What follows belongs to an exercise in optimizing a design on an open flow for small area; a production flow would make more cautious choices.
Function was checked by simulation only, so behaviour that the tests miss may differ from the original.
The series may have gaps, and a smaller design here may also do less where the tests do not look.

===== run.sh =====
#!/bin/bash
# synth_recipe.tcl (not shown) runs the flow's synth.tcl, then flattens the netlist and writes it again
# the make line also repeats each setting of config.mk as NAME=value (left out here)
make -C /OpenROAD-flow-scripts/flow DESIGN_CONFIG=/design/flow/config.mk WORK_HOME=/design/flow/orfs CLKGATE_MAP_FILE= SYNTH_SCRIPT=/design/flow/synth_recipe.tcl finish

===== config.mk =====
export PLATFORM = sky130hd
export DESIGN_NAME = pong
export DESIGN_NICKNAME = pong
export VERILOG_FILES = /design/flow/design.v
export SDC_FILE = /design/flow/constraint.sdc
export NUM_CORES = 4
export LEC_CHECK = 0
export CAP_MARGIN = 20
export CORE_MARGIN = 2
export CORE_UTILIZATION = 40
export SLEW_MARGIN = 20

===== constraint.sdc =====
create_clock -name core_clock -period 20.0 [get_ports {clk_50M}]
set_input_delay 4.0000 -clock core_clock [delete_from_list [all_inputs] [get_ports {clk_50M}]]
set_output_delay 4.0000 -clock core_clock [all_outputs]
set_load 0.01 [all_outputs]

===== design.v =====
`default_nettype none
module pong(
	input logic clk_50M,
	input logic rst,
	input logic [16:0] sw,
	input logic [3:0] btns_b,
	output logic [17:0] ledr,
	output logic [8:0] ledg,
    output logic HS, VS,
    output logic [23:0] VGA_RGB,
    output logic VGA_clk,
    output logic VGA_blank
);
	logic [3:0] btns;
	assign btns = ~btns_b;
	logic clk;
	assign clk = clk_50M;
	logic lpad_up_btn, lpad_dn_btn;
	logic rpad_up_btn, rpad_dn_btn;
	logic do_stripes;
	logic put_into_play;
	assign lpad_dn_btn = btns[3];
	assign lpad_up_btn = btns[2];
	assign rpad_dn_btn = btns[1];
	assign rpad_up_btn = btns[0];
	assign put_into_play = sw[0];
	assign do_stripes = sw[16];
	logic in_play, in_play_n;
	logic [2:0] lpad_score, lpad_score_n;
	logic [2:0] rpad_score, rpad_score_n;
	logic [9:0] ball_pos_x, ball_pos_x_n;
	logic [9:0] ball_pos_y, ball_pos_y_n;
	logic ball_dir_x, ball_dir_x_n;
	logic ball_dir_y, ball_dir_y_n;
	logic [25:0] game_period, game_period_n;
	logic [25:0] cycle_count, cycle_count_n;
	logic [9:0] lpad_pos, lpad_pos_n;
	logic [9:0] rpad_pos, rpad_pos_n;
	logic [9:0] lpad_min, lpad_max;
	logic [9:0] rpad_min, rpad_max;
	assign lpad_min = lpad_pos;
	assign lpad_max = lpad_pos+10'd40;
	assign rpad_min = rpad_pos;
	assign rpad_max = rpad_pos+10'd40;
	logic do_update;
	assign do_update = (cycle_count == game_period);
	assign ledg = 'b0;
	assign ledr[2:0] = rpad_score;
	assign ledr[5:3] = lpad_score;
	assign ledr[17:6] = 'b0;
	logic display_done;  
	logic [9:0] vga_row;
	logic [9:0] vga_col;
	logic clk_25M;
    logic [2:0] stripes_color;
	vga v(.display_done(display_done), .HS(HS), .VS(VS), .VGA_clk(VGA_clk), .VGA_blank(VGA_blank),
	      .vga_row(vga_row), .vga_col(vga_col), .clk_25M(clk_25M), .clk_50M(clk_50M), .rst(rst));
	stripes s(.vga_color(stripes_color), .vga_row(vga_row), .vga_col(vga_col));
	logic in_lpad_ver, in_lpad_hor;
	logic in_rpad_ver, in_rpad_hor;
	logic in_ball_ver, in_ball_hor;
	logic in_lpad, in_rpad, in_ball;
	range_check #(.W(10)) lpad_ver_rc(.is_between(in_lpad_ver), .val(vga_row), .low(lpad_min), .high(lpad_max));
	range_check #(.W(10)) lpad_hor_rc(.is_between(in_lpad_hor), .val(vga_col), .low(10'd10-4'd5), .high(10'd10));
	range_check #(.W(10)) rpad_ver_rc(.is_between(in_rpad_ver), .val(vga_row), .low(rpad_min), .high(rpad_max));
	range_check #(.W(10)) rpad_hor_rc(.is_between(in_rpad_hor), .val(vga_col), .low(10'd629-4'd5), .high(10'd629));
	range_check #(.W(10)) ball_ver_rc(.is_between(in_ball_ver), .val(vga_row), .low(ball_pos_y), .high(ball_pos_y+4'd10));
	range_check #(.W(10)) ball_hor_rc(.is_between(in_ball_hor), .val(vga_col), .low(ball_pos_x), .high(ball_pos_x+4'd10));
	assign in_lpad = in_lpad_ver & in_lpad_hor;
	assign in_rpad = in_rpad_ver & in_rpad_hor;
	assign in_ball = in_ball_ver & in_ball_hor;
	always_comb begin
		VGA_RGB = 24'b0;
		if(do_stripes) begin
			VGA_RGB = {stripes_color[2], 7'b0, stripes_color[1], 7'b0, stripes_color[0], 7'b0};
		end else begin
			if(in_lpad)
				VGA_RGB = 24'hFF_FF_FF;
			if(in_rpad)
				VGA_RGB = 24'hFF_FF_FF;
			if(in_ball)
				VGA_RGB = 24'hFF_FF_FF;
		end
	end
	ff_ar #(.W(1), .RV(1'b0)) in_play_ff(.q(in_play), .d(in_play_n), .clk(clk), .rst(rst));
	ff_ar #(.W(26), .RV(26'd1000)) game_period_reg(.q(game_period), .d(game_period_n), .clk(clk), .rst(rst));
	ff_ar #(.W(26), .RV(26'd0)) cycle_count_reg(.q(cycle_count), .d(cycle_count_n), .clk(clk), .rst(rst));
	ff_ar #(.W(3)) lpad_score_reg(.q(lpad_score), .d(lpad_score_n), .clk(clk), .rst(rst));
	ff_ar #(.W(3)) rpad_score_reg(.q(rpad_score), .d(rpad_score_n), .clk(clk), .rst(rst));
	ff_ar #(.W(10), .RV((10'd640 >> 1))) ball_pos_x_reg(.q(ball_pos_x), .d(ball_pos_x_n), .clk(clk), .rst(rst));
	ff_ar #(.W(10), .RV((10'd480 >> 1))) ball_pos_y_reg(.q(ball_pos_y), .d(ball_pos_y_n), .clk(clk), .rst(rst));
	ff_ar #(.W(1), .RV(1'b0)) ball_dir_x_ff(.q(ball_dir_x), .d(ball_dir_x_n), .clk(clk), .rst(rst));
	ff_ar #(.W(1), .RV(1'b0  )) ball_dir_y_ff(.q(ball_dir_y), .d(ball_dir_y_n), .clk(clk), .rst(rst));
	ff_ar #(.W(10), .RV((10'd240-(10'd40>>1)))) lpad_pos_reg(.q(lpad_pos), .d(lpad_pos_n), .clk(clk), .rst(rst));
	ff_ar #(.W(10), .RV((10'd240-(10'd40>>1)))) rpad_pos_reg(.q(rpad_pos), .d(rpad_pos_n), .clk(clk), .rst(rst));
	logic ball_hit_lpad;
	logic ball_hit_rpad;
	logic ball_hit_pad;
	logic ball_off_top;
	logic ball_off_bottom;
	logic ball_off_left;
	logic ball_off_right;
	logic ball_off_sides;
	logic ball_off_wall;
	assign ball_hit_lpad = (ball_pos_x == 10'd10) & (ball_pos_y >= lpad_pos) & (ball_pos_y <= (lpad_pos+10'd40));
	assign ball_hit_rpad = ((ball_pos_x + 4'd10) == (10'd629-4'd5)) & (ball_pos_y >= rpad_pos) & (ball_pos_y <= (rpad_pos+10'd40));
	assign ball_hit_pad = ball_hit_lpad | ball_hit_rpad;
	assign ball_off_top     = (ball_pos_y == 10'd0)                ? 1'b1 : 1'b0;
	assign ball_off_bottom  = (ball_pos_y == 10'd480-10'd1)  ? 1'b1 : 1'b0;
	assign ball_off_left    = (ball_pos_x == 10'd0)               ? 1'b1 : 1'b0;
	assign ball_off_right   = (ball_pos_x == 10'd640-10'd1) ? 1'b1 : 1'b0;
	assign ball_off_sides   = ball_off_left | ball_off_right;
	assign ball_off_wall    = ball_off_top | ball_off_bottom;
	always_comb begin
		in_play_n = in_play;
		if(do_update) begin
			if(in_play & ball_off_sides)
				in_play_n = 1'b0;
			if(~in_play & put_into_play)
				in_play_n = 1'b1;
		end
	end
	assign game_period_n = (do_update & ball_off_sides) ? game_period - (game_period >> 3) : game_period;
	assign cycle_count_n = (do_update) ? 26'd0 : (cycle_count + 1'd1);
	assign lpad_score_n = (do_update & ball_off_right) ? lpad_score + 1'b1 : lpad_score;
	assign rpad_score_n = (do_update & ball_off_left) ? rpad_score + 1'b1 : rpad_score;
	always_comb begin
		ball_pos_x_n = ball_pos_x;
		ball_pos_y_n = ball_pos_y;
		if(do_update) begin
			if(ball_off_sides) begin
				ball_pos_x_n = (10'd640 >> 1);
				ball_pos_y_n = (10'd480 >> 1);
			end
			else begin
				if(in_play) begin
					if(ball_dir_x_n == 1'b1)
						ball_pos_x_n = ball_pos_x+1'd1;
					if(ball_dir_x_n == 1'b0)
						ball_pos_x_n = ball_pos_x-1'd1;
					if(ball_dir_y_n == 1'b1)
						ball_pos_y_n = ball_pos_y+1'd1;
					if(ball_dir_y_n == 1'b0)
						ball_pos_y_n = ball_pos_y-1'd1;
				end
			end
		end
	end
	assign ball_dir_x_n = (do_update & (ball_hit_pad | ball_off_sides))?  ~ball_dir_x : ball_dir_x;
	assign ball_dir_y_n = (do_update & ball_off_wall)?                    ~ball_dir_y : ball_dir_y;
	always_comb begin
		lpad_pos_n = lpad_pos;
		if(do_update & in_play) begin
			case({lpad_up_btn,lpad_dn_btn})
				2'b00: lpad_pos_n = lpad_pos;
				2'b01: lpad_pos_n = lpad_pos + 1'b1;
				2'b10: lpad_pos_n = lpad_pos - 1'b1;
				default: lpad_pos_n = lpad_pos;
			endcase
			if(lpad_pos_n <= 'd0)
				lpad_pos_n = lpad_pos;
			if(lpad_pos_n+10'd40 >= 10'd480)
				lpad_pos_n = lpad_pos;
		end
	end
	always_comb begin
		rpad_pos_n = rpad_pos;
		if(do_update & in_play) begin
			case({rpad_up_btn,rpad_dn_btn})
				2'b00: rpad_pos_n = rpad_pos;
				2'b01: rpad_pos_n = rpad_pos + 1'b1;
				2'b10: rpad_pos_n = rpad_pos - 1'b1;
				default: rpad_pos_n = rpad_pos;
			endcase
			if(rpad_pos_n <= 'd0)
				rpad_pos_n = rpad_pos;
			if(rpad_pos_n+10'd40 >= 10'd480)
				rpad_pos_n = rpad_pos;
		end
	end
endmodule
module ff_ar #(parameter W=1, RV={W{1'b0}}) (
	input logic [W-1:0] d,
	output logic [W-1:0] q,
	input logic clk, rst);
	always_ff @(posedge clk, posedge rst) begin
		if(rst)
			q <= RV;
		else
			q <= d;
	end
endmodule
module vga(
    output logic display_done,
    output logic HS, VS,
    output logic VGA_clk,
    output logic VGA_blank,
    output logic [9:0] vga_row,
    output logic [9:0] vga_col,
    output logic clk_25M,
    input logic clk_50M, rst);
    logic clr_clk, clr_line, inc_line;
    logic HS_b, VS_b;
    logic [9:0] clk_cnt;
    logic [9:0] line_cnt;
    logic max_line;
    logic clr_line_50M;
    assign display_done = clr_line && ~clr_line_50M;
    always @(posedge clk_50M, posedge rst) begin
        if(rst)    clr_line_50M <= 1'b0;
        else        clr_line_50M <= clr_line;
    end
    assign HS = ~HS_b;
    assign VS = ~VS_b;
    assign clr_clk = inc_line;
    assign clr_line = clr_clk && max_line;
    always_ff @(posedge clk_50M, posedge rst) begin
        if(rst)    clk_25M <= 1'b0;
        else        clk_25M <= ~clk_25M;
    end
    logic HS_porch_b, VS_porch_b;
    range_check #(10) VS_portch_rc(.is_between(VS_porch_b), .val(vga_row), .low(10'd0), .high(10'd480-1'b1));
    range_check #(10) HS_portch_rc(.is_between(HS_porch_b), .val(vga_col), .low(10'd0), .high(10'd640-1'b1));
    assign VGA_blank = ~(~HS_porch_b | ~VS_porch_b);  
    assign VGA_clk = ~clk_25M;
    logic pix_en;
    assign pix_en = ~clk_25M;
    counter #(10,10'd0) clk_counter(.cnt(clk_cnt), .clk(clk_50M), .rst(rst), .inc(pix_en), .clr(clr_clk & pix_en));
    counter #(10,10'd0) line_counter(.cnt(line_cnt), .clk(clk_50M), .rst(rst), .inc(inc_line & pix_en), .clr(clr_line & pix_en));
    compare #(10) cmp_clk(.eq(inc_line), .aGT(), .bGT(), .a(clk_cnt), .b(((10'd96 + 10'd48)+10'd640+10'd16)-1'b1));
    compare #(10) cmp_line(.eq(max_line), .aGT(), .bGT(), .a(line_cnt), .b(((10'd2 + 10'd29)+10'd480+10'd10)-1'b1));
    range_check #(10) HS_rc(.is_between(HS_b), .val(clk_cnt), .low(10'd0), .high(10'd96-1'b1));
    addSub #(10) col_offset(.result(vga_col), .z(), .n(), .a(clk_cnt), .b((10'd96 + 10'd48)), .add(1'b0));
    range_check #(10) VS_rc(.is_between(VS_b), .val(line_cnt), .low(10'd0), .high(10'd2-1'b1));
    addSub #(10) row_offset(.result(vga_row), .z(), .n(), .a(line_cnt), .b((10'd2 + 10'd29)), .add(1'b0));
endmodule
module stripes(
    output logic [2:0] vga_color,
    input logic [9:0] vga_row,
    input logic [9:0] vga_col);
    logic black, blue, green, cyan, red, purple, yellow, white;
    range_check #(10) black_rc    (black, vga_col,10'd0,  10'd79);
    range_check #(10) blue_rc     (blue,  vga_col,10'd80, 10'd159);
    range_check #(10) green_rc    (green, vga_col,10'd160,10'd239);
    range_check #(10) cyan_rc     (cyan,  vga_col,10'd240,10'd319);
    range_check #(10) red_rc      (red,   vga_col,10'd320,10'd399);
    range_check #(10) purple_rc   (purple,vga_col,10'd400,10'd479);
    range_check #(10) yellow_rc   (yellow,vga_col,10'd480,10'd559);
    range_check #(10) white_rc    (white, vga_col,10'd560,10'd639);
    assign vga_color[2] = red | purple | yellow | white;
    assign vga_color[1] = green | cyan | yellow | white;
    assign vga_color[0] = blue | cyan | purple | white;
endmodule
module compare
    #(parameter W=1) (
    output logic eq, aGT, bGT,
    input logic [W-1:0] a, b);
    assign eq = (a == b) ? 1'b1 : 1'b0;
    assign aGT = (a > b) ? 1'b1 : 1'b0;
    assign bGT = (b > a) ? 1'b1 : 1'b0;
endmodule
module addSub
    #(parameter W=1) (
    output logic [W-1:0] result,
    output logic z, n,
    input logic [W-1:0] a, b,
    input logic add);
    assign result = (add) ? (a+b) : (a-b);
    assign z = (result == 0) ? 1'b1 : 1'b0;
    assign n = result[W-1];
endmodule
module range_check
    #(parameter W=1) (
    output logic is_between,
    input logic [W-1:0] val, low, high);
    assign is_between = ((val >= low) && (val <= high)) ? 1'b1 : 1'b0;
endmodule
module counter #(parameter W=8, RV={W{1'b0}}) (
    output logic [W-1:0] cnt,
    input logic clr, inc,
    input logic clk, rst);
    logic [W-1:0] count_d;
    logic en;
    assign count_d = (clr) ? RV : (cnt+1'b1);
    assign en = inc || clr;
    ff_ar_en #(W, RV) count(.q(cnt), .d(count_d), .en(en), .clk(clk), .rst(rst));
endmodule
module ff_ar_en #(parameter W=1, RV={W{1'b0}}) (
    output logic [W-1:0] q,
    input logic [W-1:0] d,
    input logic en, clk, rst);
    logic [W-1:0] mux_out;
    assign mux_out = (en) ? d : q;
    ff_ar #(W,RV) ff(.q(q), .d(mux_out), .clk(clk), .rst(rst));
endmodule

==> run_1/port_trees.png <==
The bar under the picture is 50 um long.
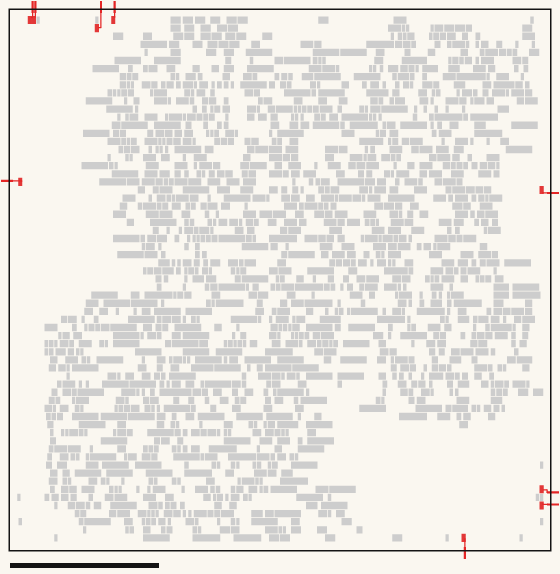
colour	port	bits	direction	edge	end cells	wire
red	ledg	9	output	4 north, 3 east, 1 south, 1 west	9	26.8 um

==> run_1/ff_map.png <==
Other sequential cells in the stronger grey, the rest of the logic in the fainter grey.
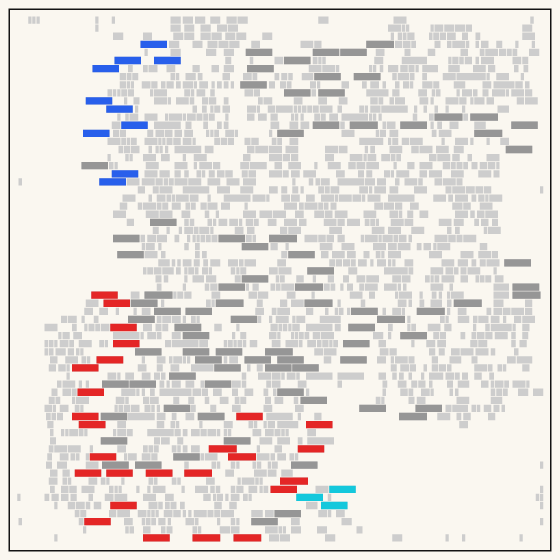
colour	name in the netlist	sequential cells
cyan	lpad_score_reg.q	3
blue	v.clk_counter.count.ff.q	10
red	game_period_reg.q	26

==> run_1/clock_wires.png <==
The bar under the picture is 50 um long.
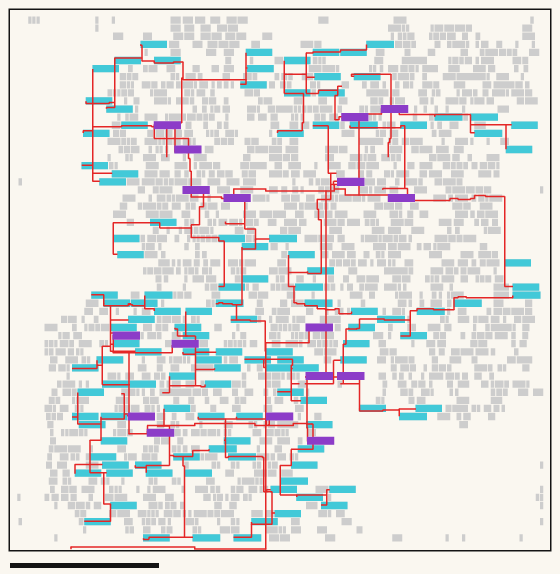
[red] clock wires | length: 2200 um
[purple] clock-net drivers | count: 17
[cyan] flip-flops | count: 122
routed clock nets	18

-- run 1: logic make-up after synthesis --
logic type / Yosys count / synth area share [%]
AND/OR/NAND/NOR: 450 / 18.72
other: 1 / 0.02974
AO/OA/AOI/OAI: 377 / 19.93
multiplexers: 25 / 2.203
buffers and inverters: 182 / 6.788
adder cells (fa/ha/maj): 179 / 17.90
flip-flops: 122 / 24.43
XOR/XNOR: 140 / 10.00
-- run 1: metrics by stage --
stage / instances / worst slack [ns] / instance area [sq um]
after floorplan: 1496 / 9.896 / 12680
after global placement: 1869 / 9.428 / 13210
after detailed placement: 1869 / 9.353 / 13210
after CTS: 1901 / 9.348 / 13780
after global routing: 1901 / 9.227 / 13780
final: 1901 / 9.197 / 13780
-- run 1: routing by layer --
layer | vias to the layer above | track usage, % | wire, um | share of wire, %
met4 | 0 | 4.488 | 410 | 1.3
met1 | 5042 | 25.96 | 15160 | 50
met3 | 24 | 2.487 | 726 | 2.4
met5 | - | 0 | 0 | 0
li1 | 5303 | - | - | -
met2 | 136 | 31.59 | 14150 | 46
-- run 1: cells in the mapped netlist (18+ instances only) --
library cell | instances | share of area [%]
a21oi_1 | 73 | 2.9
nor4_1 | 18 | 0.89
a21o_1 | 50 | 3.0
dfstp_2 | 22 | 4.6
and3_1 | 20 | 0.99
xor2_1 | 64 | 4.4
o21ai_0 | 97 | 3.9
nand3_1 | 41 | 1.6
xnor2_1 | 73 | 5.1
o21a_1 | 19 | 1.1
ha_1 | 170 | 17
clkbuf_1 | 23 | 0.68
buf_4 | 44 | 2.6
dfrtp_1 | 100 | 20
inv_1 | 105 | 3.1
nor3_1 | 29 | 1.2
nand2_1 | 109 | 3.2
nand4_1 | 29 | 1.4
nor2_1 | 93 | 2.8
-- run 1: sequential cells by signal, indices dropped and copies added, names as in the netlist --
| register | flops |
|---|---|
| rpad_score_reg.q | 3 |
| v.clk_25M | 1 |
| cycle_count_reg.q | 26 |
| ball_pos_y_reg.q | 10 |
| ball_dir_y_ff.q | 1 |
| ball_pos_x_reg.q | 10 |
| lpad_pos_reg.q | 10 |
| v.line_counter.count.ff.q | 10 |
| in_play_ff.q | 1 |
| game_period_reg.q | 26 |
| ball_dir_x_ff.q | 1 |
| lpad_score_reg.q | 3 |
| rpad_pos_reg.q | 10 |
| v.clk_counter.count.ff.q | 10 |
-- run 1: worst min path at each step --
stage	from	to	cells past startpoint
finish	lpad_score_reg.q[2]$_DFFE_PP0P_	lpad_score_reg.q[2]$_DFFE_PP0P_	1
global route	lpad_score_reg.q[2]$_DFFE_PP0P_	lpad_score_reg.q[2]$_DFFE_PP0P_	1
CTS	lpad_score_reg.q[2]$_DFFE_PP0P_	lpad_score_reg.q[2]$_DFFE_PP0P_	1
detailed placement	lpad_score_reg.q[2]$_DFFE_PP0P_	lpad_score_reg.q[2]$_DFFE_PP0P_	1
global placement	rpad_score_reg.q[2]$_DFFE_PP0P_	rpad_score_reg.q[2]$_DFFE_PP0P_	1
floorplan	in_play_ff.q$_DFFE_PP0P_	in_play_ff.q$_DFFE_PP0P_	1
-- run 1: area by class of cell --
class	count	area, sq um
fillers	3068	17530
multi-input cells	1192	8770
flip-flops and latches	122	3080
well taps	402	503.0
repair buffers	46	447.9
clock buffers	18	439.2
inverters	107	404.1
clock inverters	14	137.6
-- run 1: worst max-delay path, stage by stage --
cell	delay [ns]
clkdlybuf4s50_1	0.49
nor4_1	0.77
o221ai_1	0.40
o311ai_2	0.16
buf_4	0.28
o21bai_1	0.14
clkdlybuf4s50_1	0.56
==> summary.txt, run 1 <==
- The run finished with no timing, DRC or antenna violations.
- The longest clock path from root to sink contains 2 buffers.
- STA classifies the critical path endpoint as an output pin.
- The post-synthesis instance area is 12610 sq um.
- Data on the critical path is required at its endpoint by 16.00 ns.
- Setup violations remaining at the end of the flow were counted as 0.
- Hold is met by 0.4759 ns.
- The endpoint of the worst setup timing path is VGA_RGB[7].
- Counting every instance in the synthesized netlist gives 1476.
- Across the routed clock network, the largest skew measured is 0.01161 ns.
- The arrival time at the worst endpoint is 6.80 ns.
- The total clock buffers created by CTS is 17.
- Global routing consumed, over all layers together, 18.91% of the routing resources.
- Buffers added to address setup during post-CTS repair amount to 0.
- The die is 181.5 um tall.
- The number of nets in the finished design is 1683.
- Clock latency on the worst-skew pair, taken at its later pin, is 0.43 ns.
- The floorplan has 65 rows.
- The via total after detailed routing is 10510.
- In this run the critical register-to-register path is captured at lpad_pos_reg.q[1]$_DFFE_PP0P_.
- The die outline area is 32960 sq um.
- The via count of the first global-routing pass is 10100.
- In the routed design, unresolved DRC markers number 0.
- The origin of the worst setup path is sw[16].
- For this configuration, the core starts out at a cell density of 40.27%.
- Across all register-to-register paths, the minimum setup slack is 15.29 ns.
- The flop and latch count out of synthesis is 122.
- The H-tree was split into 4 levels.
- For this run, the share of the core covered by cells in the final layout is 44.02%.
- The type of element launching the critical path is an input pin.
- The largest net degree at the start of global routing is 65.
- The clock transition time at the flip-flop clock pins of the worst setup and hold paths is 0.06 ns.
- The top cell types in the final layout, fill and taps aside, are ha_1 (170), nand2_1 (109), inv_1 (104).
- The reg-to-reg startpoint is lpad_pos_reg.q[0]$_DFFE_PP0P_.
- In the synthesized netlist the dominant register cell turns out to be dfrtp_1.
- The number of iterations in the first detailed-routing pass is 5.
- Summed over all layers, the global routing overflow is 0.
- The routed wire length is 30.44 mm.
- Pin placement for this block handled 78 I/O pins.
- The post-route netlist has 6.938% of its cells at a drive strength greater than 1.
- The first global-routing pass estimated 51.41 mm of wire.
- After synthesis, the share of flip-flops with an asynchronous set or reset is 100.0%.
- The congestion estimate from routability-driven global placement came to 0.8354.
- The synthesized design contains 0 enable-type register cells.
## Run 2: files that changed since run 1, shown whole
==> design.v <==
`default_nettype none
module pong(
	input logic clk_50M,
	input logic rst,
	input logic [16:0] sw,
	input logic [3:0] btns_b,
	output logic [17:0] ledr,
	output logic [8:0] ledg,
    output logic HS, VS,
    output logic [23:0] VGA_RGB,
    output logic VGA_clk,
    output logic VGA_blank
);
	logic clk;
	assign clk = clk_50M;
	logic       clk_25M;
	logic [9:0] hc, vc;
	logic       in_play;
	logic [2:0] lscore, rscore;
	logic [9:0] bx;
	logic [8:1] by_h;
	logic       dir_x, dir_y;
	logic [9:0] period, cnt;
	logic [8:0] lp, rp;
	logic [8:0] by;
	assign by = {by_h, ~bx[0]};
	assign ledg = 9'b0;
	assign ledr = {12'b0, lscore, rscore};
	logic h_end, v_end;
	assign h_end = (hc == 10'd799);
	assign v_end = (vc == 10'd520);
	always_ff @(posedge clk, posedge rst) begin
		if (rst) begin
			clk_25M <= 1'b0;
			hc <= 10'd0;
			vc <= 10'd0;
		end else begin
			clk_25M <= ~clk_25M;
			if (~clk_25M) begin
				hc <= h_end ? 10'd0 : hc + 10'd1;
				if (h_end)
					vc <= v_end ? 10'd0 : vc + 10'd1;
			end
		end
	end
	assign VGA_clk = ~clk_25M;
	assign HS = (hc > 10'd95);
	assign VS = (vc > 10'd1);
	assign VGA_blank = (hc >= 10'd144) & (hc <= 10'd783) & (vc >= 10'd31) & (vc <= 10'd510);
	logic [2:0] stripe;
	always_comb begin
		stripe = 3'd0;
		if (hc >= 10'd144 && hc <= 10'd783) begin
			if      (hc >= 10'd704) stripe = 3'd7;
			else if (hc >= 10'd624) stripe = 3'd6;
			else if (hc >= 10'd544) stripe = 3'd5;
			else if (hc >= 10'd464) stripe = 3'd4;
			else if (hc >= 10'd384) stripe = 3'd3;
			else if (hc >= 10'd304) stripe = 3'd2;
			else if (hc >= 10'd224) stripe = 3'd1;
			else                    stripe = 3'd0;
		end
	end
	logic [2:0] stripes_color;
	assign stripes_color = {stripe[2], stripe[1], stripe[0]};
	logic [9:0] dhx, dpv, dbv;
	logic [8:0] psel;
	assign psel = hc[9] ? rp : lp;
	assign dhx = hc - bx;
	assign dpv = vc - {1'b0, psel};
	assign dbv = vc - {1'b0, by};
	logic pad_hor, in_pad, in_ball, white;
	assign pad_hor = (hc >= 10'd149 && hc <= 10'd154) || (hc >= 10'd768 && hc <= 10'd773);
	assign in_pad = pad_hor & (dpv <= 10'd40);
	assign in_ball = (dhx <= 10'd10) & (dbv <= 10'd10);
	assign white = in_pad | in_ball;
	always_comb begin
		if (sw[16])
			VGA_RGB = {stripes_color[2], 7'b0, stripes_color[1], 7'b0, stripes_color[0], 7'b0};
		else
			VGA_RGB = {24{white}};
	end
	logic upd;
	assign upd = (cnt == 10'd0);
	logic off_left, off_right, off_sides, off_top, off_bottom, off_wall;
	assign off_left   = (bx == 10'd144);
	assign off_right  = (bx == 10'd783);
	assign off_sides  = off_left | off_right;
	assign off_top    = (by == 9'd31);
	assign off_bottom = (by == 9'd510);
	assign off_wall   = off_top | off_bottom;
	logic [8:0] hsel, dhit;
	assign hsel = bx[9] ? rp : lp;
	assign dhit = by - hsel;
	logic hit_pad;
	assign hit_pad = ((bx == 10'd154) | (bx == 10'd758)) & (dhit <= 9'd40);
	logic dir_x_n, dir_y_n;
	assign dir_x_n = (upd & (hit_pad | off_sides)) ? ~dir_x : dir_x;
	assign dir_y_n = (upd & off_wall) ? ~dir_y : dir_y;
	logic [9:0] period_n;
	assign period_n = off_sides ? period - {3'b0, period[9:3]} : period;
	logic lbtn_dn, lbtn_up, rbtn_dn, rbtn_up;
	assign lbtn_dn = ~btns_b[3];
	assign lbtn_up = ~btns_b[2];
	assign rbtn_dn = ~btns_b[1];
	assign rbtn_up = ~btns_b[0];
	always_ff @(posedge clk, posedge rst) begin
		if (rst) begin
			in_play <= 1'b0;
			lscore <= 3'd0;
			rscore <= 3'd0;
			bx <= 10'd464;
			by_h <= 8'd135;
			dir_x <= 1'b0;
			dir_y <= 1'b0;
			period <= 10'd1000;
			cnt <= 10'd1000;
			lp <= 9'd251;
			rp <= 9'd251;
		end else begin
			cnt <= upd ? period_n : cnt - 10'd1;
			if (upd) begin
				dir_x <= dir_x_n;
				dir_y <= dir_y_n;
				period <= period_n;
				if (off_right) lscore <= lscore + 3'd1;
				if (off_left)  rscore <= rscore + 3'd1;
				if (in_play) begin
					if (off_sides) in_play <= 1'b0;
				end else if (sw[0])
					in_play <= 1'b1;
				if (off_sides) begin
					bx <= 10'd464;
					by_h <= 8'd135;
				end else if (in_play) begin
					bx <= dir_x_n ? bx + 10'd1 : bx - 10'd1;
					by_h <= dir_y_n ? by_h + {7'd0, by[0]} : by_h - {7'd0, ~by[0]};
				end
				if (in_play) begin
					if (lbtn_dn & ~lbtn_up & (lp <= 9'd469)) lp <= lp + 9'd1;
					if (lbtn_up & ~lbtn_dn & (lp >= 9'd33))  lp <= lp - 9'd1;
					if (rbtn_dn & ~rbtn_up & (rp <= 9'd469)) rp <= rp + 9'd1;
					if (rbtn_up & ~rbtn_dn & (rp >= 9'd33))  rp <= rp - 9'd1;
				end
			end
		end
	end
endmodule
==> config.mk <==
export PLATFORM = sky130hd
export DESIGN_NAME = pong
export DESIGN_NICKNAME = pong
export VERILOG_FILES = /design/flow/design.v
export SDC_FILE = /design/flow/constraint.sdc
export NUM_CORES = 4
export LEC_CHECK = 0
export CAP_MARGIN = 20
export CORE_MARGIN = 2
export CORE_UTILIZATION = 70
export SLEW_MARGIN = 20
==> run_2/ff_map.png <==
Other sequential cells in the stronger grey, the rest of the logic in the fainter grey.
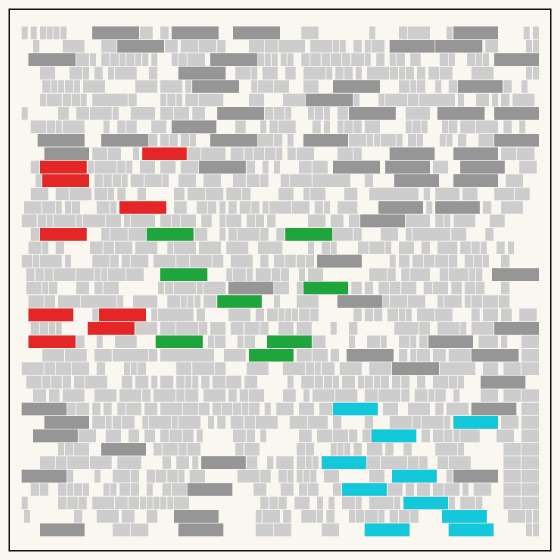
colour	name in the netlist	sequential cells
cyan	hc	10
green	by_h	8
red	lp	9
not coloured	59
flip-flop and latch share of the layout cell area: 26.79%

==> run 2 against run 1 <==
Flip-flop and latch count decreased by 36. Synthesized cell count is 38% lower. Via count decreased by 38%. Critical endpoint is now VGA_RGB[6]. Largest cell class unchanged.
==> summary.txt, run 2 <==
- The first global-routing pass estimated 29.08 mm of wire.
- The clock passes through at most 2 buffers.
- Summed over all instances, the cell type with the most area after synthesis is dfrtp_1.
- In the synthesized netlist, mux cells make up 3.673% of the area.
- Summed over all layers, the routed wires come to 17.28 mm.
- Row generation in the floorplan step produced 38 rows.
- STA classifies the critical path startpoint as an input pin.
- After synthesis, the cell types taking the most area are dfrtp_1 (17%), ha_1 (12%), dfstp_2 (12%).
- The remaining design rule violation count is 0.
- The tightest min-delay check is of the reg -> reg type.
- Data on the critical path is required at its endpoint by 16.00 ns.
- The pre-CTS setup slack is 8.898 ns.
- The synthesized netlist devotes 18.15% of its cell area to compound gates.
- The last weighted congestion value of the routability-driven placer is 0.8944.
- The setup slack after layout is 8.956 ns.
- The arrival time at the worst endpoint is 7.04 ns.
- The fraction of layout cells with a size suffix above 1 is 8.855%.
- Global routing finished with a remaining overflow of 0.
- The clock sink count is 86.
- The number of endpoints failing setup at the final stage is 0.
- The number of clock buffers added by TritonCTS is 9.
- The via total after detailed routing is 6528.
- The maximum fanout encountered on the critical timing path is 21.
- Once the clock tree was built, the setup fixing pass inserted 0 buffers.
- For the final database, setup skew stands at 0.008345 ns.
- The count of flip-flops with a built-in enable after synthesis is 0.
- The top-area cell type share of the netlist area is 16.75%.
- The mean routed wirelength per cell is 16.21 um.
- By area, the combinational part of the netlist is dominated by simple AND/OR/NAND/NOR gates.
- After the last flow step, the layout net total stands at 1027.
- The initial core utilization is 71.65%.
- Adding up every negative setup slack in the final design gives 0 ns.
- Counting instances in the post-synthesis netlist gives the leading cell types as inv_1 (83), ha_1 (77), o21ai_0 (72).
- The remaining number of nets flagged by the antenna check after routing is 0.
- The clock transition time at the flip-flop clock pins of the worst setup and hold paths is 0.09 ns.
- Of the total synthesized cell area, the portion taken by XOR and XNOR cells is 7.571%.
- The later pin in the worst-skew pair is clocked with a latency of 0.38 ns.
- In the routed layout, each cell is associated on average with a via count of 6.124.
- The number of warnings reported in the yosys synthesis log is 1.
- The number of iterations in the first detailed-routing pass is 5.
- TritonCTS built the clock tree.
- The flop and latch count out of synthesis is 86.
- The number of top-level design ports is 78.
- In this run the horizontal extent of the chip is 109.3 um.
- Synthesis handed over a netlist of 913 instances.
- The worst setup path is captured at an output pin.
- The overall fraction of global-route tracks in use is 30.49%.
- The die height is 109.3 um.
- Entering global routing, the biggest net connects 51 pins.
- The die outline area is 11960 sq um.
- The worst path in the final design needs a cycle of 11.04 ns, including I/O delays and setup.
- The CTS H-tree depth is 3.
- After Yosys synthesis, and, or, nand and nor cells account for 18.33% of the synthesized area.
- The fraction of registers with async set or reset after synthesis is 100.0%.
- The critical path is of the in -> out type.
- The most common cell in the synthesized netlist is inv_1.
- The reg2reg setup slack is 14.81 ns.
- The worst hold slack after final layout is 0.4761 ns.
- The adder-cell share of the synthesized area is 13.95%.
- The main flop type after synthesis is dfrtp_1.
- The number of placed instances, taps included is 1050.
- The flow ran to the end and the layout has no timing, DRC or antenna violations.
- The via count of the first global-routing pass is 6238.
- In the layout the commonest cells are inv_1 (82), ha_1 (77), o21ai_0 (72).
- The cell area that synthesis handed to floorplanning was 7767 sq um.
==> run_2/critical_path.png <==
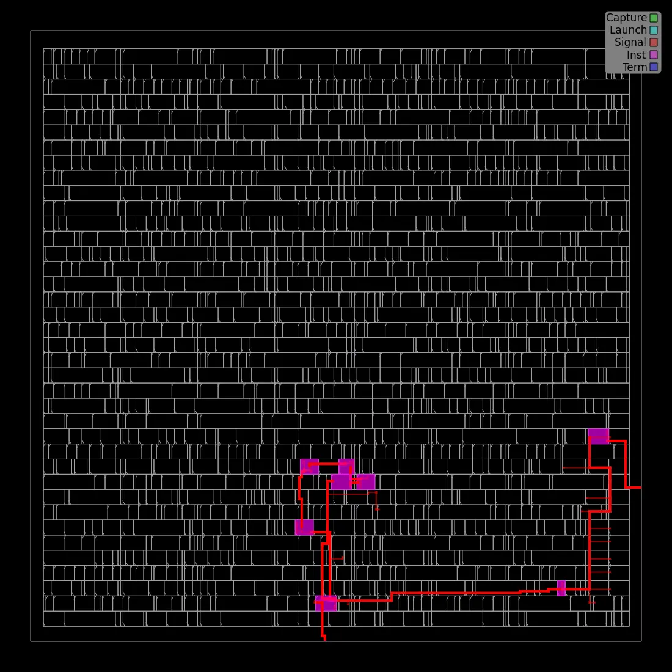
Layout Cells excl Fill: 1066
final core utilization: 75.57%

[run 2: cell count changes in the layout (fill, tap and decap cells not counted), moves of 16 or more]
cell / previous run / this run
xor2_1: 64 / 23
inv_1: 104 / 82
xnor2_1: 73 / 41
o21ai_0: 97 / 72
nand4_1: 29 / 13
dfrtp_1: 100 / 52
nor2_1: 93 / 48
a21o_1: 50 / 11
ha_1: 170 / 77
nand2_1: 109 / 69
clkbuf_16: 17 / 0
[run 2: per-layer routing]
| metal | wire [um] | global-route usage [%] |
|---|---|---|
| met5 | 0 | 0 |
| met4 | 355 | 11.30 |
| met3 | 794 | 3.438 |
| met2 | 8345 | 51.68 |
| met1 | 7789 | 40.18 |
[run 2: metrics by stage]
stage | area, sq um
final | 8192
after global routing | 8192
after CTS | 8192
after detailed placement | 7991
after global placement | 7991
after floorplan | 7843
[run 2: logic make-up (layout without fill, tap and decap cells)]
kind of cell,count (synthesis),count (layout)
buf+inv,150,143
fa+ha+maj,83,83
compound gates,231,231
xor+xnor,65,65
mux,28,28
other cells,1,21
simple gates,269,269
flops,86,86
[run 2: final timing paths]
check / startpoint / end / cells after the start
setup / recovery: sw[16] / VGA_RGB[6] / 8
hold / removal: lscore[2]$_DFFE_PP0P_ / lscore[2]$_DFFE_PP0P_ / 1
setup reg to reg: bx[9]$_DFFE_PP0P_ / bx[6]$_DFFE_PP1P_ / 15
hold reg to reg: lscore[2]$_DFFE_PP0P_ / lscore[2]$_DFFE_PP0P_ / 1
max in group asynchronous: rst / hc[2]$_DFFE_PP0N_ / 3
min in group asynchronous: rst / period[4]$_DFFE_PP0P_ / 2
[run 2: final cells by class]
type,instances,area (sq um)
clock buffers,12,155.1
well taps,140,175.2
fillers,791,2649
inverters,83,312.8
multi-input cells,697,4876
flip-flops and latches,86,2195
repair buffers,44,432.9
clock inverters,4,45.04
[run 2: worst max-delay path, cell delays in order]
cell and delay [ns]:
clkdlybuf4s50_1 0.48, a221o_1 0.27, a2111oi_0 0.29, o211ai_1 0.14
a2111oi_0 0.45, a41oi_1 0.33, inv_1 0.45, clkdlybuf4s50_1 0.64
## Run 3: what changed since run 2
--- a/config.mk
+++ b/config.mk
@@ -7,5 +7,5 @@
 export LEC_CHECK = 0
 export CAP_MARGIN = 20
 export CORE_MARGIN = 2
-export CORE_UTILIZATION = 70
+export CORE_UTILIZATION = 40
 export SLEW_MARGIN = 20
==> run_3/clock_wires.png <==
The bar under the picture is 50 um long.
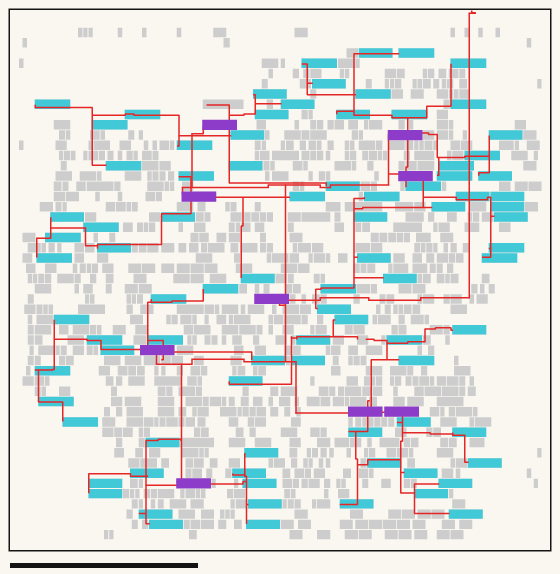
worst skew pair latency: 0.35 ns
setup skew after layout: 0.005830 ns

==> run 3 against run 2 <==
Flip-flop and latch count unchanged. Area after synthesis unchanged. Final area increased by 3.5%. Die area increased by 72%. Wire length decreased by 0.72%. First-iteration DRC count decreased by 51%. Global-route usage decreased by 13 points. Hold slack got worse by 0.0061 ns. Cell count increased by 11%. Still clean.
==> summary.txt, run 3 <==
- Entering global routing, the biggest net connects 56 pins.
- The worst register-to-register path has a setup slack of 15.12 ns.
- The mux share of post-synthesis cell area is 3.673%.
- The largest family of logic cells by synthesized area is simple AND/OR/NAND/NOR gates.
- The total setup buffers inserted after CTS is 0.
- The overflow left after global routing is 0.
- The fraction of registers with async set or reset after synthesis is 100.0%.
- The worst setup path is captured at an output pin.
- The cell type group with the largest total delay on the critical path is buffers and inverters.
- The critical path goes through clkdlybuf4s50_1 > a221o_1 > a2111oi_0 > o211ai_1 > a2111oi_0 > a41oi_1 > inv_1 > clkdlybuf4s50_1.
- The synthesized-area fraction occupied by ao, oa, aoi and oai cells is 18.15%.
- Including well taps, the total number of placed cells is 1172.
- For hold timing, the worst endpoint is rscore[2]$_DFFE_PP0P_.
- Leaving out filler cells and counting taps, the final layout contains 1188.
- The synthesized design spends more area on one cell type than any other, namely dfrtp_1.
- The top-area cell type share of the netlist area is 16.75%.
- In the final layout, the share of cells above drive strength 1 is 9.159%.
- The initial utilization of the core area, before any placement, comes to 41.11%.
- The number of warnings reported in the yosys synthesis log is 1.
- Leaving out fill and tap cells, the most frequent cells in the layout are inv_1 (82), ha_1 (77), o21ai_0 (72).
- The worst hold path depth is 1.
- For this design, the sink count on the clock tree is 86.
- Timing analysis after detailed placement gives a worst setup slack of 8.894 ns.
- Counting the buffers created by CTS gives 9.
- The overall fraction of global-route tracks in use is 17.98%.
- The flow ran to the end and the layout has no timing, DRC or antenna violations.
- Synthesis produced a netlist whose cell count is 913.
- The critical path is of the in -> out type.
- The die height is 143.4 um.
- The number of endpoints failing setup at the final stage is 0.
- The first global-routing pass estimated 29.92 mm of wire.
- The maximum count of clock buffers along a single path is 2.
- The main flop type after synthesis is dfrtp_1.
- The via count of the first global-routing pass is 5985.
- The die outline area is 20550 sq um.
- The die is 143.4 um wide.
- The endpoint of the worst-slack reg-to-reg timing path is bx[6]$_DFFE_PP1P_.
- After layout, the worst setup slack is 8.993 ns.
- The number of top-level design ports is 78.
- The reg-to-reg startpoint is bx[9]$_DFFE_PP0P_.
- The arrival time at the worst endpoint is 7.01 ns.
- Among all cell types in the netlist, the one instantiated most often is inv_1.
==> run_3/critical_path.png <==
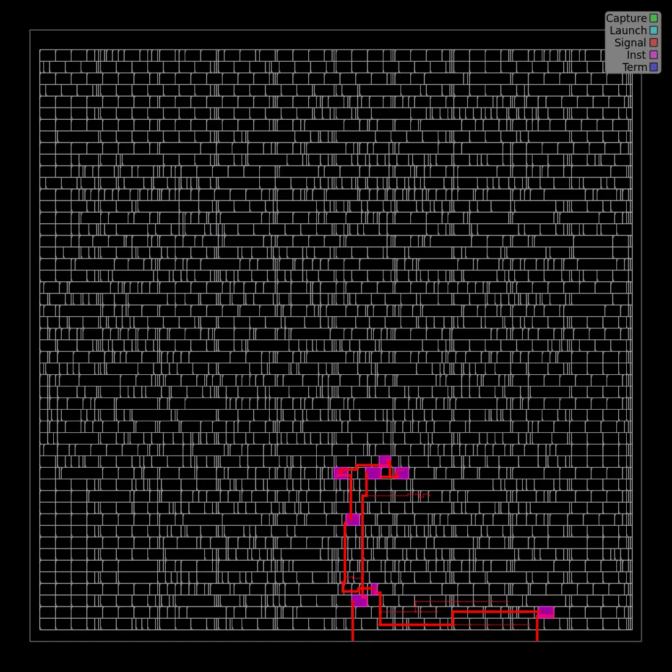
final core utilization: 44.89%
sum of negative setup slack: 0 ns

[run 3: changes by cell type in the layout (fill, tap and decap cells not counted), sizes merged]
cell,delta
clkinvlp,+1
buf,+2
clkinv,-2
clkbuf,-1
inv,+2
[run 3: kinds of logic after synthesis]
group | count (synthesis)
DFF | 86
xor gates and xnor gates | 65
muxes | 28
AOI/OAI and AO/OA | 231
and+or+nand+nor | 269
buffers and inverters | 150
adders and majority gates | 83
other | 1
[run 3: final cells by class]
| type | instances | area (sq um) |
|---|---|---|
| timing repair buffer | 46 | 447.9 |
| multi-input combinational | 697 | 4876 |
| fill | 1907 | 10410 |
| clock inverter | 5 | 61.31 |
| inverter | 83 | 312.8 |
| clock buffer | 11 | 264.0 |
| tap | 260 | 325.3 |
| sequential | 86 | 2195 |
[run 3: layer usage]
layer	vias to the layer above	wire length (um)	global-route usage, %
met3	11	454	2.566
met5	-	0	0
met2	77	7737	28.53
li1	3190	-	-
met4	0	181	4.334
met1	2935	8785	25.91
[run 3: worst max path at each step]
stage           start  depth (start not counted)     endpoint  slack, ns
2_1_floorplan  sw[16]                          7  VGA_RGB[10]      10.18
3_3_place_gp   sw[16]                          8   VGA_RGB[2]       9.03
3_5_place_dp   sw[16]                          8   VGA_RGB[6]       8.89
4_1_cts        sw[16]                          8   VGA_RGB[6]       8.92
5_1_grt        sw[16]                          8  VGA_RGB[21]       8.66
6_report       sw[16]                          8  VGA_RGB[12]       8.99
[run 3: per-stage QoR]
stage	hold slack (ns)	area, sq um
global placement	0.4607	8157
floorplan	0.4440	7843
global route	0.4966	8482
finish	0.4700	8482
CTS	0.4759	8482
detailed placement	0.4616	8157
## Run 4: what changed since run 3
--- a/design.v
+++ b/design.v
@@ -26,9 +26,15 @@
 	assign by = {by_h, ~bx[0]};
 	assign ledg = 9'b0;
 	assign ledr = {12'b0, lscore, rscore};
+	function automatic [9:0] step(input [9:0] v, input en, input down);
+		logic [9:0] t;
+		t[0] = en;
+		for (int i = 1; i < 10; i++) t[i] = t[i-1] & (v[i-1] ^ down);
+		step = v ^ t;
+	endfunction
 	logic h_end, v_end;
-	assign h_end = (hc == 10'd799);
-	assign v_end = (vc == 10'd520);
+	assign h_end = hc[9] & hc[8] & (&hc[4:0]);
+	assign v_end = vc[9] & vc[3];
 	always_ff @(posedge clk, posedge rst) begin
 		if (rst) begin
 			clk_25M <= 1'b0;
@@ -36,11 +42,8 @@
 			vc <= 10'd0;
 		end else begin
 			clk_25M <= ~clk_25M;
-			if (~clk_25M) begin
-				hc <= h_end ? 10'd0 : hc + 10'd1;
-				if (h_end)
-					vc <= v_end ? 10'd0 : vc + 10'd1;
-			end
+			hc <= (~clk_25M & h_end) ? 10'd0 : step(hc, ~clk_25M, 1'b0);
+			vc <= (~clk_25M & h_end & v_end) ? 10'd0 : step(vc, ~clk_25M & h_end, 1'b0);
 		end
 	end
 	assign VGA_clk = ~clk_25M;
@@ -81,7 +84,7 @@
 			VGA_RGB = {24{white}};
 	end
 	logic upd;
-	assign upd = (cnt == 10'd0);
+	assign upd = ~|cnt;
 	logic off_left, off_right, off_sides, off_top, off_bottom, off_wall;
 	assign off_left   = (bx == 10'd144);
 	assign off_right  = (bx == 10'd783);
@@ -104,6 +107,12 @@
 	assign lbtn_up = ~btns_b[2];
 	assign rbtn_dn = ~btns_b[1];
 	assign rbtn_up = ~btns_b[0];
+	logic [9:0] lp_s, rp_s, bx_s, by_s, cnt_s;
+	assign lp_s = step({1'b0, lp}, upd & in_play & ((lbtn_dn & ~lbtn_up & (lp != 9'd470)) | (lbtn_up & ~lbtn_dn & (lp != 9'd32))), lbtn_up);
+	assign rp_s = step({1'b0, rp}, upd & in_play & ((rbtn_dn & ~rbtn_up & (rp != 9'd470)) | (rbtn_up & ~rbtn_dn & (rp != 9'd32))), rbtn_up);
+	assign bx_s = step(bx, upd & in_play, ~dir_x_n);
+	assign by_s = step({1'b0, by}, upd & in_play, ~dir_y_n);
+	assign cnt_s = step(cnt, 1'b1, 1'b1);
 	always_ff @(posedge clk, posedge rst) begin
 		if (rst) begin
 			in_play <= 1'b0;
@@ -118,7 +127,16 @@
 			lp <= 9'd251;
 			rp <= 9'd251;
 		end else begin
-			cnt <= upd ? period_n : cnt - 10'd1;
+			cnt <= upd ? period_n : cnt_s;
+			lp <= lp_s[8:0];
+			rp <= rp_s[8:0];
+			if (upd & off_sides) begin
+				bx <= 10'd464;
+				by_h <= 8'd135;
+			end else begin
+				bx <= bx_s;
+				by_h <= by_s[8:1];
+			end
 			if (upd) begin
 				dir_x <= dir_x_n;
 				dir_y <= dir_y_n;
@@ -129,19 +147,6 @@
 					if (off_sides) in_play <= 1'b0;
 				end else if (sw[0])
 					in_play <= 1'b1;
-				if (off_sides) begin
-					bx <= 10'd464;
-					by_h <= 8'd135;
-				end else if (in_play) begin
-					bx <= dir_x_n ? bx + 10'd1 : bx - 10'd1;
-					by_h <= dir_y_n ? by_h + {7'd0, by[0]} : by_h - {7'd0, ~by[0]};
-				end
-				if (in_play) begin
-					if (lbtn_dn & ~lbtn_up & (lp <= 9'd469)) lp <= lp + 9'd1;
-					if (lbtn_up & ~lbtn_dn & (lp >= 9'd33))  lp <= lp - 9'd1;
-					if (rbtn_dn & ~rbtn_up & (rp <= 9'd469)) rp <= rp + 9'd1;
-					if (rbtn_up & ~rbtn_dn & (rp >= 9'd33))  rp <= rp - 9'd1;
-				end
 			end
 		end
 	end
--- a/config.mk
+++ b/config.mk
@@ -7,5 +7,6 @@
 export LEC_CHECK = 0
 export CAP_MARGIN = 20
 export CORE_MARGIN = 2
-export CORE_UTILIZATION = 40
+export CORE_UTILIZATION = 85
+export PLACE_DENSITY = 0.9
 export SLEW_MARGIN = 20
==> run_4/closeup.png <==
Window x 28 to 68, y 28 to 68 um. Cells in grey, sequential cells in the stronger grey; small squares are vias.
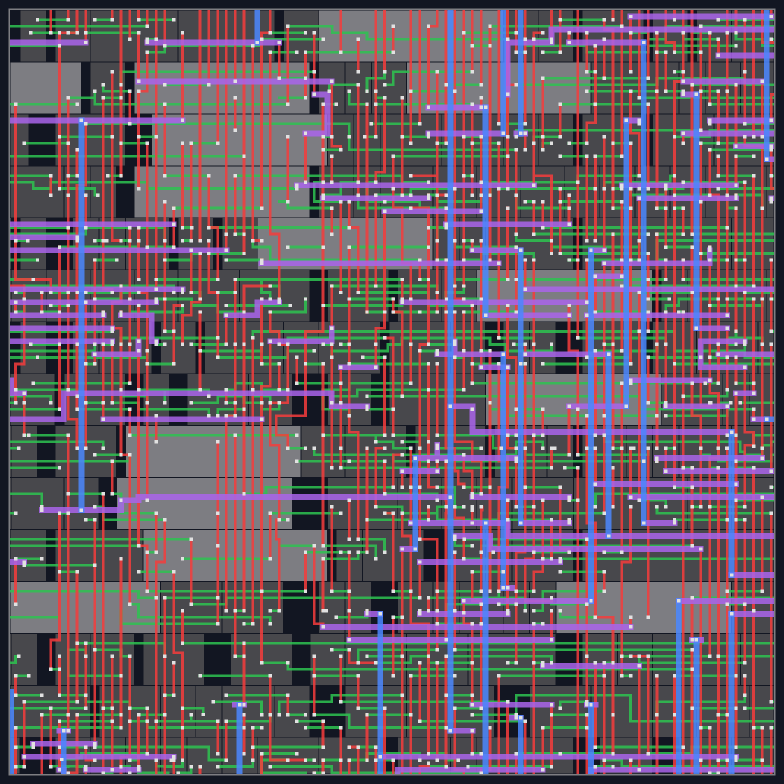
colour	layer
green	M1
red	M2
blue	M4
purple	M3
cells with their middle in the window	176
most frequent	inv_1 (19), nor2_1 (15), xnor2_1 (14)
netlist names of flops here include	by_h (6), bx (3)
sequential cells in the window	13

==> run 4 against run 3 <==
Utilization rose by 47 points. Cell count down 21%. Wire length is 12% higher. Critical endpoint is now VGA_RGB[22]. Highest routed layer unchanged.
==> summary.txt, run 4 <==
- Wires add up to 19.14 mm.
- After synthesis the netlist holds a flip-flop and latch count of 86.
- The critical path in this run is classified as in -> out.
- Setup violations remaining at the end of the flow were counted as 0.
- The last weighted congestion value of the routability-driven placer is 0.9166.
- The kind of end point of the critical path is an output pin.
- The post-synthesis instance area is 7208 sq um.
- The count of flip-flops with a built-in enable after synthesis is 0.
- For this run, the total global-route usage over all layers was measured as 42.82%.
- The number of nets in the finished design is 921.
- The quantity of gates resized following cts is 0.
- The remaining design rule violation count is 0.
- The worst hold path depth is 1.
- The most used flip-flop cell after synthesis is dfrtp_1.
- In the layout the commonest cells are ha_1 (71), inv_1 (61), nor2_1 (61).
- Of all nets on the critical path, the largest fanout is 21.
- The die is 96.09 um wide.
- In the global route stage, met1 resource usage came out at 49.44%.
- The reg-to-reg startpoint is bx[9]$_DFF_PP0_.
- The top-area cell type share of the netlist area is 18.05%.
- The via count of the first global-routing pass is 6509.
- In this run the vertical extent of the chip is 96.09 um.
- The die outline area is 9232 sq um.
- By area the synthesized netlist is led by dfrtp_1 (18%), dfstp_2 (12%), ha_1 (12%).
- The total clock buffers created by CTS is 9.
- The initial antenna violation count is 0.
- At the worst endpoint, the required time is 16.00 ns.
- After synthesis, the share of flip-flops with an asynchronous set or reset is 100.0%.
- Setup repair after global routing left no endpoint under its margin.
- The overflow left after global routing is 0.
- The arrival time at the worst endpoint is 7.22 ns.
- STA classifies the critical path startpoint as an input pin.
- For the final database, setup skew stands at 0.01786 ns.
- The first global-routing pass estimated 30.42 mm of wire.
- The worst hold path class is reg -> reg.
- The first detailed-routing pass took 6 iterations.
- For this configuration, the core starts out at a cell density of 87.73%.
- The biggest area consumer among synthesized cells is dfrtp_1.
- Setup total negative slack on the finished layout was measured at 0 ns.
- The clock sink count is 86.
- The quantity of hold-fixing buffers added after cts is 0.
- The worst hold slack after final layout is 0.4606 ns.
- The flow ran to the end and the layout has no timing, DRC or antenna violations.
- The origin of the worst setup path is sw[16].
- Clock latency on the worst-skew pair, taken at its later pin, is 0.38 ns.
- Entering global routing, the biggest net connects 66 pins.
- The iteration-0 DRC count of the detailed router is 741.
- The distinct cell type count of the synthesized netlist is 73.
- The routed layout has 6619 vias.
- The clock transition time at the flip-flop clock pins of the worst setup and hold paths is 0.09 ns.
- The mean post-synth cell area is 8.716 sq um.
- The longest clock path from root to sink contains 2 buffers.
- The post-place instance area is 7383 sq um.
- Global routing used 71.93% of the available met2 tracks.
- The most heavily used metal layer in global routing is met2.
- In this run the remaining antenna-violating nets after routing total 0.
- In this run the tightest slew margin relative to its limit is 33.34%.
- The via count normalized by instance count is 7.087.
- The tool flagged a number of max-cap violations equal to 0.
- After detailed routing, the average wire length per cell comes to 20.49 um.
- The actual slew at the worst max-slew pin is 0.9923 ns.
- By instance count, the leading cell after synthesis is ha_1.
- Cells with a size suffix above 1 make up 8.565% of the layout.
- The startpoint identified for the worst hold timing path is clk_25M$_DFF_PP0_.
- After synthesis, the most frequently instantiated cells are ha_1 (71), inv_1 (62), nor2_1 (61).
- The cell count after synthesis is 827.
- In the global route stage, met3 resource usage came out at 10.73%.
- The TritonCTS clock tree is done.
- The number of warnings reported in the yosys synthesis log is 1.
- The number of rows created at floorplan is 33.
- The H-tree generated during clock tree synthesis spans 3 levels.
- The final hold violation count came to 0.
- The number of top-level design ports is 78.
- Once the clock tree was built, the setup fixing pass inserted 0 buffers.
- With fillers left out, the area of the finished cells amounts to 7585 sq um.
- The worst register-to-register path has a depth of 11.
==> run_4/critical_path.png <==
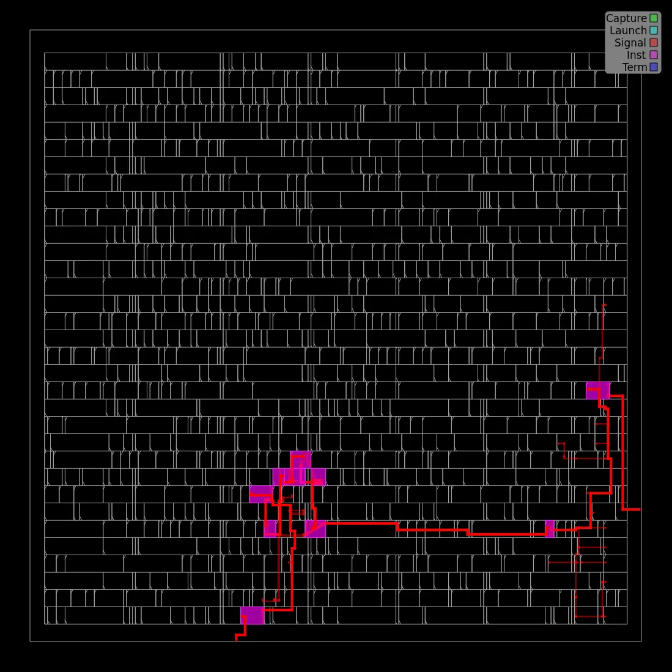
crit path time final: 11.22 ns
final core utilization: 92.31%
least setup slack across all paths after layout: 8.783 ns

run 4: stage by stage:
stage / utilization, % / cells / worst slack, ns
floorplan: - / 847 / 10.14
global placement: 89.86 / 918 / 9.036
detailed placement: 89.86 / 918 / 8.890
CTS: 92.31 / 934 / 8.868
global route: 92.31 / 934 / 8.536
finish: 92.31 / 934 / 8.783
run 4: path summary, 6_finish.rpt:
kind,endpoint,slack [ns]
max,VGA_RGB[22],8.78
min,clk_25M$_DFF_PP0_,0.46
max reg2reg,bx[3]$_DFF_PP0_,15.68
min reg2reg,clk_25M$_DFF_PP0_,0.46
max in group asynchronous,by_h[5]$_DFF_PP0_,14.90
min in group asynchronous,lp[2]$_DFF_PP0_,3.92
run 4: kinds of logic after synthesis:
kind of cell	count (synthesis)	share of synthesized area [%]
and+or+nand+nor	262	18.96
AOI/OAI and AO/OA	166	14.88
buffers and inverters	140	9.703
DFF	86	30.45
adders and majority gates	75	13.30
xor gates and xnor gates	63	7.759
muxes	34	4.912
other	1	0.05202
run 4: layout make-up:
| type | count | area [sq um] |
|---|---|---|
| tap | 105 | 131.4 |
| sequential | 86 | 2195 |
| timing repair buffer | 43 | 425.4 |
| inverter | 63 | 242.7 |
| multi-input combinational | 621 | 4389 |
| clock inverter | 7 | 77.57 |
| fill | 327 | 631.9 |
| clock buffer | 9 | 123.9 |
run 4: critical path, cell delays in order:
cell and delay (ns):
clkdlybuf4s50_1 0.47, a221o_1 0.28, a21oi_1 0.13, o21ai_0 0.09, a2111oi_0 0.35, o311ai_0 0.20
nor4_1 0.24, a41oi_1 0.31, inv_1 0.49, clkdlybuf4s50_1 0.65
run 4: layer usage:
metal | wire length, um | up-vias
met5 | 0 | -
met4 | 1009 | 0
met3 | 1790 | 133
met2 | 9406 | 512
met1 | 6930 | 3112
li1 | - | 2862
## Run 5: what changed since run 4
--- a/config.mk
+++ b/config.mk
@@ -7,6 +7,5 @@
 export LEC_CHECK = 0
 export CAP_MARGIN = 20
 export CORE_MARGIN = 2
-export CORE_UTILIZATION = 85
-export PLACE_DENSITY = 0.9
+export CORE_UTILIZATION = 70
 export SLEW_MARGIN = 20
==> run_5/closeup.png <==
Window x 33 to 73, y 33 to 73 um. Cells in grey, sequential cells in the stronger grey; small squares are vias.
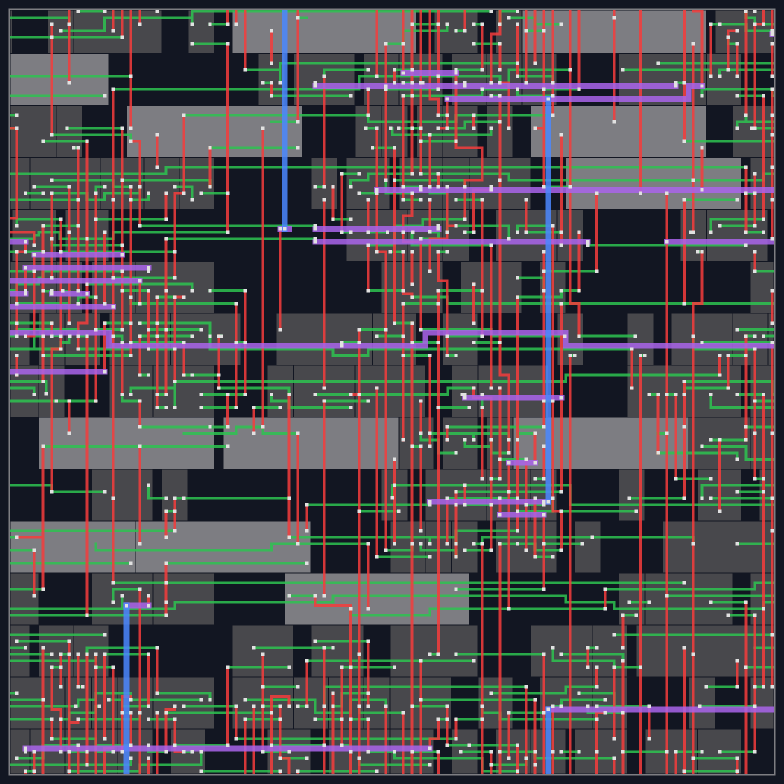

==> run 5 against run 4 <==
Still clean. Die area rose by 21%. Clock-buffer cell count rose by 2. Global-route usage fell by 13 points. Sequential share of layout area fell by 0.076 points. Flip-flop and latch count did not move. Cell count rose by 3.5%. Hold slack got worse by 0.017 ns. Register-to-register slack improved by 0.23 ns. Critical path type unchanged. Highest routed layer unchanged.
==> summary.txt, run 5 <==
- Counting cells, the worst reg-to-reg path comes to 11.
- The quantity of gates resized following cts is 0.
- Yosys instantiated no cell more often than ha_1.
- The fraction of registers with async set or reset after synthesis is 100.0%.
- The type of element launching the critical path is an input pin.
- The clock sink count is 86.
- The biggest area contributor in the post-synthesis netlist is dfrtp_1.
- The clock period could shrink to 11.11 ns.
- The iteration-0 DRC count of the detailed router is 263.
- The reg-to-reg startpoint is bx[9]$_DFF_PP0_.
- For this run, the number of Yosys warnings is 1.
- The slowest stage of the critical path belongs to the cell clkdlybuf4s50_1.
- The endpoint of the worst-slack reg-to-reg timing path is bx[3]$_DFF_PP0_.
- In the routed layout, each cell is associated on average with a via count of 6.062.
- The share of synthesized area in the top cell type comes to 18.05%.
- The most prevalent standard cell on the critical path is clkdlybuf4s50_1.
- The remaining design rule violation count is 0.
- The aggregate negative setup slack is 0 ns.
- The max-cap violation count is 0.
- The remaining number of nets flagged by the antenna check after routing is 0.
- The number of endpoints failing setup at the final stage is 0.
- The flow ran to the end and the layout has no timing, DRC or antenna violations.
- Along the worst path, the maximum fanout reaches 21.
- The initial utilization of the core area, before any placement, comes to 71.10%.
- After clock tree synthesis, the setup repair step added 0 buffers.
- After synthesis the netlist holds a flip-flop and latch count of 86.
- For this run the aggregate overflow at the end of global routing stands at 0.
- Clock-pin slew was measured on the worst setup and hold paths at 0.08 ns.
- Setup repair after global routing left no endpoint under its margin.
- After filler insertion, the fill cell instance count of the layout stands at 755.
- The synthesized-area fraction occupied by ao, oa, aoi and oai cells is 14.88%.
- The mux share of post-synthesis cell area is 4.912%.
- TritonCTS built the clock tree.
- The quantity of hold-fixing buffers added after cts is 0.
- The worst hold path depth is 1.
- The cell count after synthesis is 827.
- The via total after detailed routing is 5862.
- The post-synthesis share of cell area spent on xor and xnor gates is 7.759%.
- The first global-routing pass estimated 26.34 mm of wire.
- The mean post-synth cell area is 8.716 sq um.
- Row generation in the floorplan step produced 37 rows.
- Dividing the detail-routed wire length by the instance count gives 15.94 um.
- The reg2reg setup slack is 15.91 ns.
- The distinct cell type count of the synthesized netlist is 73.
- The critical path goes through clkdlybuf4s50_1 > a221o_1 > a21oi_1 > o21ai_0 > a2111oi_0 > o311ai_0 > nor4_1 > a41oi_1 > inv_1 > clkdlybuf4s50_1.
- In the synthesized netlist the dominant register cell turns out to be dfrtp_1.
- For the pin with the worst max-slew slack, the measured transition is 0.8570 ns.
- The simple-gate portion of the synthesized area is 18.96%.
- The cell family contributing the most delay on the critical path is buffers and inverters.
- STA classifies the critical path endpoint as an output pin.
- In the layout the commonest cells are ha_1 (71), inv_1 (61), nor2_1 (61).
==> run_5/ff_map.png <==
Other sequential cells in the stronger grey, the rest of the logic in the fainter grey.
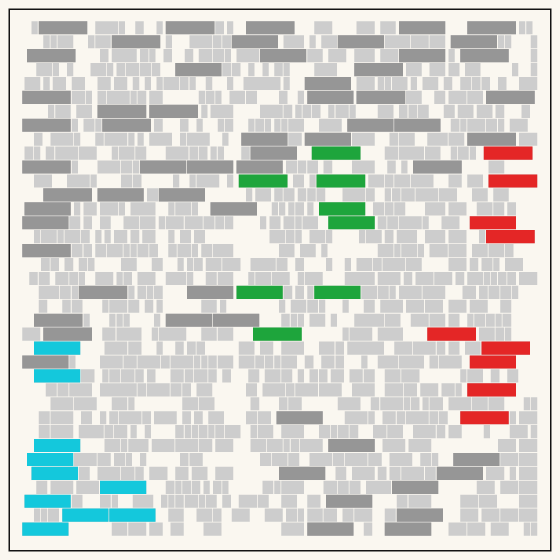
FF/Latch Area: 2195 sq um
flip-flop and latch share of the layout cell area: 28.86%

## run 5: cell counts after synthesis
No cell type changed its count.
## run 5: final cells by class
cell class / count / area [sq um] / area share (%)
repair buffers: 45 / 440.4 / 5.791
clock inverters: 5 / 36.28 / 0.4771
well taps: 136 / 170.2 / 2.238
flip-flops and latches: 86 / 2195 / 28.86
clock buffers: 11 / 131.4 / 1.728
inverters: 63 / 242.7 / 3.192
multi-input cells: 621 / 4389 / 57.72
## run 5: worst max path at each step
stage / from / to / slack (ns) / cells after the start
2_1_floorplan: sw[16] / VGA_RGB[10] / 10.14 / 9
3_3_place_gp: sw[16] / VGA_RGB[0] / 8.99 / 10
3_5_place_dp: sw[16] / VGA_RGB[18] / 8.89 / 10
4_1_cts: sw[16] / VGA_RGB[18] / 8.87 / 10
5_1_grt: sw[16] / VGA_RGB[18] / 8.47 / 10
6_report: sw[16] / VGA_RGB[18] / 8.89 / 10
## run 5: cells by family after synthesis
family                   after synthesis
multiplexers                          34
XOR/XNOR                              63
flip-flops                            86
other                                  1
adder cells (fa/ha/maj)               75
AO/OA/AOI/OAI                        166
AND/OR/NAND/NOR                      262
buffers and inverters                140
## run 5: layer usage
layer | global-route usage, % | wire, um | vias up
li1 | - | - | 2865
met1 | 39.16 | 6849 | 2809
met2 | 48.02 | 7463 | 160
met3 | 4.515 | 721 | 28
met4 | 12.38 | 376 | 0
met5 | 0 | 0 | -
## run 5: stage by stage
step | cell area (sq um) | setup slack (ns) | hold WS, ns | util (%)
3_3_place_gp | 7437 | 8.987 | 0.4294 | 73.36
4_1_cts | 7605 | 8.872 | 0.4446 | 75.01
6_report | 7605 | 8.888 | 0.4439 | 75.01
2_1_floorplan | 7283 | 10.14 | 0.4171 | -
3_5_place_dp | 7437 | 8.893 | 0.4325 | 73.36
5_1_grt | 7605 | 8.472 | 0.4717 | 75.01
## Run 6: what changed since run 5
==> flow/run.sh (new file) <==
#!/bin/bash
# The standard ORFS layout, except that synthesis maps the logic with an
# area-oriented ABC script and leaves adders to ABC (no full/half-adder
# extraction). All output goes to standard.log; ORFS keeps per-step logs
# under orfs/logs.
set -euo pipefail
here=$(pwd)
export AREA_ABC_SCRIPT=$here/flow/area.abc
bash standard.sh SYNTH_SCRIPT=$here/flow/synth.tcl ADDER_MAP_FILE= finish > standard.log 2>&1
==> flow/area.abc (new file) <==
strash
&get -n
&fraig -x
&put
scorr
dc2
balance -l
resub -K 6 -l
rewrite -l
resub -K 6 -N 2 -l
refactor -l
resub -K 8 -l
balance -l
resub -K 8 -N 2 -l
rewrite -l
resub -K 10 -l
rewrite -z -l
resub -K 10 -N 2 -l
balance -l
resub -K 12 -l
refactor -z -l
resub -K 12 -N 2 -l
rewrite -z -l
balance -l
strash
&get -n
&dch -f
&nf -R 1000
&put
==> flow/synth.tcl (new file) <==
# The standard synthesis (synth_recipe.tcl), with ABC run on an area-oriented
# script instead of ORFS's delay-oriented one. Everything before ABC, and so
# every register's name and cell, is unchanged.
proc synth {args} { yosys synth -nofsm -noshare {*}$args }
proc abc {args} {
  set i [lsearch -exact $args -script]
  if { $i >= 0 } { set args [lreplace $args [expr {$i+1}] [expr {$i+1}] $::env(AREA_ABC_SCRIPT)] }
  yosys abc {*}$args
}
source $::env(SCRIPTS_DIR)/synth.tcl
# left out here: clear keep_hierarchy, flatten, clean up, hide names made inside functions, write 1_2_yosys.v
==> standard.sh (new file) <==
#!/bin/bash
# synth_recipe.tcl (not shown) runs the flow's synth.tcl, then flattens the netlist and writes it again
# the make line also repeats each setting of config.mk as NAME=value (left out here)
make -C /OpenROAD-flow-scripts/flow DESIGN_CONFIG=/design/flow/config.mk WORK_HOME=/design/flow/orfs CLKGATE_MAP_FILE= SYNTH_SCRIPT=/design/flow/synth_recipe.tcl "${@:-finish}"
removed: run.sh
==> run_6/ff_map.png <==
Other sequential cells in the stronger grey, the rest of the logic in the fainter grey.
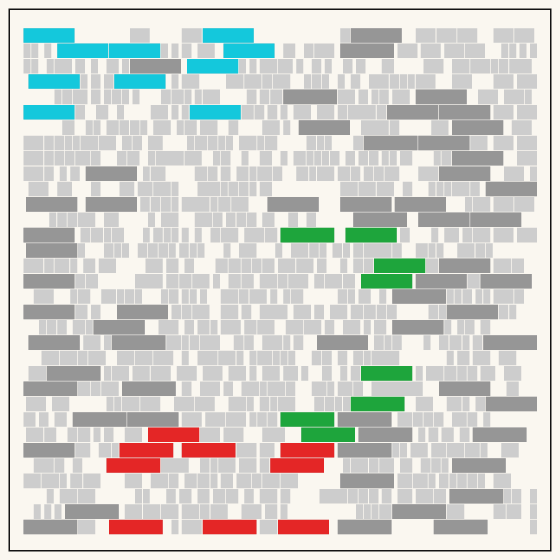
flip-flop and latch share of the layout cell area: 34.22%
final core utilization: 78.45%

==> run 6 against run 5 <==
Cell count fell by 13%. Fmax is 14% higher. Critical path depth fell by 6. Critical path type unchanged. Non-clock buffer count down 1. Global-route usage up 0.13 points. Final area shrank 16%. Still clean. Clock-buffer cell count stayed put. Area after synthesis decreased by 18%. Synthesized cell count shrank 15%. Worst setup slack better by 1.4 ns.
==> summary.txt, run 6 <==
- The biggest area contributor in the post-synthesis netlist is dfrtp_1.
- The initial antenna violation count is 0.
- The post-route clock skew is 0.009144 ns.
- The total setup buffers inserted after CTS is 0.
- The main flop type after synthesis is dfrtp_1.
- Summed over all layers, the routed wires come to 12.83 mm.
- The fraction of registers with async set or reset after synthesis is 100.0%.
- The top-area cell type share of the netlist area is 22.14%.
- For this design, the CTS-stage hold fixing added 0 buffers.
- The overall fraction of global-route tracks in use is 29.58%.
- The maximum operating frequency is 102.6 MHz.
- CTS built an H-tree with a depth of 3.
- The last weighted congestion value of the routability-driven placer is 0.9144.
- Walking the worst path, the cells encountered are clkdlybuf4s50_1 > a21o_1 > clkinv_1 > clkdlybuf4s50_1.
- The start point of the worst min-delay path is lscore[2]$_DFFE_PP0P_.
- The clock transition time at the flip-flop clock pins of the worst setup and hold paths is 0.09 ns.
- TritonCTS built the clock tree.
- The flop and latch count out of synthesis is 86.
- After clock tree synthesis, the repair step resized 0 gates.
- The cell count after synthesis is 702.
- Summed over all layers, the global routing overflow is 0.
- The library cells used most frequently in the layout, excluding fill and tap cells, are o21ai_0 (77), nand2_1 (74), nor2_1 (63).
- The number of fill cells is 589.
- The iteration-0 DRC count of the detailed router is 277.
- In the post-synthesis netlist, the cell with the most instances is o21ai_0.
- The maximum fanout encountered on the critical timing path is 21.
- The setup slack after layout is 10.25 ns.
- The via total after detailed routing is 5155.
- The reg-to-reg startpoint is bx[9]$_DFF_PP0_.
- Counting stages on the worst path, the most repeated cell is clkdlybuf4s50_1.
- The flow ran to the end and the layout has no timing, DRC or antenna violations.
- Along the worst hold path, the cell count comes to 1.
- The initial core utilization is 71.89%.
- The area of all sequential standard cells is 2195 sq um.
- The worst setup path is captured at an output pin.
- The floorplan step set the die height to 95.63 um.
- At the end of the flow, the number of nets in the layout was 759.
- The endpoint identified for the worst register-to-register timing path is bx[9]$_DFF_PP0_.
- The reg2reg setup slack is 13.93 ns.
- The shortest clock period the worst path allows after layout is 9.750 ns.
- The distinct cell type count of the synthesized netlist is 50.
- Setup repair after global routing left no endpoint under its margin.
- The slowest library cell on the worst path is clkdlybuf4s50_1.
- The area of the core is 8175 sq um.
- The maximum cell stage delay along the critical path is 0.64 ns.
- The pre-CTS setup slack is 10.23 ns.
- The post-synthesis instance area is 5877 sq um.
- The via count of the first global-routing pass was 4759.
- Clock tree synthesis inserted a total of 9 buffers.
- The via count normalized by instance count is 6.093.
- The number of max-slew violations in the final report is 0.
- The worst pin sits at a relative slew slack of 46.94%.
- The post-route clock period utilization is 48.75%.
- The arrival time at the worst endpoint is 5.75 ns.
- Compared with the post-synthesis result, the final layout area differs by 9.133%.
- The mean routed wirelength per cell is 15.17 um.
- The clock drives 86 sinks.
- For met2 alone, demand over resource in global routing was 49.53%.
- The clock insertion delay at the later pin of the skew report is 0.37 ns.
- The number of endpoints failing setup at the final stage is 0.
- The tree is rooted in a clkbuf_8.
- The final hold violation count is 0.
- The floorplan step defined a die boundary enclosing 9144 sq um.
- The worst hold path class is reg -> reg.
- The width of the die is 95.63 um.
- The number of iterations in the first detailed-routing pass is 5.
- The aggregate negative setup slack is 0 ns.
- The number of buffers and inverters on the critical path is 3.
- For this run, global-route usage on met1 was measured as 38.58%.
- The wire length of the first global-routing pass is 21.42 mm.
- The remaining design rule violation count is 0.
- For the pin with the worst max-slew slack, the measured transition is 0.7932 ns.
- Summing all multi-input logic gate instances after layout gives 3356 sq um.
- The clock passes through at most 2 buffers.
- Entering global routing, the biggest net connects 87 pins.
- The kind of cell with the highest combined delay along the critical path is buffers and inverters.
- For the worst flop-to-flop path, the logic depth is 23.
- The tool flagged a number of max-cap violations equal to 0.
- The critical path class is in -> out.
- In the final layout, the share of cells above drive strength 1 is 7.287%.
- The worst hold endpoint is lscore[2]$_DFFE_PP0P_.
- Detailed placement finished with a half-perimeter wire length of 9.246 mm.
- The post-synthesis sequential area ratio is 37.34%.
- In this run the core area contains 33 standard-cell rows.
- Leaving out fill and tap cells, the most frequent cell in the layout is o21ai_0.
- For this run, the number of Yosys warnings is 1.
- Global routing consumed, on the met3 layer, 4.980% of the routing resources.
- Data on the critical path is required at its endpoint by 16.00 ns.
- The antenna diode count is 0.
- By count the netlist is led by o21ai_0 (77), nand2_1 (74), nor2_1 (63).
- Yosys attributes the largest share of cell area to dfrtp_1 (22%), dfstp_2 (15%), xnor2_1 (7.7%).
- The most heavily used metal layer in global routing is met2.
- The mean post-synth cell area is 8.372 sq um.
- The count of nets left with antenna violations once routing finished came out at 0.
- The count of flip-flops with a built-in enable after synthesis is 0.
- The type of element launching the critical path is an input pin.
==> run_6/port_trees.png <==
The bar under the picture is 20 um long.
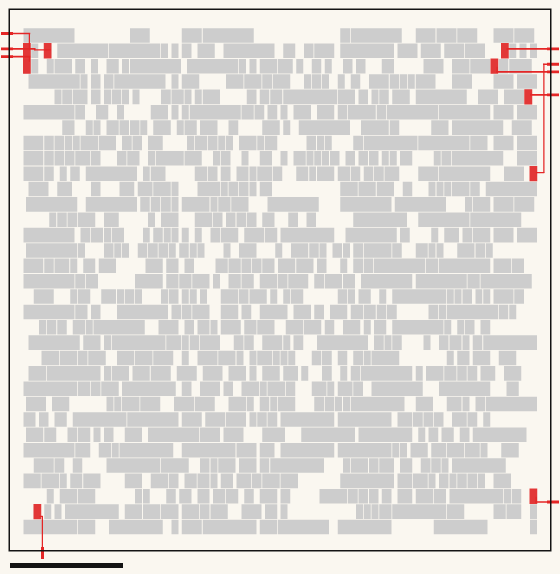
number of port buffers: 41
IO Pins: 78

==> run 6: changes by cell type after synthesis, sizes merged, moves of 7 or more <==
cell / before / now
o211ai: 2 / 9
xnor2: 38 / 52
nand2: 45 / 74
nand2b: 10 / 17
nor2b: 25 / 12
clkbuf: 30 / 0
inv: 62 / 0
clkinv: 1 / 25
mux2i: 29 / 18
ha: 71 / 0
xor2: 25 / 36
o21ai: 43 / 77
==> run 6: cells by family after synthesis <==
group                      Yosys count  share of synthesized area (%)
adders and majority gates            3                         0.5110
other                                1                        0.06381
and+or+nand+nor                    255                          20.42
muxes                               19                          3.257
buffers and inverters               66                          6.834
xor gates and xnor gates            88                          13.11
AOI/OAI and AO/OA                  184                          18.46
DFF                                 86                          37.34
==> run 6: area by class of cell <==
cell class              instances  share of cell area, %
flip-flops and latches         86                  34.22
clock buffers                  11                  2.536
clock inverters                 5                 0.5853
well taps                     105                  2.048
inverters                      25                  1.483
repair buffers                 44                  6.808
multi-input cells             570                  52.32
==> run 6: worst max-delay path by stage <==
| stage | from | end | cells past startpoint | slack, ns |
|---|---|---|---|---|
| after floorplan | sw[16] | VGA_RGB[10] | 3 | 11.24 |
| after global placement | sw[16] | VGA_RGB[3] | 4 | 10.32 |
| after detailed placement | sw[16] | VGA_RGB[14] | 4 | 10.23 |
| after CTS | sw[16] | VGA_RGB[14] | 4 | 10.24 |
| after global routing | sw[16] | VGA_RGB[14] | 4 | 10.12 |
| final | sw[16] | VGA_RGB[14] | 4 | 10.25 |
==> run 6: routing by layer <==
metal,share of wire [%],wire length (um),up-vias
li1,-,-,2504
met1,44,5609,2442
met2,49,6233,176
met3,5.4,699,33
met4,2.2,288,0
met5,0,0,-
==> run 6: metrics by stage <==
| stage | util (%) | area, sq um | std cells | hold WS (ns) |
|---|---|---|---|---|
| after floorplan | - | 5952 | 722 | 0.4449 |
| after global placement | 75.96 | 6210 | 830 | 0.4594 |
| after detailed placement | 75.96 | 6210 | 830 | 0.4647 |
| after CTS | 78.41 | 6410 | 846 | 0.4798 |
| after global routing | 78.45 | 6414 | 846 | 0.5020 |
| final | 78.45 | 6414 | 846 | 0.4768 |
## Run 7: what changed since run 6
==> flow/run.sh (replaced) <==
#!/bin/bash
# The standard ORFS layout, except that:
#  - synthesis maps the logic with an area-oriented ABC script and leaves
#    adders to ABC (no full/half-adder extraction); registers are unchanged;
#  - each port gets the smallest buffer (buf_1) instead of the default;
#  - the clock tree is built from clkbuf_8 cells without dummy loads.
# All output goes to standard.log; ORFS keeps per-step logs under orfs/logs.
set -euo pipefail
here=$(pwd)
export AREA_ABC_SCRIPT=$here/flow/area.abc
export BUFFER_PORTS_ARGS="-buffer_cell sky130_fd_sc_hd__buf_1"
export CTS_ARGS="-sink_clustering_enable -repair_clock_nets -buf_list sky130_fd_sc_hd__clkbuf_8 -dont_use_dummy_load"
bash standard.sh SYNTH_SCRIPT=$here/flow/synth.tcl ADDER_MAP_FILE= finish > standard.log 2>&1
==> run_7/clock_wires.png <==
The bar under the picture is 20 um long.
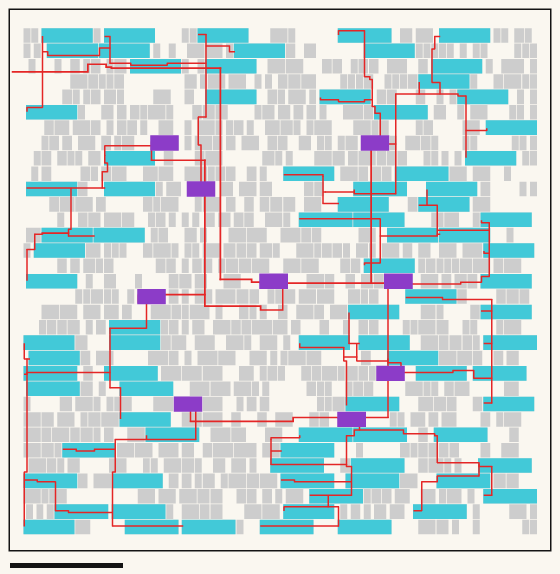
worst skew pair latency: 0.37 ns

==> run 7 against run 6 <==
Flip-flop and latch count stayed put. Still clean on timing, DRC and antenna. Cell count shrank 0.71%. Wire length rose by 0.74%. Register-to-register slack gained 0.13 ns. Worst setup slack better by 0.78 ns. Final area is 5.1% lower. Clock skew rose by 0.021 ns. Utilization fell by 4.0 points. Hold slack gained 0.0042 ns.
==> summary.txt, run 7 <==
- The HPWL after detailed placement is 9.354 mm.
- For this run, global-route usage on met2 was measured as 50.29%.
- The post-route netlist has 6.531% of its cells at a drive strength greater than 1.
- The cell area that synthesis handed to floorplanning was 5877 sq um.
- After detailed routing, the number of vias per cell comes to 6.048.
- The die is 95.63 um wide.
- The number of rows created at floorplan is 33.
- In the global route stage, met3 resource usage came out at 6.008%.
- CTS placed an instance of clkbuf_8 at the clock tree root.
- Global routing used 39.00% of the available met1 tracks.
- The main flop type after synthesis is dfrtp_1.
- Leaving out filler cells and counting taps, the final layout contains 840.
- The setup slack after layout is 11.03 ns.
- The overall fraction of global-route tracks in use is 29.89%.
- After detailed routing, the number of remaining DRC violations is 0.
- The via count of the first global-routing pass was 4798.
- The floorplan step set the die height to 95.63 um.
- At the end of routability-driven placement, the weighted congestion stood at 0.9100.
- In this run the most used layer during global routing was met2.
- The maximum count of clock buffers along a single path is 2.
- The clock sink count is 86.
- The flow ran to the end and the layout has no timing, DRC or antenna violations.
- Setup violations remaining at the end of the flow were counted as 0.
- Buffers inserted to repair hold after CTS numbered 0.
- The worst hold path depth is 1.
- The largest net degree at the start of global routing is 87.
- After synthesis, the most frequently instantiated cells are o21ai_0 (77), nand2_1 (74), nor2_1 (63).
- The kind of end point of the critical path is an output pin.
- The synthesized design contains 86 register bits.
- The endpoint of the worst-slack reg-to-reg timing path is bx[9]$_DFF_PP0_.
- The worst hold slack after final layout is 0.4810 ns.
- Leaving out fill and tap cells, the most frequent cells in the layout are o21ai_0 (77), nand2_1 (74), nor2_1 (63).
- In this run the worst path has a maximum fanout of 21.
- The quantity of gates resized following cts is 0.
- In the post-synthesis netlist, the biggest area contributors are dfrtp_1 (22%), dfstp_2 (15%), xnor2_1 (7.7%).
- The clock transition time at the flip-flop clock pins of the worst setup and hold paths is 0.09 ns.
- The post-route clock skew is 0.03048 ns.
- The worst hold path begins at rscore[2]$_DFFE_PP0P_.
- Across all register-to-register paths, the minimum setup slack is 14.06 ns.
- The number of max-slew violations in the final report is 0.
- The initial antenna violation count is 0.
- The pre-CTS setup slack is 11.03 ns.
- The max-cap violation count is 0.
- The number of warnings reported in the yosys synthesis log is 1.
- The number of nets in the finished design is 760.
- The mean post-synth cell area is 8.372 sq um.
- The port buffer count is 41.
- The library cell used most frequently in the layout, excluding fill and tap cells, is o21ai_0.
- The number of fill cells is 660.
- Dividing the final minimum period by the clock period gives 44.87%.
- The core region is 8175 sq um.
- TritonCTS built the clock tree.
- For this run, the top clock speed supported by timing is 111.4 MHz.
- The arrival time at the worst endpoint is 4.97 ns.
- The top-area cell type share of the netlist area is 22.14%.
- Setup repair after global routing left no endpoint under its margin.
- The number of placed instances, taps included is 831.
- The remaining number of nets flagged by the antenna check after routing is 0.
- The type of element launching the critical path is an input pin.
- 0 antenna diodes ended up in the layout.
- For the pin with the worst max-slew slack, the measured transition is 0.7944 ns.
- The number of iterations in the first detailed-routing pass is 5.
- Clock tree synthesis inserted a total of 9 buffers.
- The distinct cell type count of the synthesized netlist is 50.
- The number of top-level design ports is 78.
- The synthesized design contains 0 enable-type register cells.
- The worst slew margin relative to its limit is 46.86%.
- STA puts the critical path data required time at 16.00 ns.
- The post-synthesis sequential area ratio is 37.34%.
- The iteration-0 DRC count of the detailed router is 313.
- In this run the number of H-tree levels came out at 3.
- The area growth from synthesis to layout is 3.598%.
- For this run, the share of the core covered by cells in the final layout is 74.47%.
- The worst hold path class is reg -> reg.
- The reg-to-reg startpoint is bx[9]$_DFF_PP0_.
- The final hold violation count was 0.
- Summed over all layers, the global routing overflow is 0.
- By startpoint and endpoint, the worst setup path is classified as in -> out.
- Across all layers, the routed design uses 5080 vias.
- After routing, the total negative slack on setup checks comes to 0 ns.
- The routed wire length is 12.93 mm.
- The wire length of the first global-routing pass is 21.57 mm.
- The cell count of the worst reg-to-reg path is 23.
- The shortest clock period the worst path allows after layout is 8.973 ns.
- The fraction of registers with async set or reset after synthesis is 100.0%.
- The mean routed wirelength per cell is 15.39 um.
- For this configuration, the core starts out at a cell density of 71.89%.
- The worst hold endpoint is rscore[2]$_DFFE_PP0P_.
- Post-CTS timing repair inserted 0 buffers for setup.
- Synthesis handed over a netlist of 702 instances.
- The most common cell in the synthesized netlist is o21ai_0.
- The floorplan step defined a die boundary enclosing 9144 sq um.
- The biggest area consumer among synthesized cells is dfrtp_1.
==> run_7/port_trees.png <==
The bar under the picture is 20 um long.
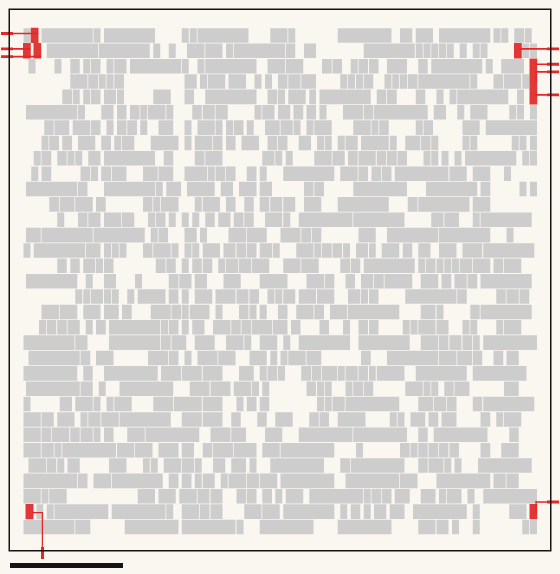
colour	port	bits	direction	edge	end cells	wire
red	ledg	9	output	5 east, 3 west, 1 south	9	38.2 um

[run 7: cell counts after synthesis]
Identical to the previous run, type by type.
[run 7: worst max-delay path by stage]
| stage | start | to |
|---|---|---|
| floorplan | sw[16] | VGA_RGB[10] |
| global placement | sw[16] | VGA_RGB[0] |
| detailed placement | sw[16] | VGA_RGB[9] |
| CTS | sw[16] | VGA_RGB[9] |
| global route | sw[16] | VGA_RGB[19] |
| finish | sw[16] | VGA_RGB[9] |
[run 7: cell families after synthesis]
family,Yosys count,synth area share (%)
compound gates,184,18.46
other cells,1,0.06381
fa+ha+maj,3,0.5110
mux,19,3.257
buf+inv,66,6.834
xor+xnor,88,13.11
simple gates,255,20.42
flops,86,37.34
[run 7: cell type report]
type,instances,area [sq um],area share [%]
Timing Repair Buffer,45,187.7,3.083
Clock buffer,9,123.9,2.035
Sequential cell,86,2195,36.05
Inverter,25,95.09,1.562
Tap cell,105,131.4,2.158
Multi-Input combinational cell,570,3356,55.12
[run 7: stage by stage]
| stage | instance area [sq um] |
|---|---|
| 2_1_floorplan | 5952 |
| 3_3_place_gp | 5961 |
| 3_5_place_dp | 5961 |
| 4_1_cts | 6085 |
| 5_1_grt | 6088 |
| 6_report | 6088 |
[run 7: layer usage]
layer,share of wire [%],vias up
li1,-,2493
met1,45,2416
met2,49,153
met3,4.9,18
met4,1.1,0
met5,0,-
[run 7: critical path: stages]
cell,delay (ns)
buf_1,0.11
a21o_1,0.21
clkinv_1,0.40
buf_1,0.25
## Run 8: what changed since run 7
==> flow/run.sh (replaced) <==
#!/bin/bash
# The standard ORFS layout, except that:
#  - synthesis maps the logic with several area-oriented ABC scripts, keeps
#    the smallest result, and leaves adders to ABC (no full/half-adder
#    extraction); the registers are those of the standard synthesis;
#  - each port gets the smallest buffer (buf_1) instead of the default;
#  - the clock tree is built without dummy loads.
# All output goes to standard.log; ORFS keeps per-step logs under orfs/logs.
set -euo pipefail
here=$(pwd)
export AREA_ABC_SCRIPTS="$(ls $here/flow/abc_*.script | tr '\n' ' ')"
export BUFFER_PORTS_ARGS="-buffer_cell sky130_fd_sc_hd__buf_1"
export CTS_ARGS="-sink_clustering_enable -repair_clock_nets -buf_list sky130_fd_sc_hd__clkbuf_8 -dont_use_dummy_load"
bash standard.sh SYNTH_SCRIPT=$here/flow/synth.tcl ADDER_MAP_FILE= finish > standard.log 2>&1
==> flow/abc_e2.script (new file) <==
strash
&get -n
&fraig -x
&put
scorr
dc2
balance -l
resub -K 6 -l
rewrite -l
resub -K 6 -N 2 -l
refactor -l
resub -K 8 -l
balance -l
resub -K 8 -N 2 -l
rewrite -l
resub -K 10 -l
rewrite -z -l
resub -K 10 -N 2 -l
balance -l
resub -K 12 -l
refactor -z -l
resub -K 12 -N 2 -l
rewrite -z -l
balance -l
strash
&get -n
&dch -f
&nf -R 1000
&put
==> flow/abc_e3.script (new file) <==
strash
&get -n
&fraig -x
&put
scorr
dc2
balance -l
resub -K 6 -l
rewrite -l
resub -K 6 -N 2 -l
refactor -l
resub -K 8 -l
balance -l
resub -K 8 -N 2 -l
rewrite -l
resub -K 10 -l
rewrite -z -l
resub -K 10 -N 2 -l
balance -l
resub -K 12 -l
refactor -z -l
resub -K 12 -N 2 -l
rewrite -z -l
balance -l
balance -l
resub -K 6 -l
rewrite -l
resub -K 6 -N 2 -l
refactor -l
resub -K 8 -l
balance -l
resub -K 8 -N 2 -l
rewrite -l
resub -K 10 -l
rewrite -z -l
resub -K 10 -N 2 -l
balance -l
resub -K 12 -l
refactor -z -l
resub -K 12 -N 2 -l
rewrite -z -l
balance -l
strash
&get -n
&dch -f
&nf -R 1000
&put
==> flow/abc_g5.script (new file) <==
strash
&get -n
&fraig -x
&put
scorr
dc2
balance -l
resub -K 6 -l
rewrite -l
resub -K 6 -N 2 -l
refactor -l
resub -K 8 -l
balance -l
resub -K 8 -N 2 -l
rewrite -l
resub -K 10 -l
rewrite -z -l
resub -K 10 -N 2 -l
balance -l
resub -K 12 -l
refactor -z -l
resub -K 12 -N 2 -l
rewrite -z -l
balance -l
balance -l
resub -K 6 -l
rewrite -l
resub -K 6 -N 2 -l
refactor -l
resub -K 8 -l
balance -l
resub -K 8 -N 2 -l
rewrite -l
resub -K 10 -l
rewrite -z -l
resub -K 10 -N 2 -l
balance -l
resub -K 12 -l
refactor -z -l
resub -K 12 -N 2 -l
rewrite -z -l
balance -l
balance -l
resub -K 6 -l
rewrite -l
resub -K 6 -N 2 -l
refactor -l
resub -K 8 -l
balance -l
resub -K 8 -N 2 -l
rewrite -l
resub -K 10 -l
rewrite -z -l
resub -K 10 -N 2 -l
balance -l
resub -K 12 -l
refactor -z -l
resub -K 12 -N 2 -l
rewrite -z -l
balance -l
strash
&get -n
&dch -f
&nf -R 1000
&put
==> flow/abc_h1.script (new file) <==
strash
&get -n
&fraig -x
&put
scorr
dc2
balance -l
resub -K 6 -l
rewrite -l
resub -K 6 -N 2 -l
refactor -l
resub -K 8 -l
balance -l
resub -K 8 -N 2 -l
rewrite -l
resub -K 10 -l
rewrite -z -l
resub -K 10 -N 2 -l
balance -l
resub -K 12 -l
refactor -z -l
resub -K 12 -N 2 -l
rewrite -z -l
balance -l
strash
dch -f
amap -m
==> flow/abc_h2.script (new file) <==
strash
&get -n
&fraig -x
&put
scorr
dc2
balance -l
resub -K 6 -l
rewrite -l
resub -K 6 -N 2 -l
refactor -l
resub -K 8 -l
balance -l
resub -K 8 -N 2 -l
rewrite -l
resub -K 10 -l
rewrite -z -l
resub -K 10 -N 2 -l
balance -l
resub -K 12 -l
refactor -z -l
resub -K 12 -N 2 -l
rewrite -z -l
balance -l
strash
dch -f
amap -F 4 -A 8
==> flow/abc_h3.script (new file) <==
strash
&get -n
&fraig -x
&put
scorr
dc2
balance -l
resub -K 6 -l
rewrite -l
resub -K 6 -N 2 -l
refactor -l
resub -K 8 -l
balance -l
resub -K 8 -N 2 -l
rewrite -l
resub -K 10 -l
rewrite -z -l
resub -K 10 -N 2 -l
balance -l
resub -K 12 -l
refactor -z -l
resub -K 12 -N 2 -l
rewrite -z -l
balance -l
strash
dch -f
amap -m -F 4 -A 8
==> flow/abc_h4.script (new file) <==
strash
&get -n
&fraig -x
&put
scorr
dc2
balance -l
resub -K 6 -l
rewrite -l
resub -K 6 -N 2 -l
refactor -l
resub -K 8 -l
balance -l
resub -K 8 -N 2 -l
rewrite -l
resub -K 10 -l
rewrite -z -l
resub -K 10 -N 2 -l
balance -l
resub -K 12 -l
refactor -z -l
resub -K 12 -N 2 -l
rewrite -z -l
balance -l
balance -l
resub -K 6 -l
rewrite -l
resub -K 6 -N 2 -l
refactor -l
resub -K 8 -l
balance -l
resub -K 8 -N 2 -l
rewrite -l
resub -K 10 -l
rewrite -z -l
resub -K 10 -N 2 -l
balance -l
resub -K 12 -l
refactor -z -l
resub -K 12 -N 2 -l
rewrite -z -l
balance -l
strash
dch -f
amap
==> flow/abc_h8.script (new file) <==
strash
&get -n
&fraig -x
&put
scorr
dc2
balance -l
resub -K 6 -l
rewrite -l
resub -K 6 -N 2 -l
refactor -l
resub -K 8 -l
balance -l
resub -K 8 -N 2 -l
rewrite -l
resub -K 10 -l
rewrite -z -l
resub -K 10 -N 2 -l
balance -l
resub -K 12 -l
refactor -z -l
resub -K 12 -N 2 -l
rewrite -z -l
balance -l
strash
amap
==> flow/synth.tcl (replaced) <==
# The standard synthesis (synth_recipe.tcl), except for the ABC step: the
# logic is mapped with each of the area-oriented ABC scripts listed in
# AREA_ABC_SCRIPTS and the smallest result is kept. Everything before ABC,
# and so every register's name and cell, is unchanged.
proc synth {args} { yosys synth -nofsm -noshare {*}$args }
proc abc {args} {
  set i [lsearch -exact $args -script]
  set lib [lindex $::env(LIB_FILES) 0]
  set stat_file $::env(OBJECTS_DIR)/abc_area_pick.txt
  yosys design -save pre_abc
  set best_area ""
  set best_script ""
  foreach script $::env(AREA_ABC_SCRIPTS) {
    yosys design -load pre_abc
    yosys abc {*}[lreplace $args [expr {$i+1}] [expr {$i+1}] $script]
    yosys tee -q -o $stat_file stat -liberty $lib
    set fh [open $stat_file r]; set txt [read $fh]; close $fh
    regexp {Chip area for module[^:]*:\s*([0-9.]+)} $txt -> area
    puts "ABC script $script: area $area"
    if { $best_area eq "" || $area < $best_area } { set best_area $area; set best_script $script }
  }
  puts "ABC script picked: $best_script ($best_area)"
  yosys design -load pre_abc
  yosys abc {*}[lreplace $args [expr {$i+1}] [expr {$i+1}] $best_script]
}
source $::env(SCRIPTS_DIR)/synth.tcl
# left out here: clear keep_hierarchy, flatten, clean up, hide names made inside functions, write 1_2_yosys.v
removed: flow/area.abc
==> run_8/critical_path.png <==
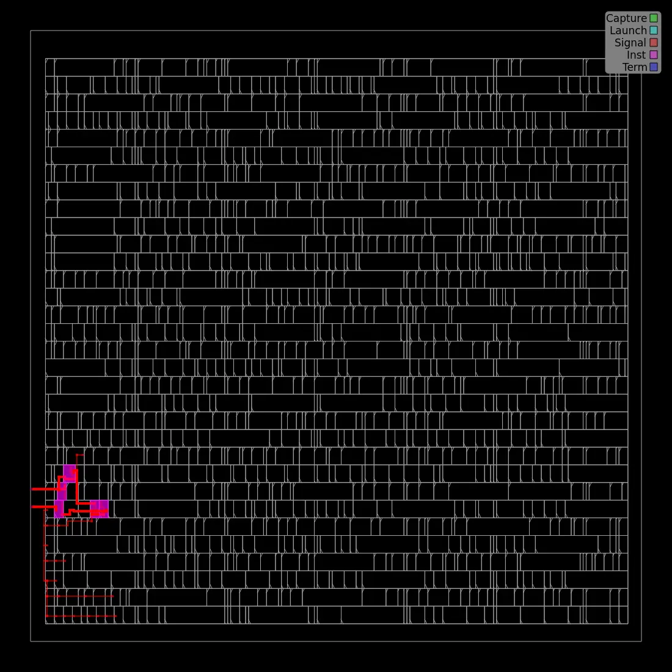
least setup slack across all paths after layout: 10.61 ns
final core utilization: 75.22%

==> run 8 against run 7 <==
Cell count rose by 4.5%. Synthesized cell count rose by 6.1%. Final area is 3.5% lower. Largest cell class unchanged. Register-to-register slack got worse by 0.64 ns. Worst setup slack lost 0.41 ns. Area after synthesis is 3.3% lower. Global-route usage increased by 2.9 points. Critical endpoint is now VGA_RGB[23].
==> summary.txt, run 8 <==
- The worst setup path is launched from an input pin.
- Counting the buffers created by CTS gives 9.
- Sequential elements use 38.63% of the synthesized area.
- After clock tree synthesis, the clock-pin slew on the worst setup and hold paths is 0.08 ns.
- For this design, the CTS-stage hold fixing added 0 buffers.
- The overall fraction of global-route tracks in use is 32.84%.
- In this run the vertical extent of the chip is 94.08 um.
- The clock sink count is 86.
- The flow ran to the end and the layout has no timing, DRC or antenna violations.
- The worst slew margin relative to its limit is 31.00%.
- The synthesized design contains 0 enable-type register cells.
- The largest net degree at the start of global routing is 87.
- The main flop type after synthesis is dfrtp_1.
- The quantity of gates resized following cts is 0.
- The final hold violation count came to 0.
- Cells with a size suffix above 1 make up 5.928% of the layout.
- The via count of the first global-routing pass is 5297.
- The mean routed wirelength per cell is 15.49 um.
- Across the run, the number of max-cap violations was 0.
- The biggest area consumer among synthesized cells is dfrtp_1.
- The fraction of registers with async set or reset after synthesis is 100.0%.
- At the worst endpoint, the arrival time is 5.39 ns.
- The critical path in this run is classified as in -> out.
- The number of top-level design ports is 78.
- The required time reported for the critical path endpoint is 16.00 ns.
- After detailed routing, the met3 layer carries 1.029 mm of wire.
- After detailed routing, the wire length on met1 is 5.764 mm.
- In the synthesized netlist, the cells that appear most often are clkinv_1 (116), nor2_1 (105), o21ai_0 (71).
- The top-area cell type share of the netlist area is 22.91%.
- In the routed layout, each cell is associated on average with a via count of 6.405.
- Clock latency on the worst-skew pair, taken at its later pin, is 0.36 ns.
- The via total after detailed routing is 5624.
- The wire length of the first global-routing pass is 23.50 mm.
- After layout, the minimum clock period comes to 9.387 ns.
- Setup repair after global routing left no endpoint under its margin.
- The maximum operating frequency is 106.5 MHz.
- The min-delay analysis places its worst path in the category reg -> reg.
- The final critical path takes up 46.94% of the cycle.
- After detailed routing, the total wire length is 13.60 mm.
- The number of endpoints failing setup at the final stage is 0.
- The initial core utilization is 72.76%.
- After synthesis the netlist holds a flip-flop and latch count of 86.
- The area growth from synthesis to layout is 3.392%.
- The most common cell after layout, fill and taps aside is clkinv_1.
- After routing, the total negative slack on setup checks comes to 0 ns.
- The cell sitting at the root of the clock tree is a clkbuf_8.
- The maximum fanout encountered on the critical timing path is 22.
- The number of warnings reported in the yosys synthesis log is 1.
- The uppermost metal layer occupied by signal nets is met4.
- The post-route clock skew is 0.03118 ns.
- Port buffering added 41 buffers.
- The die covers 8851 sq um.
- Ranked by total cell area, the synthesized netlist is headed by dfrtp_1 (23%), dfstp_2 (16%), clkinv_1 (7.7%).
- The iteration-0 DRC count of the detailed router is 460.
- The maximum count of clock buffers along a single path is 2.
- The number of max-slew violations in the final report is 0.
- The total setup buffers inserted after CTS is 0.
- The number of iterations in the first detailed-routing pass is 5.
- The area of the core is 7807 sq um.
- The H-tree was split into 3 levels.
- In this run the horizontal extent of the chip is 94.08 um.
- The overflow left after global routing is 0.
- The length of routed met2 wiring is 6.544 mm.
==> run_8/port_trees.png <==
The bar under the picture is 20 um long.
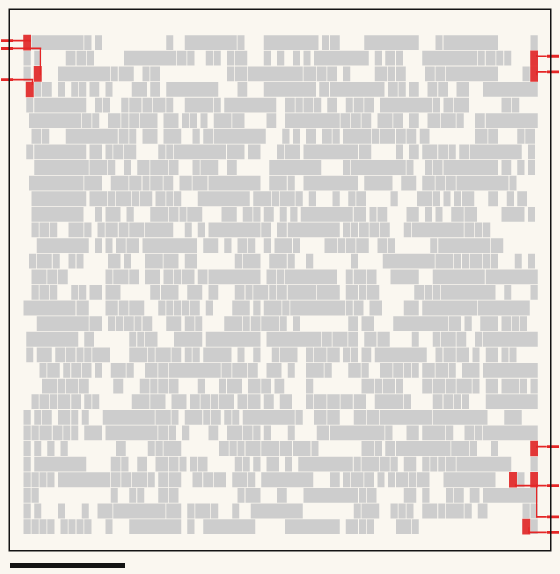
colour	port	bits	direction	edge	end cells	wire
red	ledg	9	output	6 east, 3 west	9	39.1 um

[run 8: layout make-up]
cell class / count / area (sq um) / area share, %
clock buffer: 9 / 123.9 / 2.109
timing repair buffer: 43 / 172.7 / 2.940
sequential: 86 / 2195 / 37.37
tap: 102 / 127.6 / 2.173
multi-input combinational: 522 / 2818 / 47.98
inverter: 116 / 436.7 / 7.435
[run 8: cells by family after synthesis]
group	synth area share, %
AO/OA/AOI/OAI	31.94
flip-flops	38.63
other	0.06602
AND/OR/NAND/NOR	16.12
XOR/XNOR	0.1542
buffers and inverters	13.08
[run 8: path summary, 6_finish.rpt]
| path | slack, ns | to | cells past startpoint | start |
|---|---|---|---|---|
| max in group asynchronous | 15.63 | hc[8]$_DFF_PP0_ | 3 | rst |
| min in group asynchronous | 3.82 | cnt[2]$_DFF_PP0_ | 3 | rst |
| worst min register to register | 0.47 | rscore[2]$_DFFE_PP0P_ | 1 | rscore[2]$_DFFE_PP0P_ |
| worst max-delay path | 10.61 | VGA_RGB[23] | 5 | sw[16] |
| worst min-delay path | 0.47 | rscore[2]$_DFFE_PP0P_ | 1 | rscore[2]$_DFFE_PP0P_ |
| worst max register to register | 13.42 | bx[8]$_DFF_PP1_ | 33 | cnt[0]$_DFF_PP0_ |
[run 8: routing by layer]
metal  up-vias  GRT usage (%)
met5         -              0
met4         0          13.89
met3        28          5.136
met2       285          53.99
met1      2586          43.20
li1       2725              -
[run 8: worst max-delay path, cell delays in order]
cell and delay (ns):
buf_1 0.08, nor2_1 0.74, clkinv_1 0.26, o21ai_0 0.14, buf_1 0.17
[run 8: through the flow]
step                utilization [%]  std cells  area (sq um)  setup slack [ns]
global placement              73.59        869          5746             10.69
floorplan                         -        765          5756             10.74
global route                  75.22        878          5873             10.35
detailed placement            73.59        869          5746             10.59
CTS                           75.18        878          5869             10.58
finish                        75.22        878          5873             10.61
## Run 9: what changed since run 8
--- a/design.v
+++ b/design.v
@@ -17,11 +17,17 @@
 	logic [9:0] hc, vc;
 	logic       in_play;
 	logic [2:0] lscore, rscore;
-	logic [9:0] bx;
-	logic [8:1] by_h;
+	logic [9:0] bx, bx_q;
+	logic [8:1] by_h, by_h_q;
 	logic       dir_x, dir_y;
-	logic [9:0] period, cnt;
-	logic [8:0] lp, rp;
+	logic [9:0] period, cnt, period_q, cnt_q;
+	logic [8:0] lp, rp, lp_q, rp_q;
+	assign bx = bx_q ^ 10'd464;
+	assign by_h = by_h_q ^ 8'd135;
+	assign period = period_q ^ 10'd1000;
+	assign cnt = cnt_q ^ 10'd1000;
+	assign lp = lp_q ^ 9'd251;
+	assign rp = rp_q ^ 9'd251;
 	logic [8:0] by;
 	assign by = {by_h, ~bx[0]};
 	assign ledg = 9'b0;
@@ -118,29 +124,29 @@
 			in_play <= 1'b0;
 			lscore <= 3'd0;
 			rscore <= 3'd0;
-			bx <= 10'd464;
-			by_h <= 8'd135;
+			bx_q <= 10'd0;
+			by_h_q <= 8'd0;
 			dir_x <= 1'b0;
 			dir_y <= 1'b0;
-			period <= 10'd1000;
-			cnt <= 10'd1000;
-			lp <= 9'd251;
-			rp <= 9'd251;
+			period_q <= 10'd0;
+			cnt_q <= 10'd0;
+			lp_q <= 9'd0;
+			rp_q <= 9'd0;
 		end else begin
-			cnt <= upd ? period_n : cnt_s;
-			lp <= lp_s[8:0];
-			rp <= rp_s[8:0];
+			cnt_q <= (upd ? period_n : cnt_s) ^ 10'd1000;
+			lp_q <= lp_s[8:0] ^ 9'd251;
+			rp_q <= rp_s[8:0] ^ 9'd251;
 			if (upd & off_sides) begin
-				bx <= 10'd464;
-				by_h <= 8'd135;
+				bx_q <= 10'd0;
+				by_h_q <= 8'd0;
 			end else begin
-				bx <= bx_s;
-				by_h <= by_s[8:1];
+				bx_q <= bx_s ^ 10'd464;
+				by_h_q <= by_s[8:1] ^ 8'd135;
 			end
 			if (upd) begin
 				dir_x <= dir_x_n;
 				dir_y <= dir_y_n;
-				period <= period_n;
+				period_q <= period_n ^ 10'd1000;
 				if (off_right) lscore <= lscore + 3'd1;
 				if (off_left)  rscore <= rscore + 3'd1;
 				if (in_play) begin
==> run_9/closeup.png <==
Window x 27 to 67, y 27 to 67 um. Cells in grey, sequential cells in the stronger grey; small squares are vias.
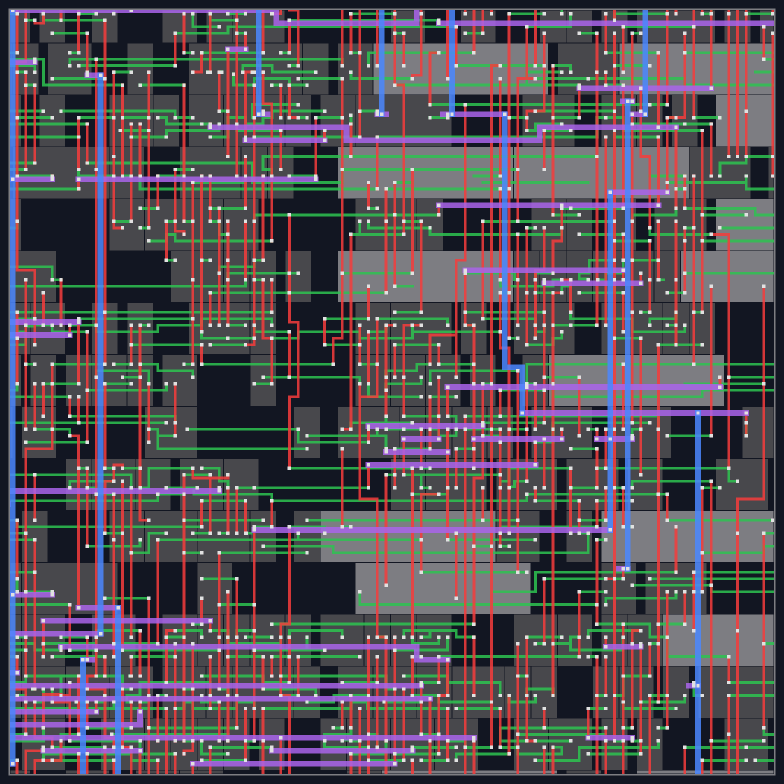

==> run 9 against run 8 <==
First-iteration DRC count unchanged. Sequential share of layout area shrank 0.50 points. Clock skew rose by 0.0014 ns. Wire length about the same. Synthesized cell count is 0.27% higher. Area after synthesis fell by 0.77%. Flip-flop and latch count did not move. Cell count is 0.23% higher. Critical path type unchanged.
==> summary.txt, run 9 <==
- The flow ran to the end and the layout has no timing, DRC or antenna violations.
- The global routing usage on met1 is 44.54%.
- The startpoint identified for the worst hold timing path is rscore[2]$_DFFE_PP0P_.
- From left edge to right edge, the die measures 93.74 um.
- The clock transition time at the flip-flop clock pins of the worst setup and hold paths is 0.07 ns.
- The number of iterations in the first detailed-routing pass is 6.
- The top-area cell type share of the netlist area is 38.18%.
- The TritonCTS clock tree is done.
- Counting the buffers created by CTS gives 9.
- During placement, the flow inserted port buffers numbering 41.
- The mean post-synth cell area is 7.546 sq um.
- The die outline area is 8786 sq um.
- The initial antenna violation count is 0.
- The maximum cell stage delay along the critical path is 0.56 ns.
- The most common cell in the synthesized netlist is nor2_1.
- The biggest area consumer among synthesized cells is dfrtp_1.
- The required time reported for the critical path endpoint is 16.00 ns.
- The worst hold path class is reg -> reg.
- The number of max-slew violations in the final report is 0.
- The cell count after synthesis is 747.
- The number of warnings reported in the yosys synthesis log is 1.
- Measured along the y axis, the die boundary spans 93.74 um.
- Using the TritonRoute via totals, the vias-per-cell ratio works out to 6.413.
- The origin of the worst setup path is sw[16].
- Post-CTS repair changed the size of 0 cells.
- The mean routed wirelength per cell is 15.46 um.
- At the worst endpoint, the arrival time is 5.17 ns.
- The critical path depth is 5.
- Once the floorplan was initialized, standard cells occupied 72.57% of the core.
- The critical path class is in -> out.
- In this run, synthesis inferred 0 flip-flops with an integrated enable.
- Sorting the synthesized cells by how often they occur yields nor2_1 (127), clkinv_1 (98), dfrtp_1 (86).
- Measured against its own limit, the worst slew margin works out to 48.98%.
- The net count of the finished layout is 803.
- OpenSTA, run right after detailed placement, puts the worst setup slack at 10.50 ns.
- The max-cap violation count is 0.
- The fraction of layout cells with a size suffix above 1 is 1.799%.
- In this run the worst path has a maximum fanout of 22.
- In this run the remaining antenna-violating nets after routing total 0.
- The area growth from synthesis to layout is 3.552%.
- In this run, synthesis produced a sequential element count of 86.
- The library cells used most frequently in the layout, excluding fill and tap cells, are nor2_1 (126), clkinv_1 (97), dfrtp_1 (86).
- The most common cell after layout, fill and taps aside is nor2_1.
- For this design the top-level I/O count stands at 78.
- The most prevalent standard cell on the critical path is buf_1.
- Setup repair after global routing left no endpoint under its margin.
- The slowest library cell on the worst path is nor2_2.
- The number of endpoints failing setup at the final stage is 0.
- After detailed routing, the total wire length is 13.61 mm.
- The root buffer cell is clkbuf_8.
- The congestion estimate from routability-driven global placement came to 0.8947.
- The final hold violation count is 0.
- The CTS H-tree depth is 3.
- Counting along the longest clock path gives a buffer depth of 2.
- Hold repair after CTS inserted 0 buffers.
- Counting every sink on the clock net gives 86.
- Entering global routing, the biggest net connects 87 pins.
- Counting instances, the worst hold path has a depth of 1.
- Global routing consumed, on the met3 layer, 5.377% of the routing resources.
- The post-route cell area is 5837 sq um.
- The post-route clock period utilization is 45.86%.
- The via count of the first global-routing pass was 5045.
- The kind of end point of the critical path is an output pin.
- The wire length of the first global-routing pass is 22.67 mm.
- The remaining design rule violation count is 0.
- The aggregate negative setup slack is 0 ns.
- Detailed routing inserted a total of 5643 vias.
- Of all flip-flops after synthesis, the portion carrying an async set or reset was 100.0%.
- The actual slew at the worst max-slew pin is 0.7654 ns.
- The worst register-to-register path has a depth of 29.
- The maximum operating frequency is 109.0 MHz.
- Of the synthesized area, sequential elements account for 38.18%.
- In the post-synthesis netlist, the biggest area contributors are dfrtp_1 (38%), nor2_1 (8.5%), o21ai_0 (6.8%).
- The total setup buffers inserted after CTS is 0.
- The reg-to-reg startpoint is bx_q[9]$_DFF_PP0_.
- The number of rows created at floorplan is 32.
- Counting both buffers and inverters, the worst setup path holds a total of 3.
- Global routing used 51.90% of the available met2 tracks.
- The kind of cell with the highest combined delay along the critical path is simple AND/OR/NAND/NOR gates.
- The overall fraction of global-route tracks in use is 32.18%.
- The synthesized netlist contains 38 unique library cells.
- Hold timing on the final database bottoms out at a slack of 0.4688 ns.
- The worst setup path is launched from an input pin.
- The setup slack after layout is 10.83 ns.
- Counting I/O delays and the setup requirement, the final critical path takes 9.172 ns.
- After global routing, the most crowded layer is met2.
- The overflow left after global routing is 0.
==> run_9/clock_wires.png <==
The bar under the picture is 20 um long.
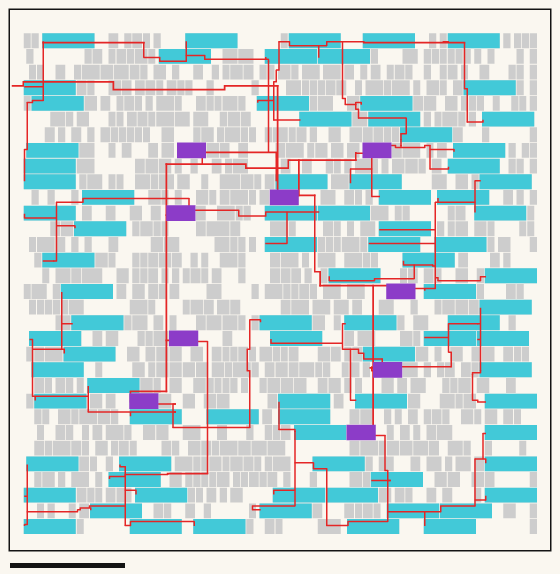
setup skew after layout: 0.03254 ns

## run 9: cell count changes after synthesis, sizes merged, moves of 4 or more
cell    delta
a21oi      -6
a221oi     +6
a311oi     +4
and2       +4
clkinv    -18
dfrtp     +34
dfstp     -34
nor2      +22
nor3       -7
o21ai      +6
o221ai     -7
or2        +4
## run 9: path summary, 6_finish.rpt
| check | end | slack (ns) |
|---|---|---|
| worst max register to register | bx_q[8]$_DFF_PP0_ | 14.13 |
| worst min-delay path | rscore[2]$_DFFE_PP0P_ | 0.47 |
| worst max-delay path | VGA_RGB[7] | 10.83 |
| max in group asynchronous | by_h_q[4]$_DFF_PP0_ | 15.65 |
| min in group asynchronous | cnt_q[8]$_DFF_PP0_ | 3.82 |
| worst min register to register | rscore[2]$_DFFE_PP0P_ | 0.47 |
## run 9: stage by stage
step | instances | util (%)
2_1_floorplan | 767 | -
3_3_place_gp | 871 | 73.41
3_5_place_dp | 871 | 73.41
4_1_cts | 880 | 75.00
5_1_grt | 880 | 75.15
6_report | 880 | 75.15
## run 9: cells by family after synthesis
logic type             count (synthesis)  share of synthesized area [%]
AO/OA/AOI/OAI                        281                          31.25
buffers and inverters                139                          11.99
flip-flops                            86                          38.18
other                                  1                        0.06653
AND/OR/NAND/NOR                      240                          18.51
## run 9: final cells by class
type	instances	area [sq um]
Multi-Input combinational cell	542	2892
Inverter	98	369.1
Fill cell	614	1931
Clock buffer	9	123.9
Tap cell	102	127.6
Timing Repair Buffer	43	172.7
Sequential cell	86	2152
## run 9: layer usage
metal  vias up  share of wire (%)
met2       261                 47
met5         -                  0
met1      2621                 42
met4         0                1.8
met3        33                9.0
li1       2728                  -

==> gallery <==
Nets reached from selected ports.
panel A
The bar under the picture is 20 um long.
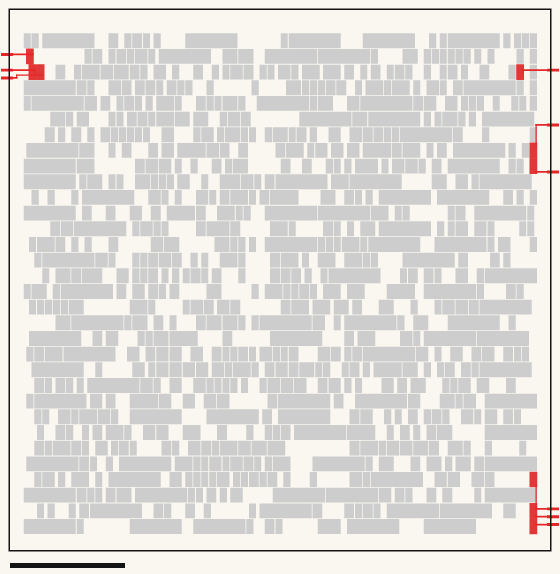
panel B
The bar under the picture is 20 um long.
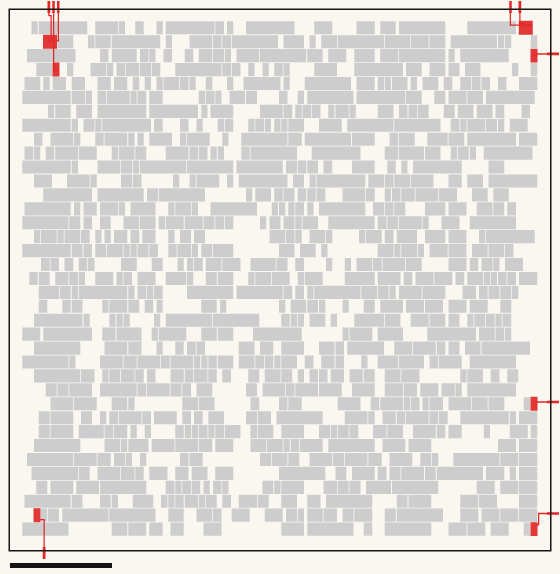
panel C
The bar under the picture is 20 um long.
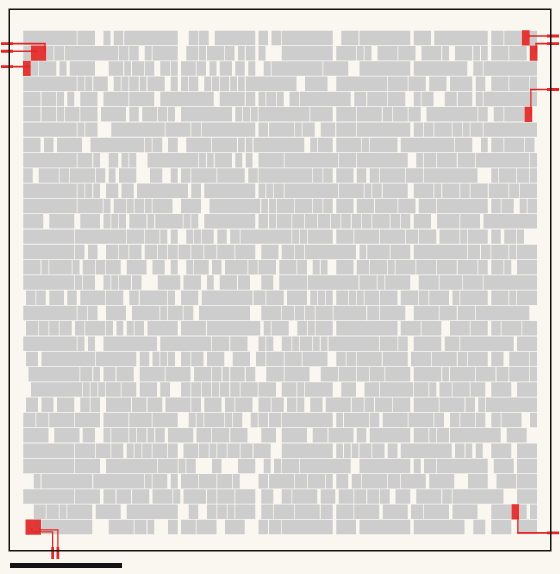
panel D
The bar under the picture is 50 um long.
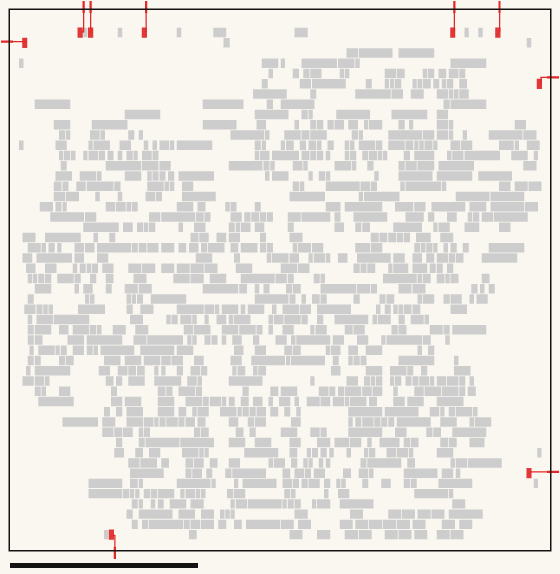
Panel D is run 3.
Panel A is run 9.
Panel C is run 4.
Panel B is run 5.
The one with the largest die is panel D.
The one with the most cells is panel D.

Key to panel C:
colour	port	bits	direction	edge	end cells	wire
red	ledg	9	output	4 east, 3 west, 2 south	9	52.0 um

[separate check: timing with driven ports]
In the flow no input, the clock included, has a driving cell. The finished layouts below were timed again as built, in two steps.
Step 1, drivers: a clkbuf_16 drives clk_50M and a buf_2 each remaining input, both assumed.
Step 2 moves the port delays by t, midway between the first and last clock arrival at a register: inputs arrive t later, outputs are due t later. That takes back most of the time a late clock gives input paths.
Three values: ideal ports, drivers, drivers and shift; two values: the first two.
| run | t (ns) | setup WS [ns] | worst setup path at the end | worst register clock-pin slew, ns |
|---|---|---|---|---|
| run 1 | 0.475 | 9.197 / 9.171 / 9.171 | input to output | 0.07 / 0.07 |
| run 2 | 0.408 | 8.956 / 8.933 / 8.933 | input to output | 0.09 / 0.09 |
| run 3 | 0.398 | 8.993 / 8.970 / 8.970 | input to output | 0.07 / 0.07 |
| run 4 | 0.406 | 8.783 / 8.761 / 8.761 | input to output | 0.11 / 0.11 |
| run 5 | 0.411 | 8.888 / 8.868 / 8.868 | input to output | 0.09 / 0.09 |
| run 6 | 0.400 | 10.250 / 10.227 / 10.227 | input to output | 0.09 / 0.09 |
| run 7 | 0.388 | 11.027 / 10.993 / 10.993 | input to output | 0.10 / 0.10 |
| run 8 | 0.378 | 10.613 / 10.593 / 10.593 | input to output | 0.09 / 0.09 |
| run 9 | 0.385 | 10.828 / 10.809 / 10.809 | input to output | 0.10 / 0.10 |
After both steps every run listed still meets setup and hold. For run 7, which loses most, drivers alone change the setup slack by -0.034 ns; drivers and shift together by -0.034 ns.
